Context: an optimization exercise on an open-source flow, tuned for small area and a short achievable clock period. The choices shown serve that exercise and are no tape-out recipe. The series may have gaps, and a smaller design here may also do less where the tests do not look. Function was not checked in any run shown here: the RTL went through the layout flow alone.

==> flow/design.v, too long to show whole: its modules and the start of the top module <==
// module quadrature_decoder: 21 lines
// module StepperPositionController: 5800 lines
module StepperPositionController (
    input clk,
    input reset,
    input write,
    input [4:0] address,
    input signed [31:0] writedata,
    input read,
    output signed [31:0] readdata,
    output step,
    output dir,
    input A,
    input B,
    input I,
    output reg enable,
    output reg [1:0] MS,
    input endswitch
  );
  // ...
==> flow/run.sh <==
#!/bin/bash
# synth_recipe.tcl (not shown) runs the flow's synth.tcl, then flattens the netlist and writes it again
# the make line also repeats each setting of config.mk as NAME=value (left out here)
make -C /OpenROAD-flow-scripts/flow DESIGN_CONFIG=/design/flow/config.mk WORK_HOME=/design/flow/orfs CLKGATE_MAP_FILE= SYNTH_SCRIPT=/design/flow/synth_recipe.tcl finish
==> flow/config.mk <==
export PLATFORM = sky130hd
export DESIGN_NAME = StepperPositionController
export DESIGN_NICKNAME = StepperPositionController
export VERILOG_FILES = /design/flow/design.v
export SDC_FILE = /design/flow/constraint.sdc
export NUM_CORES = 4
export LEC_CHECK = 0
export CAP_MARGIN = 20
export CORE_MARGIN = 2
export CORE_UTILIZATION = 40
export SLEW_MARGIN = 20
==> flow/constraint.sdc <==
create_clock -name core_clock -period 100.0 [get_ports {clk}]
set_input_delay 20.0000 -clock core_clock [delete_from_list [all_inputs] [get_ports {clk}]]
set_output_delay 20.0000 -clock core_clock [all_outputs]
set_load 0.01 [all_outputs]
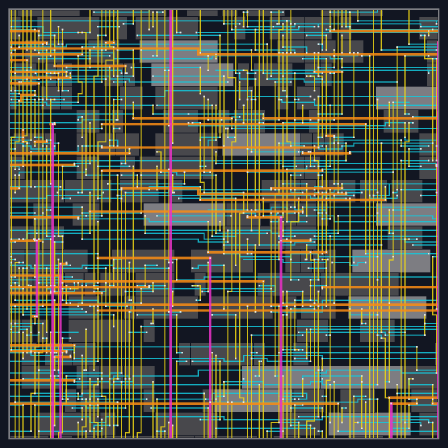
**Above:** run 1 (close-up of the layout).
Window x 185 to 235, y 269 to 319 microns. Cells in gray, sequential cells in the stronger gray; small squares are vias.
[met1] cyan
[met4] magenta
[met2] yellow
[met3] orange
sequential cells in the window: 12
cells with their middle in the window: 150
most frequent: inv_1 (25), fa_1 (16), nand2_1 (10)

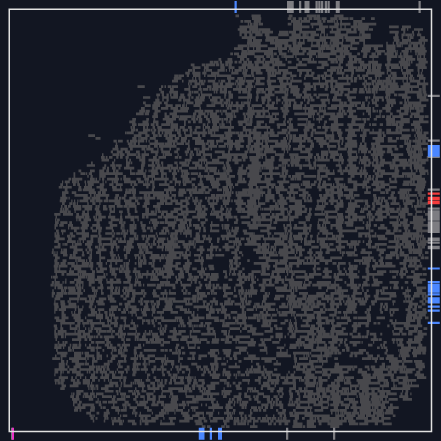
**Above:** run 1 (ports around the boundary).
(1 px per micron) Pins as bars across the die edge, other pins in gray.
[read] magenta | pins: 1 | direction: input | edge: bottom
[address] red | pins: 5 | direction: input | edge: right
[writedata] blue | pins: 32 | direction: input | edge: 24 right, 7 bottom, 1 top
all pins by edge: 54 right, 17 top, 11 bottom

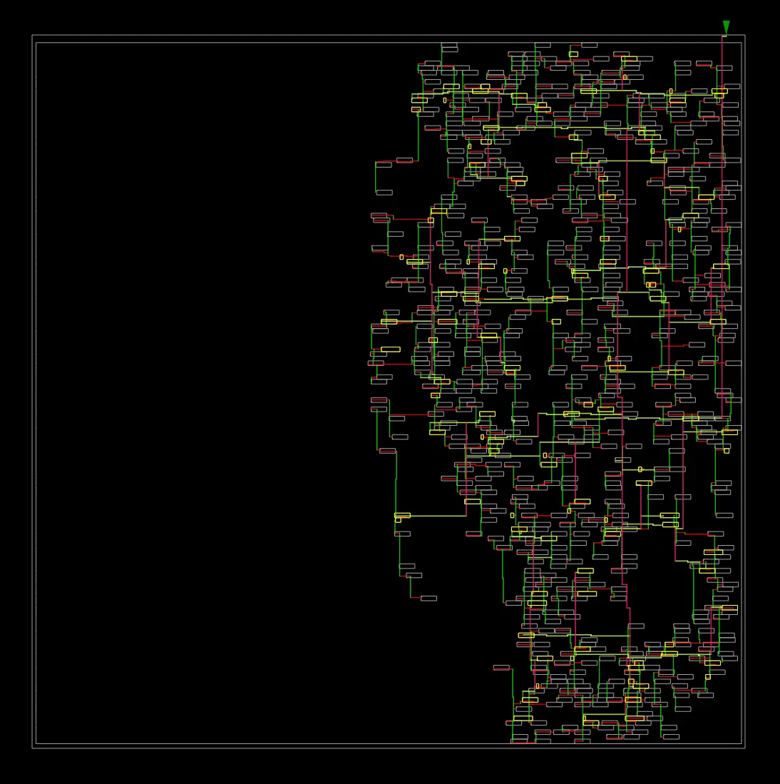
**Above:** run 1 (clock wiring as the flow saved it).
count of clock-net buffers in the final layout: 95
maximum clock skew at final layout: 0.0534 ns
clock buffer count from CTS: 67
flip-flop and latch count: 655

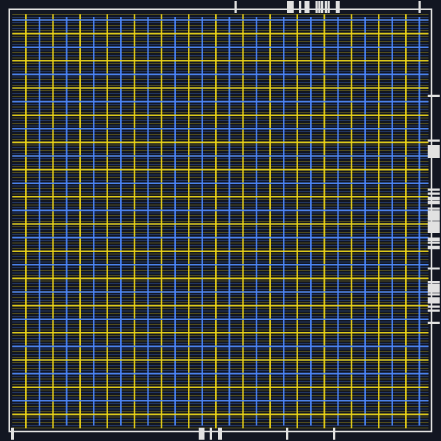
**Above:** run 1 (floorplan with the power grid).
(1 px per micron) Pins as bars on the die edge.
[VDD] blue
[VSS] yellow
met4 straps: 30
rows: 152
met1 rails: 153
Core Region: 172,000 sq um
die span in x: 421 microns
die span in y: 421 microns

==> qor.log, run 1 <==
[hold_path] cell depth of the worst hold path 0
[finish] fraction of layout cells with a size suffix above 1 0.100
[placement] port buffer count 79
[floorplanning] starting density of the core 0.404
[clock_network] buffers inserted by post-CTS timing repair 0
[setup_path] list of cells traversed by the critical path clkdlybuf4s50_1 -> nand2_1 -> nor3b_2 -> buf_4 -> a222oi_1 -> nand3_1 -> a21oi_1 -> nand4_1 -> clkdlybuf4s50_1
[clock_network] clock tree from TritonCTS yes
[sta] min setup slack post-route 55.72 ns
[setup_path] slack of the worst reg-to-reg path 64.56 ns
[setup_path] Setup CP Type in2out
[logic_synthesis] Async SR Flop Fraction 1.00
[sta] slew at the pin closest to its max-slew limit 1.28 ns
[setup_path] depth of the most critical reg-to-reg path 86
[clock_network] later-pin clock latency in the skew report 0.70 ns
[logic_synthesis] Post-Synthesis Net Count 8,823
[routing] number of iterations in the first detailed-routing pass 10
[sta] final worst path period share 0.443
[sta] count of final setup violators 0
[routing] DRC errors left 0
[finish] share of the core filled with cells in the final layout 0.434
[logic_synthesis] post-synthesis compound-gate area fraction 0.219
[setup_path] family of cells with the greatest summed delay on the critical path buffers and inverters
[finish] number of filler instances in the final layout 16,600
[finish] synthesis-to-layout area growth 7.47%
[sta] unrepaired setup endpoints after global routing no
[routing] DR WL/cell 30.5 microns
[sta] total negative slack 0 ns
[global_routing] number of antenna violations at the first check in global routing 14
[placement] Post-DP HPWL 217,000 microns
[finish] count of inverters other than clock inverters in the layout 826
[global_routing] met2 Track Usage GR 0.494
[global_routing] met3 GRT Util 0.0898
[finish] final standard cell area without fillers 74,600 sq um
[setup_path] largest stage delay on the critical path 0.94 ns
[routing] count of vias placed by the detailed router 63,800
[global_routing] global routing usage on met1 0.444
[sta] minimum clock period 44.28 ns
[logic_synthesis] cell area after synthesis 69,500 sq um
[finish] most used cells in the layout excluding fill and tap cells nand2_1 (949), inv_1 (809), fa_1 (696)
[logic_synthesis] number of unique standard cell types used by synthesis 90
[setup_path] cell with the largest stage delay on the worst path clkdlybuf4s50_1
[floorplanning] number of cell rows 152
[logic_synthesis] ranking of synthesized cells by instance count nand2_1 (954), inv_1 (812), fa_1 (696)
[clock_network] number of cells upsized or downsized after cts 0
[global_routing] most used routing layer met2
[sta] remaining max-slew budget at the tightest pin 0.141
[clock_network] H-tree levels 3
[finish] leading cell type in the layout, fill and taps excluded nand2_1
[sta] final hold violation count 0
[logic_synthesis] average cell area after synthesis 8.82 sq um
[sta] maximum clock frequency 0.0226 GHz
[logic_synthesis] portion of the post-synthesis area used by sequential elements 0.236
[finish] number of inserted diodes 7
[placement] pre-CTS setup slack 55.90 ns
[finish] Area-dominant class multi-input gates
[logic_synthesis] Cells after Synth 7,877
[setup_path] Crit. path cell count 9
[setup_path] maximum fanout count along the critical path 25
[global_routing] global-route wire length before repair 431,000 microns
[clock_network] cell at the root of the clock tree clkbuf_16
[logic_synthesis] fraction of post-synthesis cell area in the top cell type by area 0.229
[floorplanning] tapcell count 2,310
[logic_synthesis] dominant combinational cell family by area after synthesis adder cells
[logic_synthesis] post-synthesis xor/xnor area fraction 0.0276
[routing] Detail Route Antenna Nets 0
[logic_synthesis] number of flops mapped to enable cells by yosys 0
[setup_path] crit end category output pin
[finish] count of non-filler cells in the finished layout 9,852
[logic_synthesis] most common cell in the synthesized netlist nand2_1
[setup_path] most frequent CP cell clkdlybuf4s50_1
[setup_path] worst path buffer plus inverter count 3
[clock_network] Reg clk slew, reported paths 0.06 ns
[routing] length of routed wiring on met1 117,000 microns
[sta] count of pins over their slew limit 0
[clock_network] number of buffers added to fix hold violations after cts 0
[global_routing] leftover overflow at the end of global routing 0
[run_status] status timing/DRC/antenna clean
[finish] Final Net Count 8,429
[logic_synthesis] number of warnings issued by yosys 2
[global_routing] largest net degree at the start of global routing 152
[finish] register cell area after layout 16,500 sq um
[floorplanning] number of I/O pins 82
[placement] final RePlAce weighted congestion 1.01
[logic_synthesis] basic-gate share of the synthesized area counting and, or, nand and nor cells 0.106
[routing] first-iteration detailed-routing DRC count 9,277
==> run 2: changes to the inputs <==
--- a/flow/config.mk
+++ b/flow/config.mk
@@ -5,6 +5,7 @@
 export SDC_FILE = /design/flow/constraint.sdc
 export NUM_CORES = 4
 export LEC_CHECK = 0
+export ABC_AREA = 1
 export CAP_MARGIN = 20
 export CORE_MARGIN = 2
 export CORE_UTILIZATION = 40
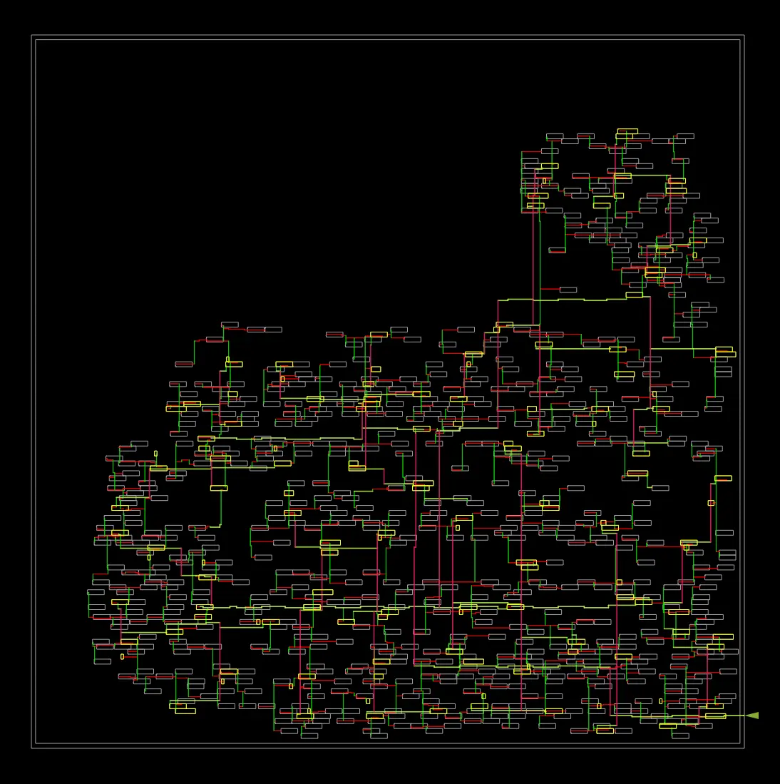
**Above:** run 2 (clock wiring as the flow saved it).
later-pin clock latency in the skew report: 0.69 ns
TritonCTS Sinks: 655
maximum clock skew at final layout: 0.0460 ns
count of clock-net buffers in the final layout: 105

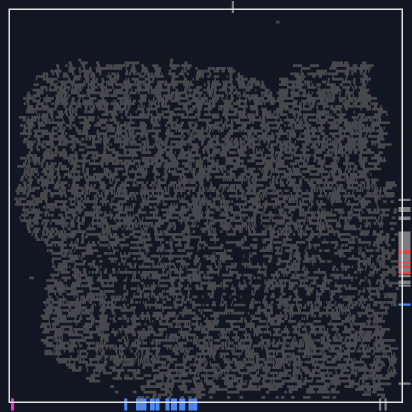
**Above:** run 2 (ports around the boundary).
(1 px per micron) Pins as bars across the die edge, other pins in gray.
[address] red | pins: 5 | direction: input | edge: right
[writedata] blue | pins: 32 | direction: input | edge: 31 bottom, 1 right
[read] magenta | pins: 1 | direction: input | edge: bottom
all pins by edge: 43 right, 38 bottom, 1 top
die span in x: 392 microns
die span in y: 392 microns
port buffer count: 79

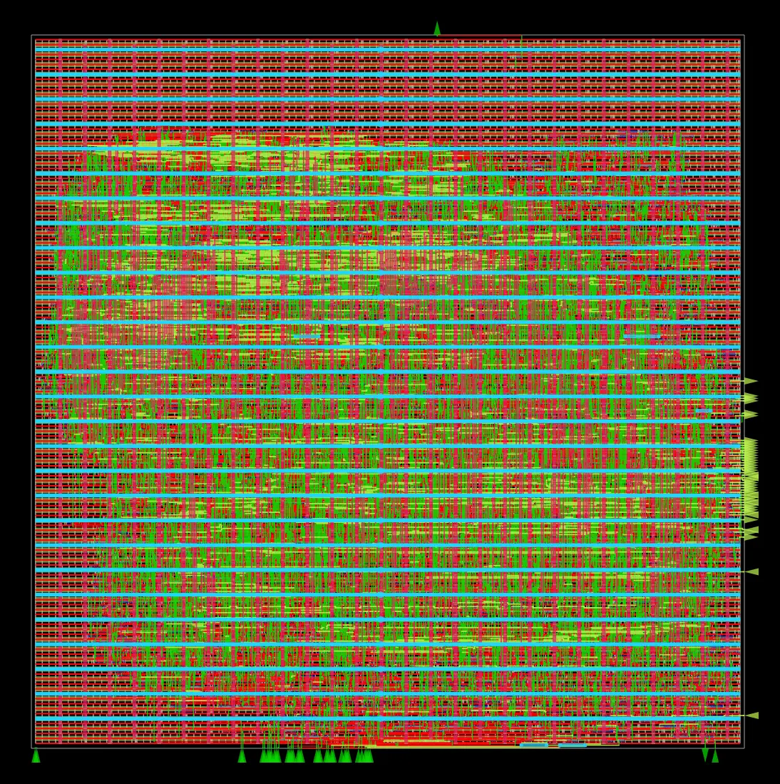
**Above:** run 2 (the whole layout, all layers).
wirelength, routed: 240,000 microns
count of non-filler cells in the finished layout: 8,712
share of the core filled with cells in the final layout: 0.441

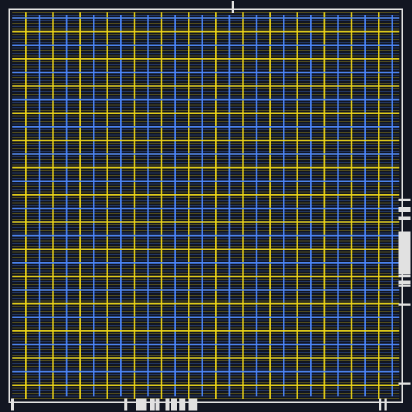
**Above:** run 2 (floorplan with the power grid).
(1 px per micron) Pins as bars on the die edge.
[VDD] blue
[VSS] yellow
met1 rails: 143
met5 straps: 28
rows: 142
signal pins: 82
met4 straps: 28

==> run 2 against run 1 <==
Global-route usage is 2.0 points lower. Clock skew decreased by 0.0074 ns. Cell count is 12% lower. Critical path depth up 2. Non-clock buffer count decreased by 104. Clock-buffer cell count is 10 higher. Register-to-register slack better by 1.5 ns. First-iteration DRC count shrank 39%.
==> qor.log, run 2 <==
[run_status] status timing/DRC/antenna clean
[setup_path] list of cells traversed by the critical path clkdlybuf4s50_1 -> nor2_1 -> nand2_1 -> nor2_1 -> buf_4 -> inv_1 -> buf_4 -> o22ai_1 -> a211oi_1 -> nand4_1 -> clkdlybuf4s50_1
[logic_synthesis] number of flops mapped to enable cells by yosys 0
[logic_synthesis] dominant combinational cell family by area after synthesis adder cells
[finish] number of inserted diodes 0
[finish] number of filler instances in the final layout 14,500
[placement] Post-DP HPWL 177,000 microns
[global_routing] met2 Track Usage GR 0.486
[finish] flip-flop and latch count 655
[sta] count of pins over their slew limit 0
[finish] most used cells in the layout excluding fill and tap cells inv_1 (1,207), nand2_1 (965), o22ai_1 (734)
[global_routing] most used routing layer met2
[finish] count of inverters other than clock inverters in the layout 1,261
[hold_path] cell depth of the worst hold path 0
[setup_path] Setup CP Type in2out
[global_routing] global routing usage on met1 0.398
[global_routing] leftover overflow at the end of global routing 0
[routing] first-iteration detailed-routing DRC count 5,679
[floorplanning] starting density of the core 0.402
[routing] Detail Route Antenna Nets 0
[sta] unrepaired setup endpoints after global routing no
[clock_network] clock buffer count from CTS 80
[clock_network] clock tree from TritonCTS yes
[sta] minimum clock period 44.17 ns
[finish] fraction of layout cells with a size suffix above 1 0.0554
[routing] count of vias placed by the detailed router 50,700
[logic_synthesis] basic-gate share of the synthesized area counting and, or, nand and nor cells 0.0863
[setup_path] Crit. path cell count 11
[logic_synthesis] Async SR Flop Fraction 1.00
[finish] Final Net Count 7,581
[logic_synthesis] number of unique standard cell types used by synthesis 52
[logic_synthesis] post-synthesis xor/xnor area fraction 0.0952
[routing] DR WL/cell 27.5 microns
[finish] register cell area after layout 16,400 sq um
[global_routing] met3 GRT Util 0.0675
[floorplanning] number of cell rows 142
[setup_path] depth of the most critical reg-to-reg path 97
[clock_network] Reg clk slew, reported paths 0.06 ns
[placement] final RePlAce weighted congestion 0.984
[setup_path] cell with the largest stage delay on the worst path nand4_1
[sta] maximum clock frequency 0.0226 GHz
[clock_network] number of buffers added to fix hold violations after cts 0
[logic_synthesis] Post-Synthesis Net Count 7,697
[finish] final standard cell area without fillers 65,900 sq um
[floorplanning] Core Region 149,000 sq um
[floorplanning] tapcell count 2,016
[placement] pre-CTS setup slack 56.05 ns
[clock_network] number of cells upsized or downsized after cts 0
[floorplanning] number of I/O pins 82
[sta] remaining max-slew budget at the tightest pin 0.229
[sta] min setup slack post-route 55.83 ns
[sta] slew at the pin closest to its max-slew limit 1.16 ns
[routing] length of routed wiring on met1 91,500 microns
[sta] final worst path period share 0.442
[sta] final hold slack 0.349 ns
[logic_synthesis] number of warnings issued by yosys 2
[setup_path] crit end category output pin
[global_routing] global-route wire length before repair 351,000 microns
[clock_network] H-tree levels 3
[logic_synthesis] fraction of post-synthesis cell area in the top cell type by area 0.264
[global_routing] number of antenna violations at the first check in global routing 16
[setup_path] largest stage delay on the critical path 0.82 ns
[sta] total negative slack 0 ns
[setup_path] slack of the worst reg-to-reg path 66.06 ns
[routing] DRC errors left 0
==> run 3: changes to the inputs <==
--- a/flow/config.mk
+++ b/flow/config.mk
@@ -8,5 +8,5 @@
 export ABC_AREA = 1
 export CAP_MARGIN = 20
 export CORE_MARGIN = 2
-export CORE_UTILIZATION = 40
+export CORE_UTILIZATION = 60
 export SLEW_MARGIN = 20
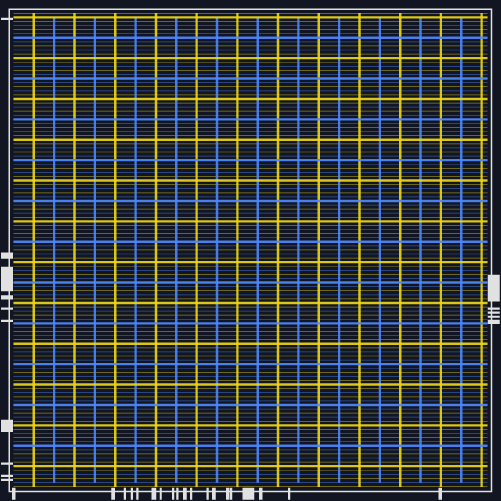
**Above:** run 3 (floorplan with the power grid).
(1.5 px per micron) Pins as bars on the die edge.
[VSS] yellow
[VDD] blue
met5 straps: 23
signal pins: 82
Core Region: 99,700 sq um
die span in x: 320 microns
die span in y: 320 microns

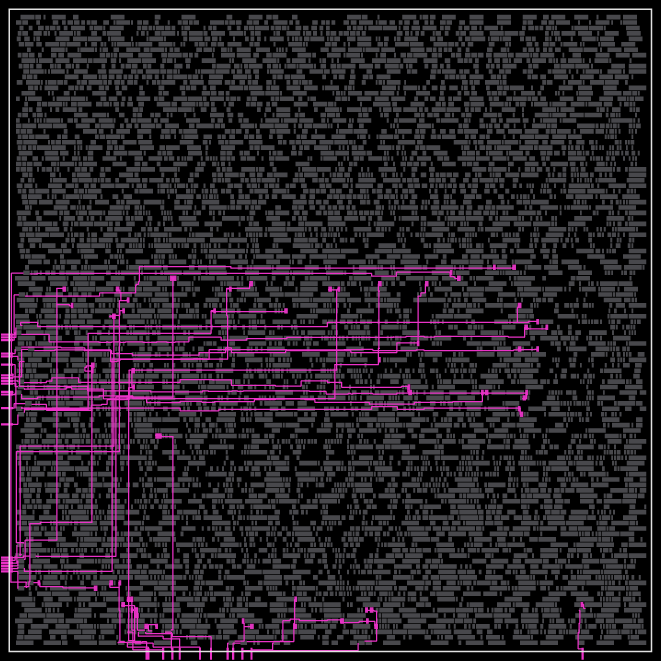
**Above:** run 3 (nets reached from selected ports).
(2 px per micron)
[writedata] magenta | bits: 32 | direction: input | edge: 20 left, 12 bottom | end cells: 64 | buffers: 32 | wire: 5,540 microns

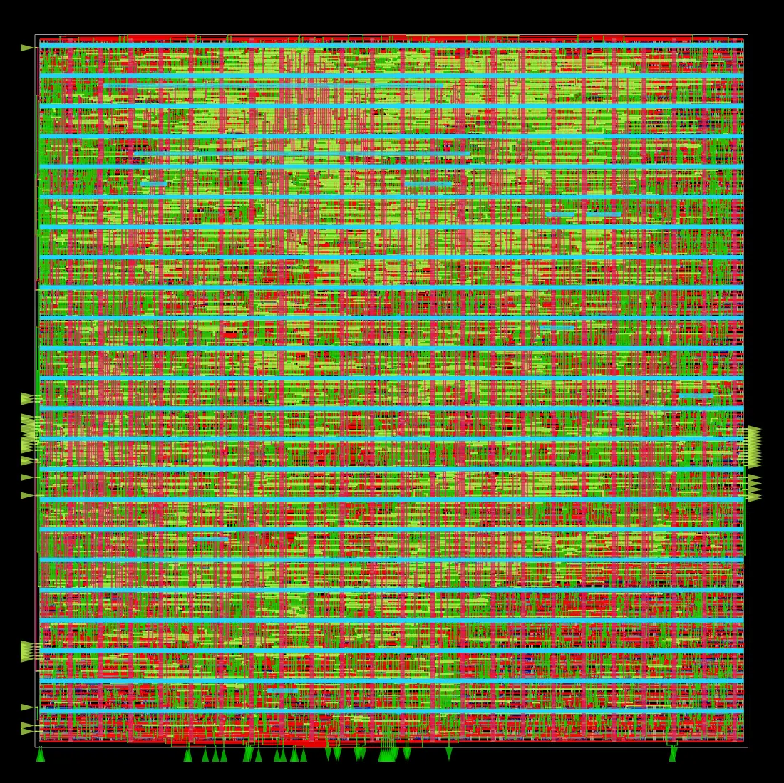
**Above:** run 3 (the whole layout, all layers).
number of cell rows: 116
total die area: 103,000 sq um

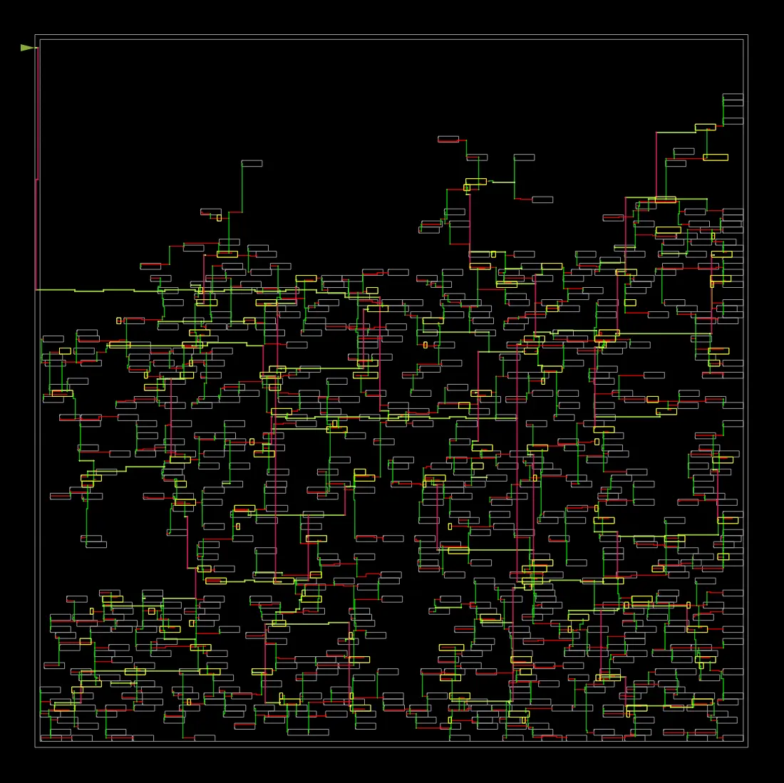
**Above:** run 3 (clock wiring as the flow saved it).
clock buffer count from CTS: 77
later-pin clock latency in the skew report: 0.65 ns
count of clock-net buffers in the final layout: 118
maximum clock skew at final layout: 0.0163 ns

==> run 3 against run 2 <==
Cell count is 7.9% lower. Cell area is 1.7% lower. Maximum frequency hardly changed. Clock skew is 0.030 ns lower. Sequential share of layout area is 0.42 points higher. Critical path depth stayed put. Non-clock buffer count is 26 higher. Largest cell class unchanged.
==> qor.log, run 3 <==
[run_status] status timing/DRC/antenna clean
[finish] synthesis-to-layout area growth 7.91%
[finish] count of inverters other than clock inverters in the layout 1,261
[finish] share of the core filled with cells in the final layout 0.650
[finish] Non-CTS buffers 230
[finish] Final Net Count 7,604
[placement] pre-CTS setup slack 56.13 ns
[logic_synthesis] Synth Area in Adders 0.275
[setup_path] Worst EP required 80.00 ns
[logic_synthesis] cell taking the most area after synthesis dfrtp_1
[sta] remaining max-slew budget at the tightest pin 0.175
[clock_network] H-tree levels 3
[floorplanning] number of I/O pins 82
[sta] final hold violation count 0
[finish] proportion of cell area occupied by multi-input gates 0.578
[hold_path] type of the worst min-delay path reg2reg
[sta] maximum clock frequency 0.0227 GHz
[global_routing] met3 GRT Util 0.219
[sta] min setup slack post-route 55.85 ns
[routing] met2 wire len 100,000 microns
[finish] register cell area after layout 16,400 sq um
[sta] unrepaired setup endpoints after global routing no
[logic_synthesis] number of flops mapped to enable cells by yosys 0
[finish] count of non-filler cells in the finished layout 8,026
[finish] final standard cell area without fillers 64,800 sq um
[finish] proportion of cell area spent on the clock network 0.0400
[setup_path] worst path arrival time 24.15 ns
[logic_synthesis] cell area after synthesis 60,100 sq um
[routing] length of routed wiring on met1 90,600 microns
[setup_path] maximum fanout count along the critical path 13
[setup_path] family of cells with the greatest summed delay on the critical path buffers and inverters
[logic_synthesis] number of warnings issued by yosys 2
[placement] Post-DP HPWL 180,000 microns
[logic_synthesis] portion of the post-synthesis area used by sequential elements 0.273
[finish] total number of multi-input combinational cells 4,433
[finish] Area-dominant class multi-input gates
[placement] final RePlAce weighted congestion 1.02
[clock_network] number of cells upsized or downsized after cts 0
[routing] DRC errors left 0
[logic_synthesis] number of unique standard cell types used by synthesis 52
[finish] sequential share of cell area 0.253
[clock_network] clock tree from TritonCTS yes
[global_routing] leftover overflow at the end of global routing 0
[logic_synthesis] post-synthesis xor/xnor area fraction 0.0952
[logic_synthesis] Cells after Synth 6,751
[global_routing] global routing usage on met1 0.632
[setup_path] startpoint class of the critical path input port
[logic_synthesis] mux contribution to synthesized area 0.000854
[global_routing] Overall Global Routing Usage 0.487
[logic_synthesis] #FFs+latches synth 655
[logic_synthesis] dominant combinational cell family by area after synthesis adder cells
[sta] count of final setup violators 0
[job] max-capacitance violation count 0
[routing] Detail Route Antenna Nets 0
[routing] met3 wire length 40,500 microns
[finish] number of filler instances in the final layout 8,475
[finish] area occupied by multi-input gates 37,500 sq um
[global_routing] met2 Track Usage GR 0.670
[sta] slew at the pin closest to its max-slew limit 1.24 ns
[setup_path] depth of the most critical reg-to-reg path 97
[clock_network] TritonCTS Sinks 655
[routing] number of iterations in the first detailed-routing pass 8
[logic_synthesis] Async SR Flop Fraction 1.00
[sta] minimum clock period 44.15 ns
[setup_path] worst path buffer plus inverter count 5
[routing] first-iteration detailed-routing DRC count 7,472
[finish] most used cells in the layout excluding fill and tap cells inv_1 (1,208), nand2_1 (965), o22ai_1 (734)
[logic_synthesis] top area cells in the synthesized netlist dfrtp_1 (26%), fa_1 (23%), xor2_1 (8.5%), o22ai_1 (7.6%), inv_1 (7.6%)
[setup_path] slack of the worst reg-to-reg path 65.15 ns
[setup_path] crit end category output pin
[global_routing] largest net degree at the start of global routing 163
[routing] wirelength, routed 249,000 microns
[logic_synthesis] dominant synthesized flop cell dfrtp_1
[floorplanning] tapcell count 1,298
[setup_path] Crit. path cell count 11
[clock_network] maximum count of clock buffers along a single path 3
[routing] Max Used Layer met5
[routing] count of vias placed by the detailed router 53,500
[logic_synthesis] basic-gate share of the synthesized area counting and, or, nand and nor cells 0.0863
[setup_path] largest stage delay on the critical path 0.70 ns
[finish] flip-flop and latch count 655
[global_routing] global-route wire length before repair 358,000 microns
[placement] Cells after DPL 7,877
[global_routing] most used routing layer met2
[clock_network] number of buffers added to fix hold violations after cts 0
[finish] leading cell type in the layout, fill and taps excluded inv_1
[logic_synthesis] average cell area after synthesis 8.90 sq um
[setup_path] Setup CP Type in2out
[finish] fraction of layout cells with a size suffix above 1 0.0573
[sta] count of pins over their slew limit 0
[finish] number of inserted diodes 6
[logic_synthesis] ranking of synthesized cells by instance count inv_1 (1,212), nand2_1 (981), o22ai_1 (734)
[clock_network] Reg clk slew, reported paths 0.05 ns
[finish] buffering overhead 0.0299
[clock_network] buffers inserted by post-CTS timing repair 0
[setup_path] list of cells traversed by the critical path clkdlybuf4s50_1 -> nor2_1 -> nand2_1 -> nor2_1 -> buf_4 -> inv_1 -> buf_4 -> o22ai_1 -> a221oi_1 -> nand4_1 -> clkdlybuf4s50_1
[routing] DR WL/cell 31.1 microns
[sta] final worst path period share 0.441
[sta] final hold slack 0.346 ns
[clock_network] cell at the root of the clock tree clkbuf_16
[hold_path] cell depth of the worst hold path 0
[sta] total negative slack 0 ns
[routing] Vias/cell 6.67
[setup_path] cell with the largest stage delay on the worst path nand4_1
[placement] instance area after placement 62,200 sq um
[logic_synthesis] fraction of post-synthesis cell area in the top cell type by area 0.264
[global_routing] number of global-route vias before repair 52,100
[placement] port buffer count 79
[floorplanning] starting density of the core 0.603
[logic_synthesis] most common cell in the synthesized netlist inv_1
[logic_synthesis] Post-Synthesis Net Count 7,697
[logic_synthesis] post-synthesis compound-gate area fraction 0.165
[global_routing] number of antenna violations at the first check in global routing 13
## Run 4: large edit since run 3, in outline
flow/design.v: 5821 -> 5694 lines; modules unchanged: 1
  StepperPositionController: edited, 5800 -> 5673 lines
--- a/flow/config.mk
+++ b/flow/config.mk
@@ -9,4 +9,5 @@
 export CAP_MARGIN = 20
 export CORE_MARGIN = 2
-export CORE_UTILIZATION = 60
+export CORE_UTILIZATION = 40
+export CTS_BUF_LIST = sky130_fd_sc_hd__clkbuf_4
 export SLEW_MARGIN = 20
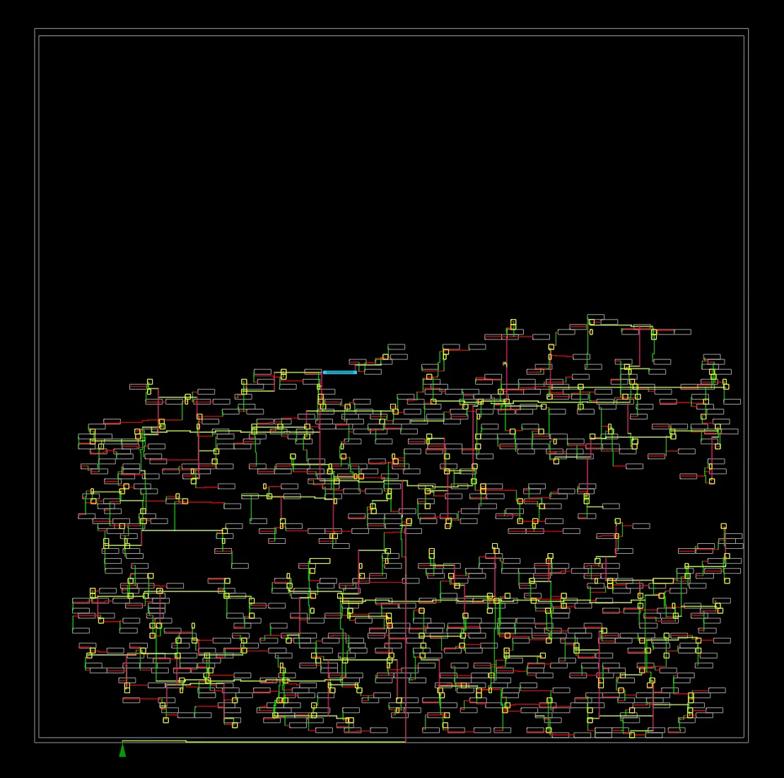
**Above:** run 4 (clock wiring as the flow saved it).
later-pin clock latency in the skew report: 1.11 ns
maximum clock skew at final layout: 0.0659 ns
count of clock-net buffers in the final layout: 247

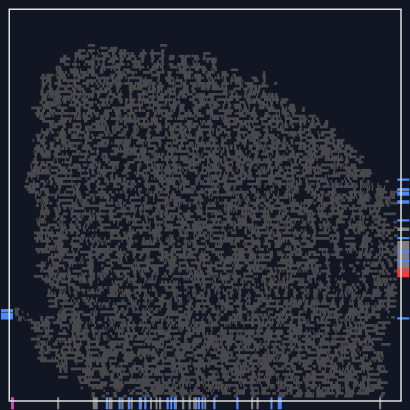
**Above:** run 4 (ports around the boundary).
(1 px per micron) Pins as bars across the die edge, other pins in gray.
[read] magenta | pins: 1 | direction: input | edge: bottom
[address] red | pins: 5 | direction: input | edge: right
[writedata] blue | pins: 32 | direction: input | edge: 15 bottom, 11 right, 6 left
all pins by edge: 38 bottom, 38 right, 6 left
die span in y: 390 microns
die span in x: 390 microns

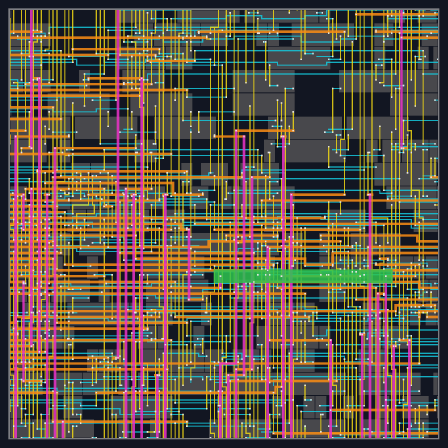
**Above:** run 4 (close-up of the layout).
Window x 170 to 220, y 248 to 298 microns. Cells in gray, sequential cells in the stronger gray; small squares are vias.
[met2] yellow
[met3] orange
[met5] green
[met4] magenta
[met1] cyan
cells with their middle in the window: 165
most frequent: inv_1 (39), fa_1 (36), o22ai_1 (34)
sequential cells in the window: 0

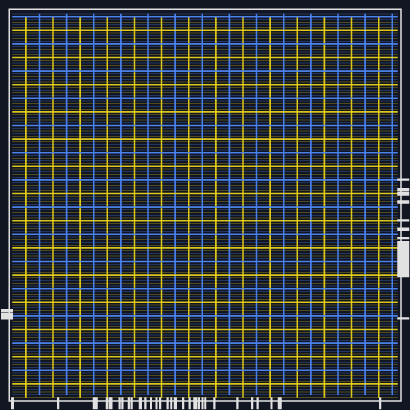
**Above:** run 4 (floorplan with the power grid).
(1 px per micron) Pins as bars on the die edge.
[VDD] blue
[VSS] yellow
met4 straps: 28
met1 rails: 142
Core Region: 148,000 sq um

==> run 4 against run 3 <==
Still clean on timing, DRC and antenna. Register-to-register slack better by 1.5 ns. Flip-flop and latch count stayed put. Non-clock buffer count is 41 lower. Die area is 48% higher. Critical path depth is 3 higher. Synthesized cell count is 0.33% higher. Maximum frequency is 0.95% higher.
==> qor.log, run 4 <==
[run_status] status timing/DRC/antenna clean
[setup_path] Setup CP Type in2out
[logic_synthesis] dominant synthesized flop cell dfrtp_1
[clock_network] Reg clk slew, reported paths 0.08 ns
[setup_path] cell with the largest stage delay on the worst path a2111oi_0
[sta] final hold violation count 0
[logic_synthesis] most common cell in the synthesized netlist inv_1
[finish] final standard cell area without fillers 64,500 sq um
[global_routing] met2 Track Usage GR 0.437
[logic_synthesis] number of warnings issued by yosys 2
[setup_path] startpoint class of the critical path input port
[logic_synthesis] average cell area after synthesis 8.81 sq um
[routing] met3 wire length 21,200 microns
[finish] proportion of cell area spent on the clock network 0.0337
[routing] Max Used Layer met5
[logic_synthesis] #FFs+latches synth 655
[routing] DRC errors left 0
[finish] sequential share of cell area 0.255
[logic_synthesis] Async SR Flop Fraction 1.00
[logic_synthesis] cell taking the most area after synthesis dfrtp_1
[floorplanning] total die area 152,000 sq um
[logic_synthesis] cell area after synthesis 59,700 sq um
[clock_network] TritonCTS Sinks 655
[hold_path] cell depth of the worst hold path 0
[placement] Post-DP HPWL 157,000 microns
[setup_path] crit end category output pin
[routing] first-iteration detailed-routing DRC count 5,498
[global_routing] number of antenna violations at the first check in global routing 8
[logic_synthesis] post-synthesis compound-gate area fraction 0.168
[routing] Vias/cell 5.75
[clock_network] buffers inserted by post-CTS timing repair 0
[logic_synthesis] top area cells in the synthesized netlist dfrtp_1 (25%), fa_1 (22%), xor2_1 (8.6%), inv_1 (7.8%), o22ai_1 (7.6%)
[routing] Detail Route Antenna Nets 0
[setup_path] maximum fanout count along the critical path 20
[routing] number of iterations in the first detailed-routing pass 9
[routing] count of vias placed by the detailed router 50,500
[clock_network] number of buffers added to fix hold violations after cts 0
[sta] unrepaired setup endpoints after global routing no
[logic_synthesis] Cells after Synth 6,773
[logic_synthesis] ranking of synthesized cells by instance count inv_1 (1,234), nand2_1 (980), o22ai_1 (729)
[finish] Non-CTS buffers 189
[sta] maximum clock frequency 0.0229 GHz
[clock_network] clock buffer count from CTS 166
[setup_path] worst path arrival time 23.73 ns
[finish] Final Net Count 7,633
[setup_path] largest stage delay on the critical path 0.64 ns
[global_routing] Overall Global Routing Usage 0.287
[finish] flip-flop and latch count 655
[setup_path] family of cells with the greatest summed delay on the critical path buffers and inverters
[placement] instance area after placement 62,300 sq um
[clock_network] clock tree from TritonCTS yes
[placement] Cells after DPL 8,480
[clock_network] cell at the root of the clock tree clkbuf_4
[setup_path] depth of the most critical reg-to-reg path 100
[logic_synthesis] fraction of post-synthesis cell area in the top cell type by area 0.253
[logic_synthesis] portion of the post-synthesis area used by sequential elements 0.276
[global_routing] global-route wire length before repair 328,000 microns
[logic_synthesis] Synth Area in Adders 0.266
[global_routing] leftover overflow at the end of global routing 0
[floorplanning] starting density of the core 0.404
[global_routing] global routing usage on met1 0.379
[sta] final worst path period share 0.437
[logic_synthesis] mux contribution to synthesized area 0.00105
[finish] number of filler instances in the final layout 14,700
[global_routing] met3 GRT Util 0.0722
[global_routing] largest net degree at the start of global routing 115
[logic_synthesis] post-synthesis xor/xnor area fraction 0.0955
[sta] final hold slack 0.358 ns
[setup_path] list of cells traversed by the critical path clkdlybuf4s50_1 -> inv_1 -> nand2_1 -> nor2_1 -> inv_1 -> nor2_1 -> buf_4 -> clkinv_1 -> buf_4 -> o22ai_1 -> a2111oi_0 -> o2111ai_1 -> a2111o_1 -> clkdlybuf4s50_1
[sta] total negative slack 0 ns
[finish] count of non-filler cells in the finished layout 8,787
[sta] slew at the pin closest to its max-slew limit 1.14 ns
[floorplanning] number of I/O pins 82
[finish] Area-dominant class multi-input gates
[finish] most used cells in the layout excluding fill and tap cells inv_1 (1,224), nand2_1 (964), o22ai_1 (729)
[finish] register cell area after layout 16,500 sq um
[finish] number of inserted diodes 5
[placement] port buffer count 79
[sta] minimum clock period 43.73 ns
[logic_synthesis] basic-gate share of the synthesized area counting and, or, nand and nor cells 0.0871
[sta] remaining max-slew budget at the tightest pin 0.239
[finish] total number of multi-input combinational cells 4,429
[routing] length of routed wiring on met1 87,200 microns
[finish] count of inverters other than clock inverters in the layout 1,277
[finish] proportion of cell area occupied by multi-input gates 0.574
[sta] min setup slack post-route 56.27 ns
[finish] leading cell type in the layout, fill and taps excluded inv_1
[clock_network] number of cells upsized or downsized after cts 0
[routing] met2 wire len 96,500 microns
[sta] count of pins over their slew limit 0
[clock_network] maximum count of clock buffers along a single path 3
[sta] count of final setup violators 0
[job] max-capacitance violation count 0
[logic_synthesis] Post-Synthesis Net Count 7,688
[placement] pre-CTS setup slack 56.10 ns
[finish] fraction of layout cells with a size suffix above 1 0.0756
[finish] area occupied by multi-input gates 37,000 sq um
[global_routing] most used routing layer met2
[setup_path] Worst EP required 80.00 ns
[setup_path] slack of the worst reg-to-reg path 66.68 ns
[setup_path] worst path buffer plus inverter count 7
==> run 5: changes to the inputs <==
--- a/flow/config.mk
+++ b/flow/config.mk
@@ -6,8 +6,9 @@
 export NUM_CORES = 4
 export LEC_CHECK = 0
 export ABC_AREA = 1
-export CAP_MARGIN = 20
+export CAP_MARGIN = 0
 export CORE_MARGIN = 2
 export CORE_UTILIZATION = 40
-export CTS_BUF_LIST = sky130_fd_sc_hd__clkbuf_4
-export SLEW_MARGIN = 20
+export CTS_BUF_LIST = sky130_fd_sc_hd__clkbuf_8
+export CTS_CLUSTER_SIZE = 30
+export SLEW_MARGIN = 0
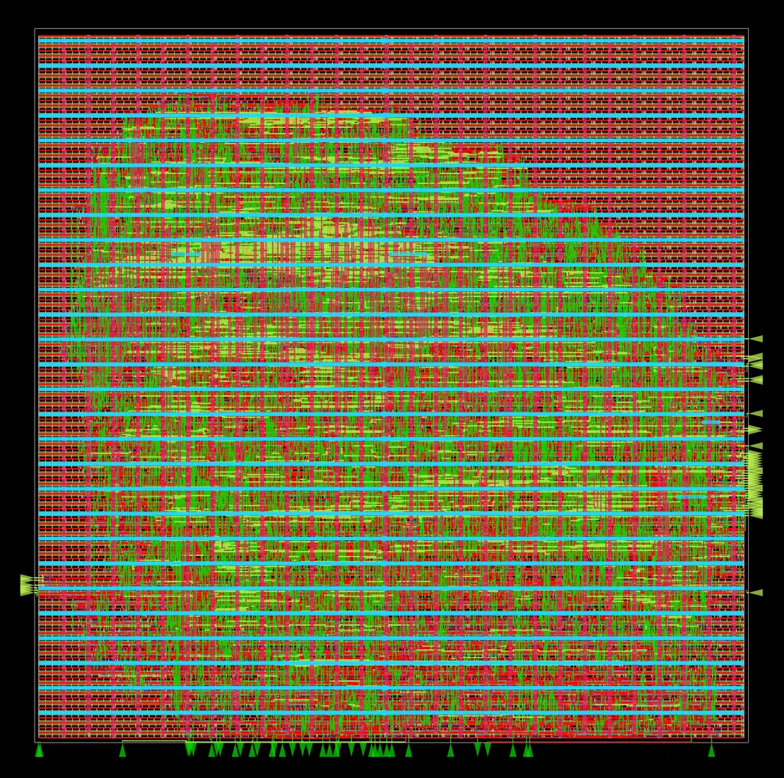
**Above:** run 5 (the whole layout, all layers).
wirelength, routed: 217,000 microns
number of I/O pins: 82
number of cell rows: 141

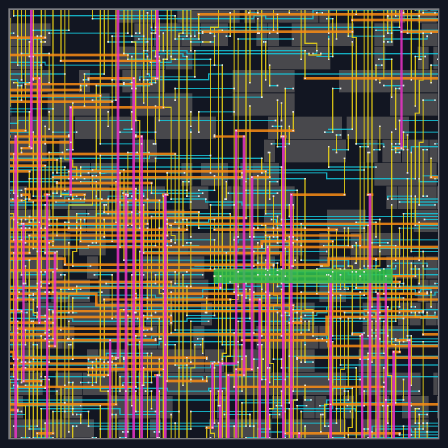
**Above:** run 5 (close-up of the layout).
Window x 170 to 220, y 248 to 298 microns. Cells in gray, sequential cells in the stronger gray; small squares are vias.
[met2] yellow
[met1] cyan
[met4] magenta
[met5] green
[met3] orange
cells with their middle in the window: 165
most frequent: inv_1 (39), fa_1 (36), o22ai_1 (34)
sequential cells in the window: 0

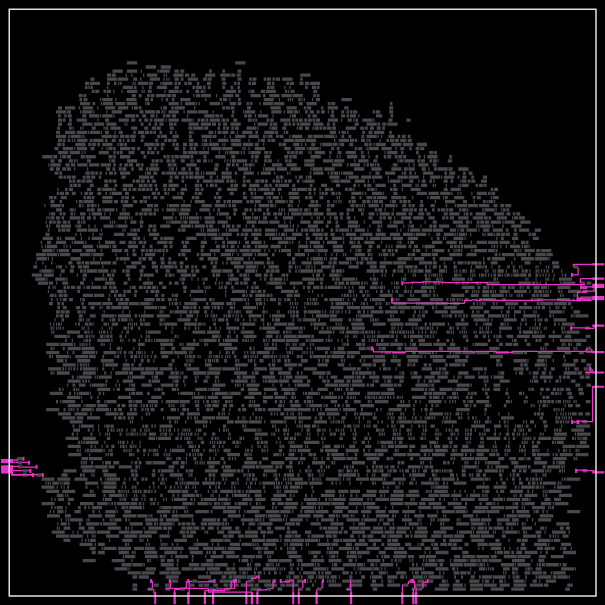
**Above:** run 5 (nets reached from selected ports).
(1.5 px per micron)
[writedata] magenta | bits: 32 | direction: input | edge: 15 bottom, 11 right, 6 left | end cells: 33 | buffers: 32 | wire: 970 microns

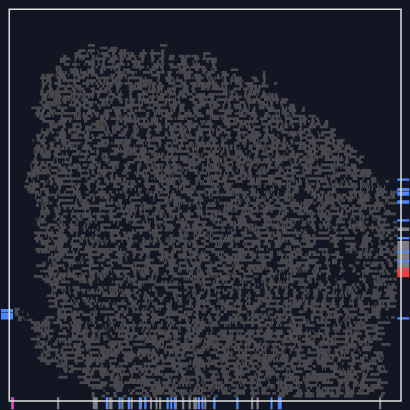
**Above:** run 5 (ports around the boundary).
(1 px per micron) Pins as bars across the die edge, other pins in gray.
[read] magenta | pins: 1 | direction: input | edge: bottom
[address] red | pins: 5 | direction: input | edge: right
[writedata] blue | pins: 32 | direction: input | edge: 15 bottom, 11 right, 6 left
all pins by edge: 38 bottom, 38 right, 6 left

==> run 5 against run 4 <==
Critical path type unchanged. Still clean. Via count is 0.94% lower. Synthesized cell count stayed put. Cell area is 0.24% lower. Global-route usage is 0.17 points lower. Cell count is 1.4% lower. Largest cell class unchanged. Sequential share of layout area is 0.062 points higher. Non-clock buffer count stayed put. Flip-flop and latch count stayed put.
==> qor.log, run 5 <==
[logic_synthesis] Async SR Flop Fraction 1.00
[floorplanning] die span in y 390 microns
[clock_network] TritonCTS Sinks 655
[finish] buffering overhead 0.0251
[logic_synthesis] number of flops mapped to enable cells by yosys 0
[logic_synthesis] most common cell in the synthesized netlist inv_1
[setup_path] crit end category output pin
[finish] synthesis-to-layout area growth 7.80%
[logic_synthesis] post-synthesis xor/xnor area fraction 0.0955
[finish] fraction of layout cells with a size suffix above 1 0.0582
[global_routing] global routing usage on met1 0.382
[setup_path] list of cells traversed by the critical path clkdlybuf4s50_1 -> nor2_1 -> inv_1 -> nor2_1 -> inv_1 -> nor2_1 -> a21oi_1 -> inv_1 -> buf_4 -> nand2_1 -> o211ai_1 -> a2111oi_0 -> o2111ai_1 -> a2111o_1 -> clkdlybuf4s50_1
[logic_synthesis] post-synthesis compound-gate area fraction 0.168
[routing] count of vias placed by the detailed router 50,100
[finish] number of filler instances in the final layout 14,600
[global_routing] largest net degree at the start of global routing 115
[floorplanning] total die area 152,000 sq um
[routing] first-iteration detailed-routing DRC count 5,502
[finish] count of inverters other than clock inverters in the layout 1,277
[logic_synthesis] Post-Synthesis Net Count 7,688
[sta] unrepaired setup endpoints after global routing no
[finish] Area-dominant class multi-input gates
[sta] final hold violation count 0
[logic_synthesis] number of unique standard cell types used by synthesis 59
[placement] pre-CTS setup slack 56.10 ns
[clock_network] number of buffers added to fix hold violations after cts 0
[clock_network] buffers inserted by post-CTS timing repair 0
[placement] instance area after placement 62,300 sq um
[global_routing] leftover overflow at the end of global routing 0
[logic_synthesis] dominant combinational cell family by area after synthesis adder cells
[logic_synthesis] cell taking the most area after synthesis dfrtp_1
[job] max-capacitance violation count 0
[floorplanning] die span in x 390 microns
[logic_synthesis] basic-gate share of the synthesized area counting and, or, nand and nor cells 0.0871
[floorplanning] starting density of the core 0.404
[global_routing] met2 Track Usage GR 0.437
[finish] leading cell type in the layout, fill and taps excluded inv_1
[floorplanning] tapcell count 1,930
[sta] min setup slack post-route 56.08 ns
[floorplanning] Core Region 148,000 sq um
[setup_path] worst path arrival time 23.92 ns
[finish] final standard cell area without fillers 64,300 sq um
[global_routing] number of antenna violations at the first check in global routing 5
[clock_network] H-tree levels 3
[routing] Max Used Layer met5
[routing] DRC errors left 0
[sta] final hold slack 0.352 ns
[logic_synthesis] top area cells in the synthesized netlist dfrtp_1 (25%), fa_1 (22%), xor2_1 (8.6%), inv_1 (7.8%), o22ai_1 (7.6%)
[logic_synthesis] average cell area after synthesis 8.81 sq um
[finish] count of clock-net buffers in the final layout 128
[finish] proportion of cell area occupied by multi-input gates 0.575
[setup_path] startpoint class of the critical path input port
[finish] total number of multi-input combinational cells 4,429
[hold_path] type of the worst min-delay path reg2reg
[placement] port buffer count 79
[finish] count of non-filler cells in the finished layout 8,668
[clock_network] number of cells upsized or downsized after cts 0
[setup_path] slack of the worst reg-to-reg path 66.63 ns
[finish] share of the core filled with cells in the final layout 0.435
[sta] remaining max-slew budget at the tightest pin 0.145
[logic_synthesis] fraction of post-synthesis cell area in the top cell type by area 0.253
[sta] total negative slack 0 ns
[routing] DR WL/cell 25.0 microns
[finish] proportion of cell area spent on the clock network 0.0320
[setup_path] cell with the largest stage delay on the worst path a2111oi_0
[setup_path] Crit. path cell count 15
[finish] register cell area after layout 16,500 sq um
[finish] flip-flop and latch count 655
[clock_network] cell at the root of the clock tree clkbuf_8
[finish] area occupied by multi-input gates 37,000 sq um
[global_routing] number of global-route vias before repair 50,400
[routing] Vias/cell 5.78
[routing] length of routed wiring on met1 87,500 microns
[setup_path] largest stage delay on the critical path 0.60 ns
[logic_synthesis] #FFs+latches synth 655
[finish] Non-CTS buffers 189
[placement] Post-DP HPWL 157,000 microns
[placement] Cells after DPL 8,480
[clock_network] clock tree from TritonCTS yes
[logic_synthesis] dominant synthesized flop cell dfrtp_1
[sta] final worst path period share 0.439
[setup_path] depth of the most critical reg-to-reg path 100
[sta] count of pins over their slew limit 0
[clock_network] clock buffer count from CTS 105
[routing] met3 wire length 20,300 microns
[setup_path] worst path buffer plus inverter count 6
[clock_network] later-pin clock latency in the skew report 0.80 ns
[setup_path] maximum fanout count along the critical path 23
[routing] Detail Route Antenna Nets 0
[global_routing] global-route wire length before repair 327,000 microns
[finish] number of inserted diodes 3
[setup_path] Setup CP Type in2out
[sta] count of final setup violators 0
[run_status] status timing/DRC/antenna clean
[logic_synthesis] cell area after synthesis 59,700 sq um
[placement] final RePlAce weighted congestion 0.933
[finish] sequential share of cell area 0.256
==> run 6: too many edits to list; what changed since run 5 <==
flow/design.v: 5694 -> 4843 lines; modules unchanged: 0
  quadrature_decoder: edited, 21 -> 9 lines
  StepperPositionController: edited, 5673 -> 4826 lines
  sp_fa: new, 4 lines
  sp_ha: new, 4 lines
==> module sp_ha as of run 6 <==
module sp_ha (input a, input b, output s, output co);
  assign s = a ^ b;
  assign co = a & b;
endmodule
==> module sp_fa as of run 6 <==
module sp_fa (input a, input b, input ci, output s, output co);
  assign s = a ^ b ^ ci;
  assign co = (a & b) | (a & ci) | (b & ci);
endmodule
==> module quadrature_decoder as of run 6 <==
module quadrature_decoder (
    input [2:0] a_delayed,
    input [2:0] b_delayed,
    output count_enable,
    output count_up
  );
  assign count_enable = a_delayed[1] ^ a_delayed[2] ^ b_delayed[1] ^ b_delayed[2];
  assign count_up = a_delayed[1] ^ b_delayed[2];
endmodule
--- a/flow/config.mk
+++ b/flow/config.mk
@@ -10,5 +10,6 @@
 export CORE_MARGIN = 2
 export CORE_UTILIZATION = 40
-export CTS_BUF_LIST = sky130_fd_sc_hd__clkbuf_8
-export CTS_CLUSTER_SIZE = 30
+export CTS_BUF_LIST = sky130_fd_sc_hd__clkbuf_4
+export GPL_TIMING_DRIVEN = 0
 export SLEW_MARGIN = 0
+export SYNTH_HIERARCHICAL = 1
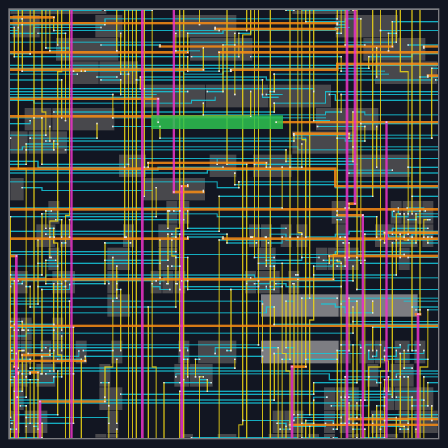
**Above:** run 6 (close-up of the layout).
Window x 169 to 219, y 247 to 297 microns. Cells in gray, sequential cells in the stronger gray; small squares are vias.
[met1] cyan
[met4] magenta
[met5] green
[met3] orange
[met2] yellow
most frequent: inv_1 (21), nand2_1 (19), fa_1 (14)
sequential cells in the window: 3
cells with their middle in the window: 103

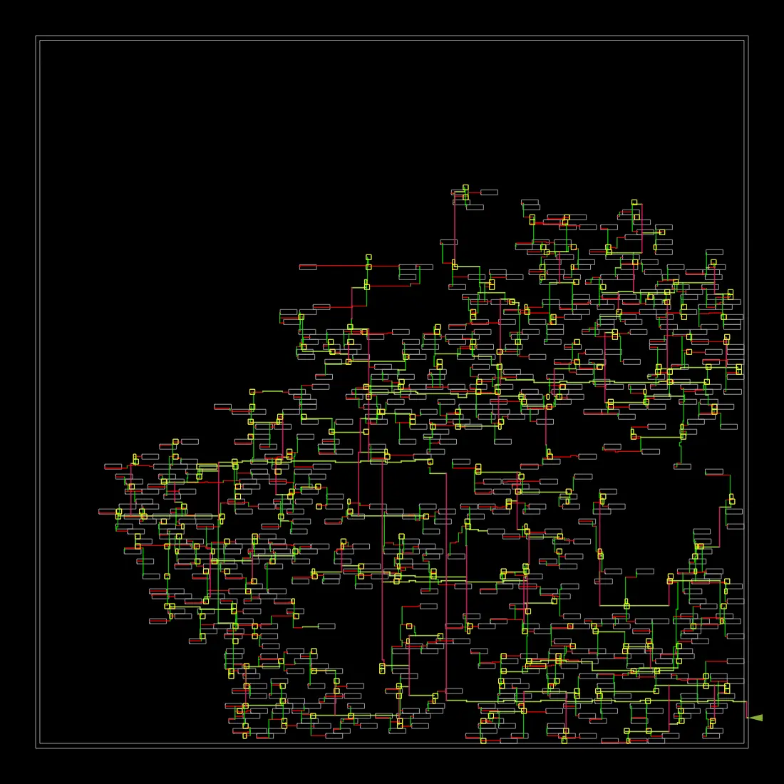
**Above:** run 6 (clock wiring as the flow saved it).
count of clock-net buffers in the final layout: 275
later-pin clock latency in the skew report: 1.18 ns
maximum clock skew at final layout: 0.103 ns

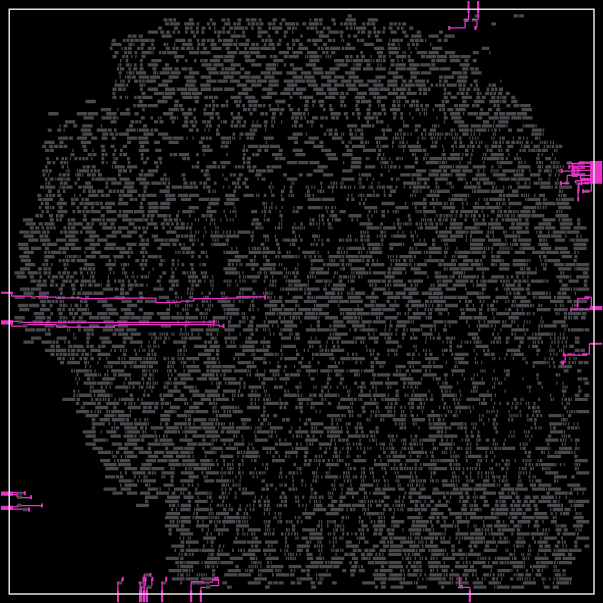
**Above:** run 6 (nets reached from selected ports).
(1.5 px per micron)
[writedata] magenta | bits: 32 | direction: input | edge: 14 right, 9 bottom, 7 left, 2 top | end cells: 33 | buffers: 32 | wire: 986 microns

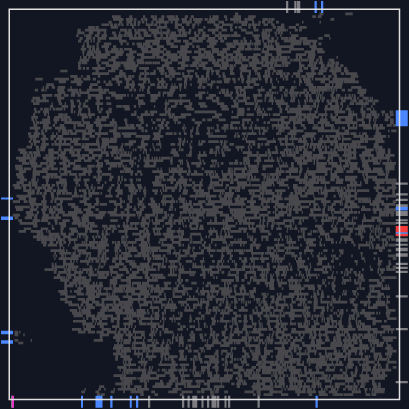
**Above:** run 6 (ports around the boundary).
(1 px per micron) Pins as bars across the die edge, other pins in gray.
[read] magenta | pins: 1 | direction: input | edge: bottom
[address] red | pins: 5 | direction: input | edge: right
[writedata] blue | pins: 32 | direction: input | edge: 14 right, 9 bottom, 7 left, 2 top
all pins by edge: 43 right, 26 bottom, 7 left, 6 top

==> run 6 against run 5 <==
Synthesized cell count decreased by 4.8%. Critical path depth fell by 3. Utilization is 0.68 points higher. Area after synthesis decreased by 0.76%. Non-clock buffer count grew 335. Now fails the layout checks on capacitance limit, slew limit.
==> qor.log, run 6 <==
[logic_synthesis] number of unique standard cell types used by synthesis 44
[routing] first-iteration detailed-routing DRC count 7,293
[clock_network] cell at the root of the clock tree clkbuf_4
[floorplanning] die span in x 389 microns
[placement] Cells after DPL 8,469
[routing] number of iterations in the first detailed-routing pass 8
[finish] final standard cell area without fillers 65,100 sq um
[finish] fraction of layout cells with a size suffix above 1 0.0591
[setup_path] Worst EP required 80.00 ns
[setup_path] Setup CP Type in2out
[finish] Non-CTS buffers 524
[sta] count of pins over their slew limit 8
[placement] port buffer count 79
[finish] flip-flop and latch count 655
[sta] remaining max-slew budget at the tightest pin -0.0689
[finish] Area-dominant class multi-input gates
[logic_synthesis] number of warnings issued by yosys 7
[routing] Detail Route Antenna Nets 0
[placement] final RePlAce weighted congestion 1.04
[job] max-capacitance violation count 2
[clock_network] TritonCTS Sinks 655
[logic_synthesis] ranking of synthesized cells by instance count nand2_1 (1,096), inv_1 (768), fa_1 (753)
[floorplanning] Core Region 147,000 sq um
[logic_synthesis] Synth Area in Adders 0.296
[global_routing] met3 GRT Util 0.103
[placement] pre-CTS setup slack 55.34 ns
[finish] count of inverters other than clock inverters in the layout 795
[finish] synthesis-to-layout area growth 9.93%
[run_status] failed layout checks capacitance limit, slew limit
[setup_path] crit end category output pin
[floorplanning] total die area 151,000 sq um
[sta] final worst path period share 0.450
[sta] count of final setup violators 0
[sta] total negative slack 0 ns
[sta] minimum clock period 45.02 ns
[setup_path] worst path buffer plus inverter count 7
[setup_path] worst path arrival time 25.02 ns
[clock_network] buffers inserted by post-CTS timing repair 0
[hold_path] type of the worst min-delay path reg2reg
[logic_synthesis] dominant combinational cell family by area after synthesis adder cells
[setup_path] list of cells traversed by the critical path clkdlybuf4s50_1 -> inv_1 -> nor2_1 -> inv_1 -> nor2_1 -> inv_1 -> clkbuf_1 -> clkbuf_1 -> o21ai_0 -> a211oi_1 -> nand4_1 -> clkdlybuf4s50_1
[routing] length of routed wiring on met1 111,000 microns
[finish] leading cell type in the layout, fill and taps excluded nand2_1
[setup_path] slack of the worst reg-to-reg path 68.02 ns
[global_routing] Overall Global Routing Usage 0.362
[floorplanning] die span in y 389 microns
[logic_synthesis] cell area after synthesis 59,200 sq um
[logic_synthesis] #FFs+latches synth 655
[routing] count of vias placed by the detailed router 53,800
[logic_synthesis] mux contribution to synthesized area 0
[finish] buffering overhead 0.0422
[finish] area occupied by multi-input gates 38,100 sq um
[finish] total number of multi-input combinational cells 4,565
[run_status] status complete, but fails checks
[global_routing] most used routing layer met2
[clock_network] H-tree levels 4
[finish] sequential share of cell area 0.253
[logic_synthesis] Cells after Synth 6,448
[sta] final hold slack 0.354 ns
[global_routing] met2 Track Usage GR 0.526
[placement] instance area after placement 62,700 sq um
[routing] met2 wire len 116,000 microns
[global_routing] largest net degree at the start of global routing 122
[logic_synthesis] dominant synthesized flop cell dfrtp_1
[finish] most used cells in the layout excluding fill and tap cells nand2_1 (1,096), inv_1 (767), fa_1 (753)
[logic_synthesis] average cell area after synthesis 9.18 sq um
[routing] Max Used Layer met5
[finish] count of non-filler cells in the finished layout 8,807
[finish] Final Net Count 7,717
[logic_synthesis] fraction of post-synthesis cell area in the top cell type by area 0.255
[clock_network] maximum count of clock buffers along a single path 3
[floorplanning] starting density of the core 0.402
[logic_synthesis] post-synthesis compound-gate area fraction 0.149
[hold_path] cell depth of the worst hold path 0
[floorplanning] number of I/O pins 82
[sta] maximum clock frequency 0.0222 GHz
[floorplanning] number of cell rows 141
[clock_network] clock tree from TritonCTS yes
[global_routing] leftover overflow at the end of global routing 0
[placement] Post-DP HPWL 223,000 microns
[logic_synthesis] top area cells in the synthesized netlist fa_1 (25%), dfrtp_1 (25%), xor2_1 (8.5%), o22ai_1 (7.9%), nand2_1 (6.9%)
[finish] number of filler instances in the final layout 14,700
[routing] wirelength, routed 276,000 microns
[sta] unrepaired setup endpoints after global routing no
[sta] final hold violation count 0
[logic_synthesis] cell taking the most area after synthesis fa_1
[finish] register cell area after layout 16,500 sq um
[setup_path] Crit. path cell count 12
[sta] min setup slack post-route 54.98 ns
[global_routing] number of antenna violations at the first check in global routing 20
[setup_path] family of cells with the greatest summed delay on the critical path buffers and inverters
[global_routing] number of global-route vias before repair 51,900
[setup_path] cell with the largest stage delay on the worst path nor2_1
[clock_network] number of cells upsized or downsized after cts 0
[finish] number of inserted diodes 13
[finish] proportion of cell area occupied by multi-input gates 0.586
[setup_path] maximum fanout count along the critical path 10
[routing] met3 wire length 31,700 microns
[setup_path] depth of the most critical reg-to-reg path 82
[routing] DRC errors left 0

==> layout pictures side by side <==
Nets reached from selected ports.
(1.5 px per micron)
picture 1
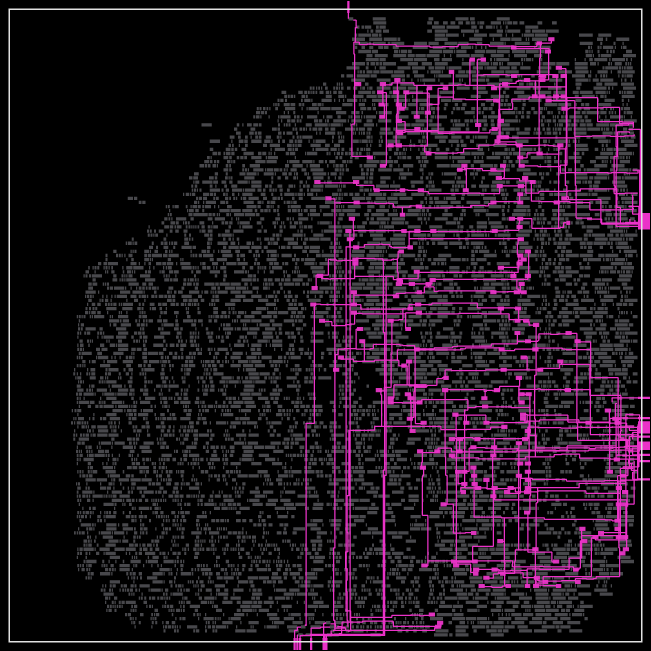
picture 2
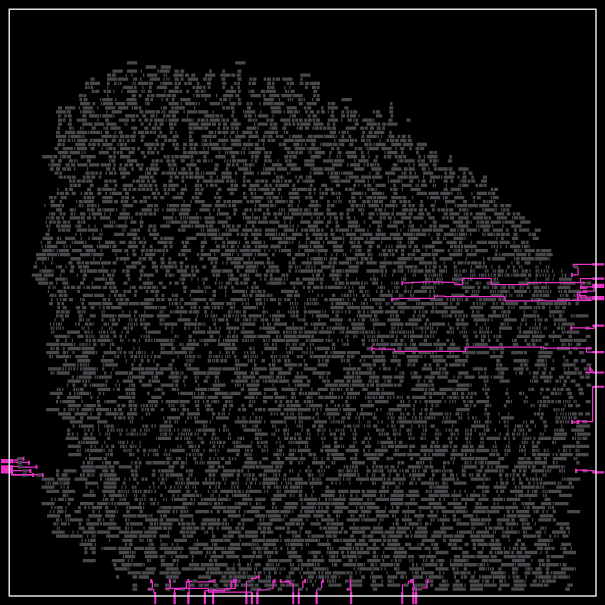
picture 3
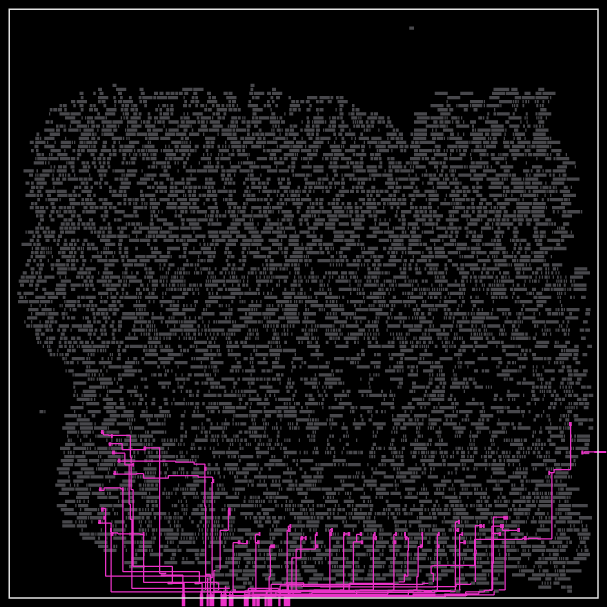
- run 4 = picture 2
- run 2 = picture 3
- run 1 = picture 1
Of these, largest die: picture 1


## Gallery

The whole layout, all layers.
image #1
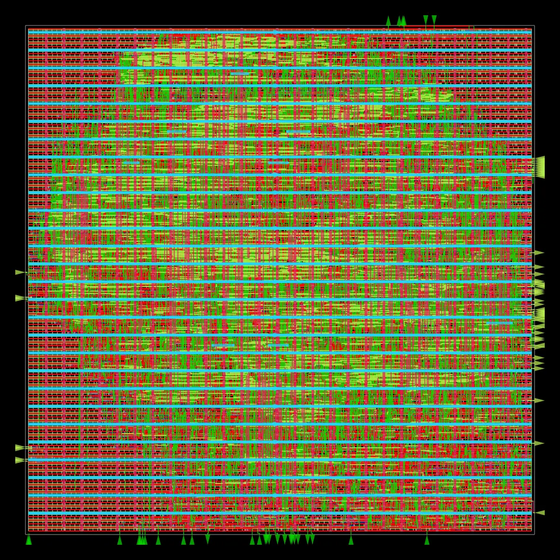
image #2
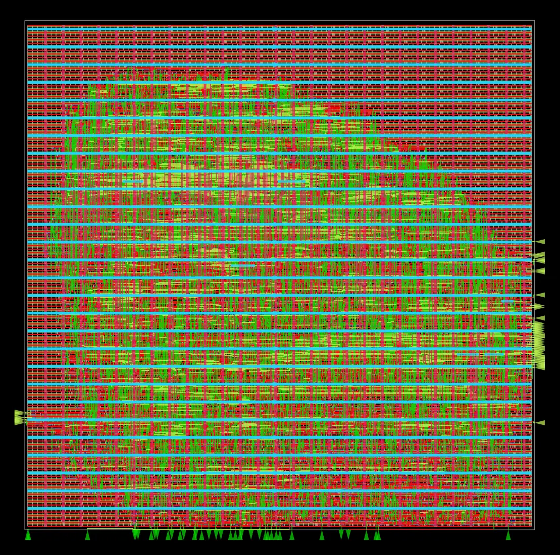
image #3
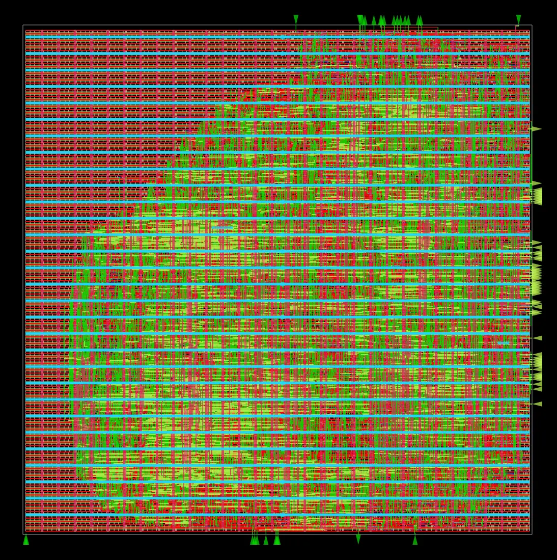
- least wire: image #2
Image #3 comes from run 1.
Image #1 comes from run 6.
Image #2 comes from run 4.

-- static timing again, ports no longer ideal --
In the flow no input, the clock included, has a driving cell. The finished layouts below were timed again as built, in two steps. Step 1 (the two cells are an assumption about what drives the block):
set clk [get_ports {clk}]
set_driving_cell -lib_cell sky130_fd_sc_hd__clkbuf_16 $clk
set_driving_cell -lib_cell sky130_fd_sc_hd__buf_2 [delete_from_list [all_inputs] $clk]
Step 2 adds t to the input delays and takes it off the output delays; t is the mean of the earliest and latest rising clock arrival at the registers after step 1. Input paths then give back, and output paths get back, about the clock's delay inside the block. Three values: ideal ports, drivers, drivers and shift; two values: the first two.
run	t, ns	setup slack, ns	worst hold slack (ns)	slew at the worst register clock pin (ns)	cell pins on the clock port's net
run 1	0.756	55.721 / 55.652 / 55.652	0.346 / 0.346 / 0.346	0.07 / 0.07	1
run 2	0.748	55.827 / 55.793 / 55.793	0.349 / 0.349 / 0.349	0.07 / 0.07	1
run 3	0.724	55.852 / 55.821 / 55.821	0.346 / 0.346 / 0.346	0.07 / 0.07	1
run 4	1.136	56.269 / 56.229 / 56.229	0.358 / 0.358 / 0.358	0.09 / 0.09	1
run 5	0.843	56.078 / 56.046 / 56.046	0.352 / 0.352 / 0.352	0.08 / 0.08	1
run 6	1.206	54.980 / 54.940 / 54.940	0.354 / 0.354 / 0.354	0.08 / 0.08	1
For run 1, which loses most, drivers alone change the setup slack by -0.069 ns; drivers and shift together by -0.069 ns.
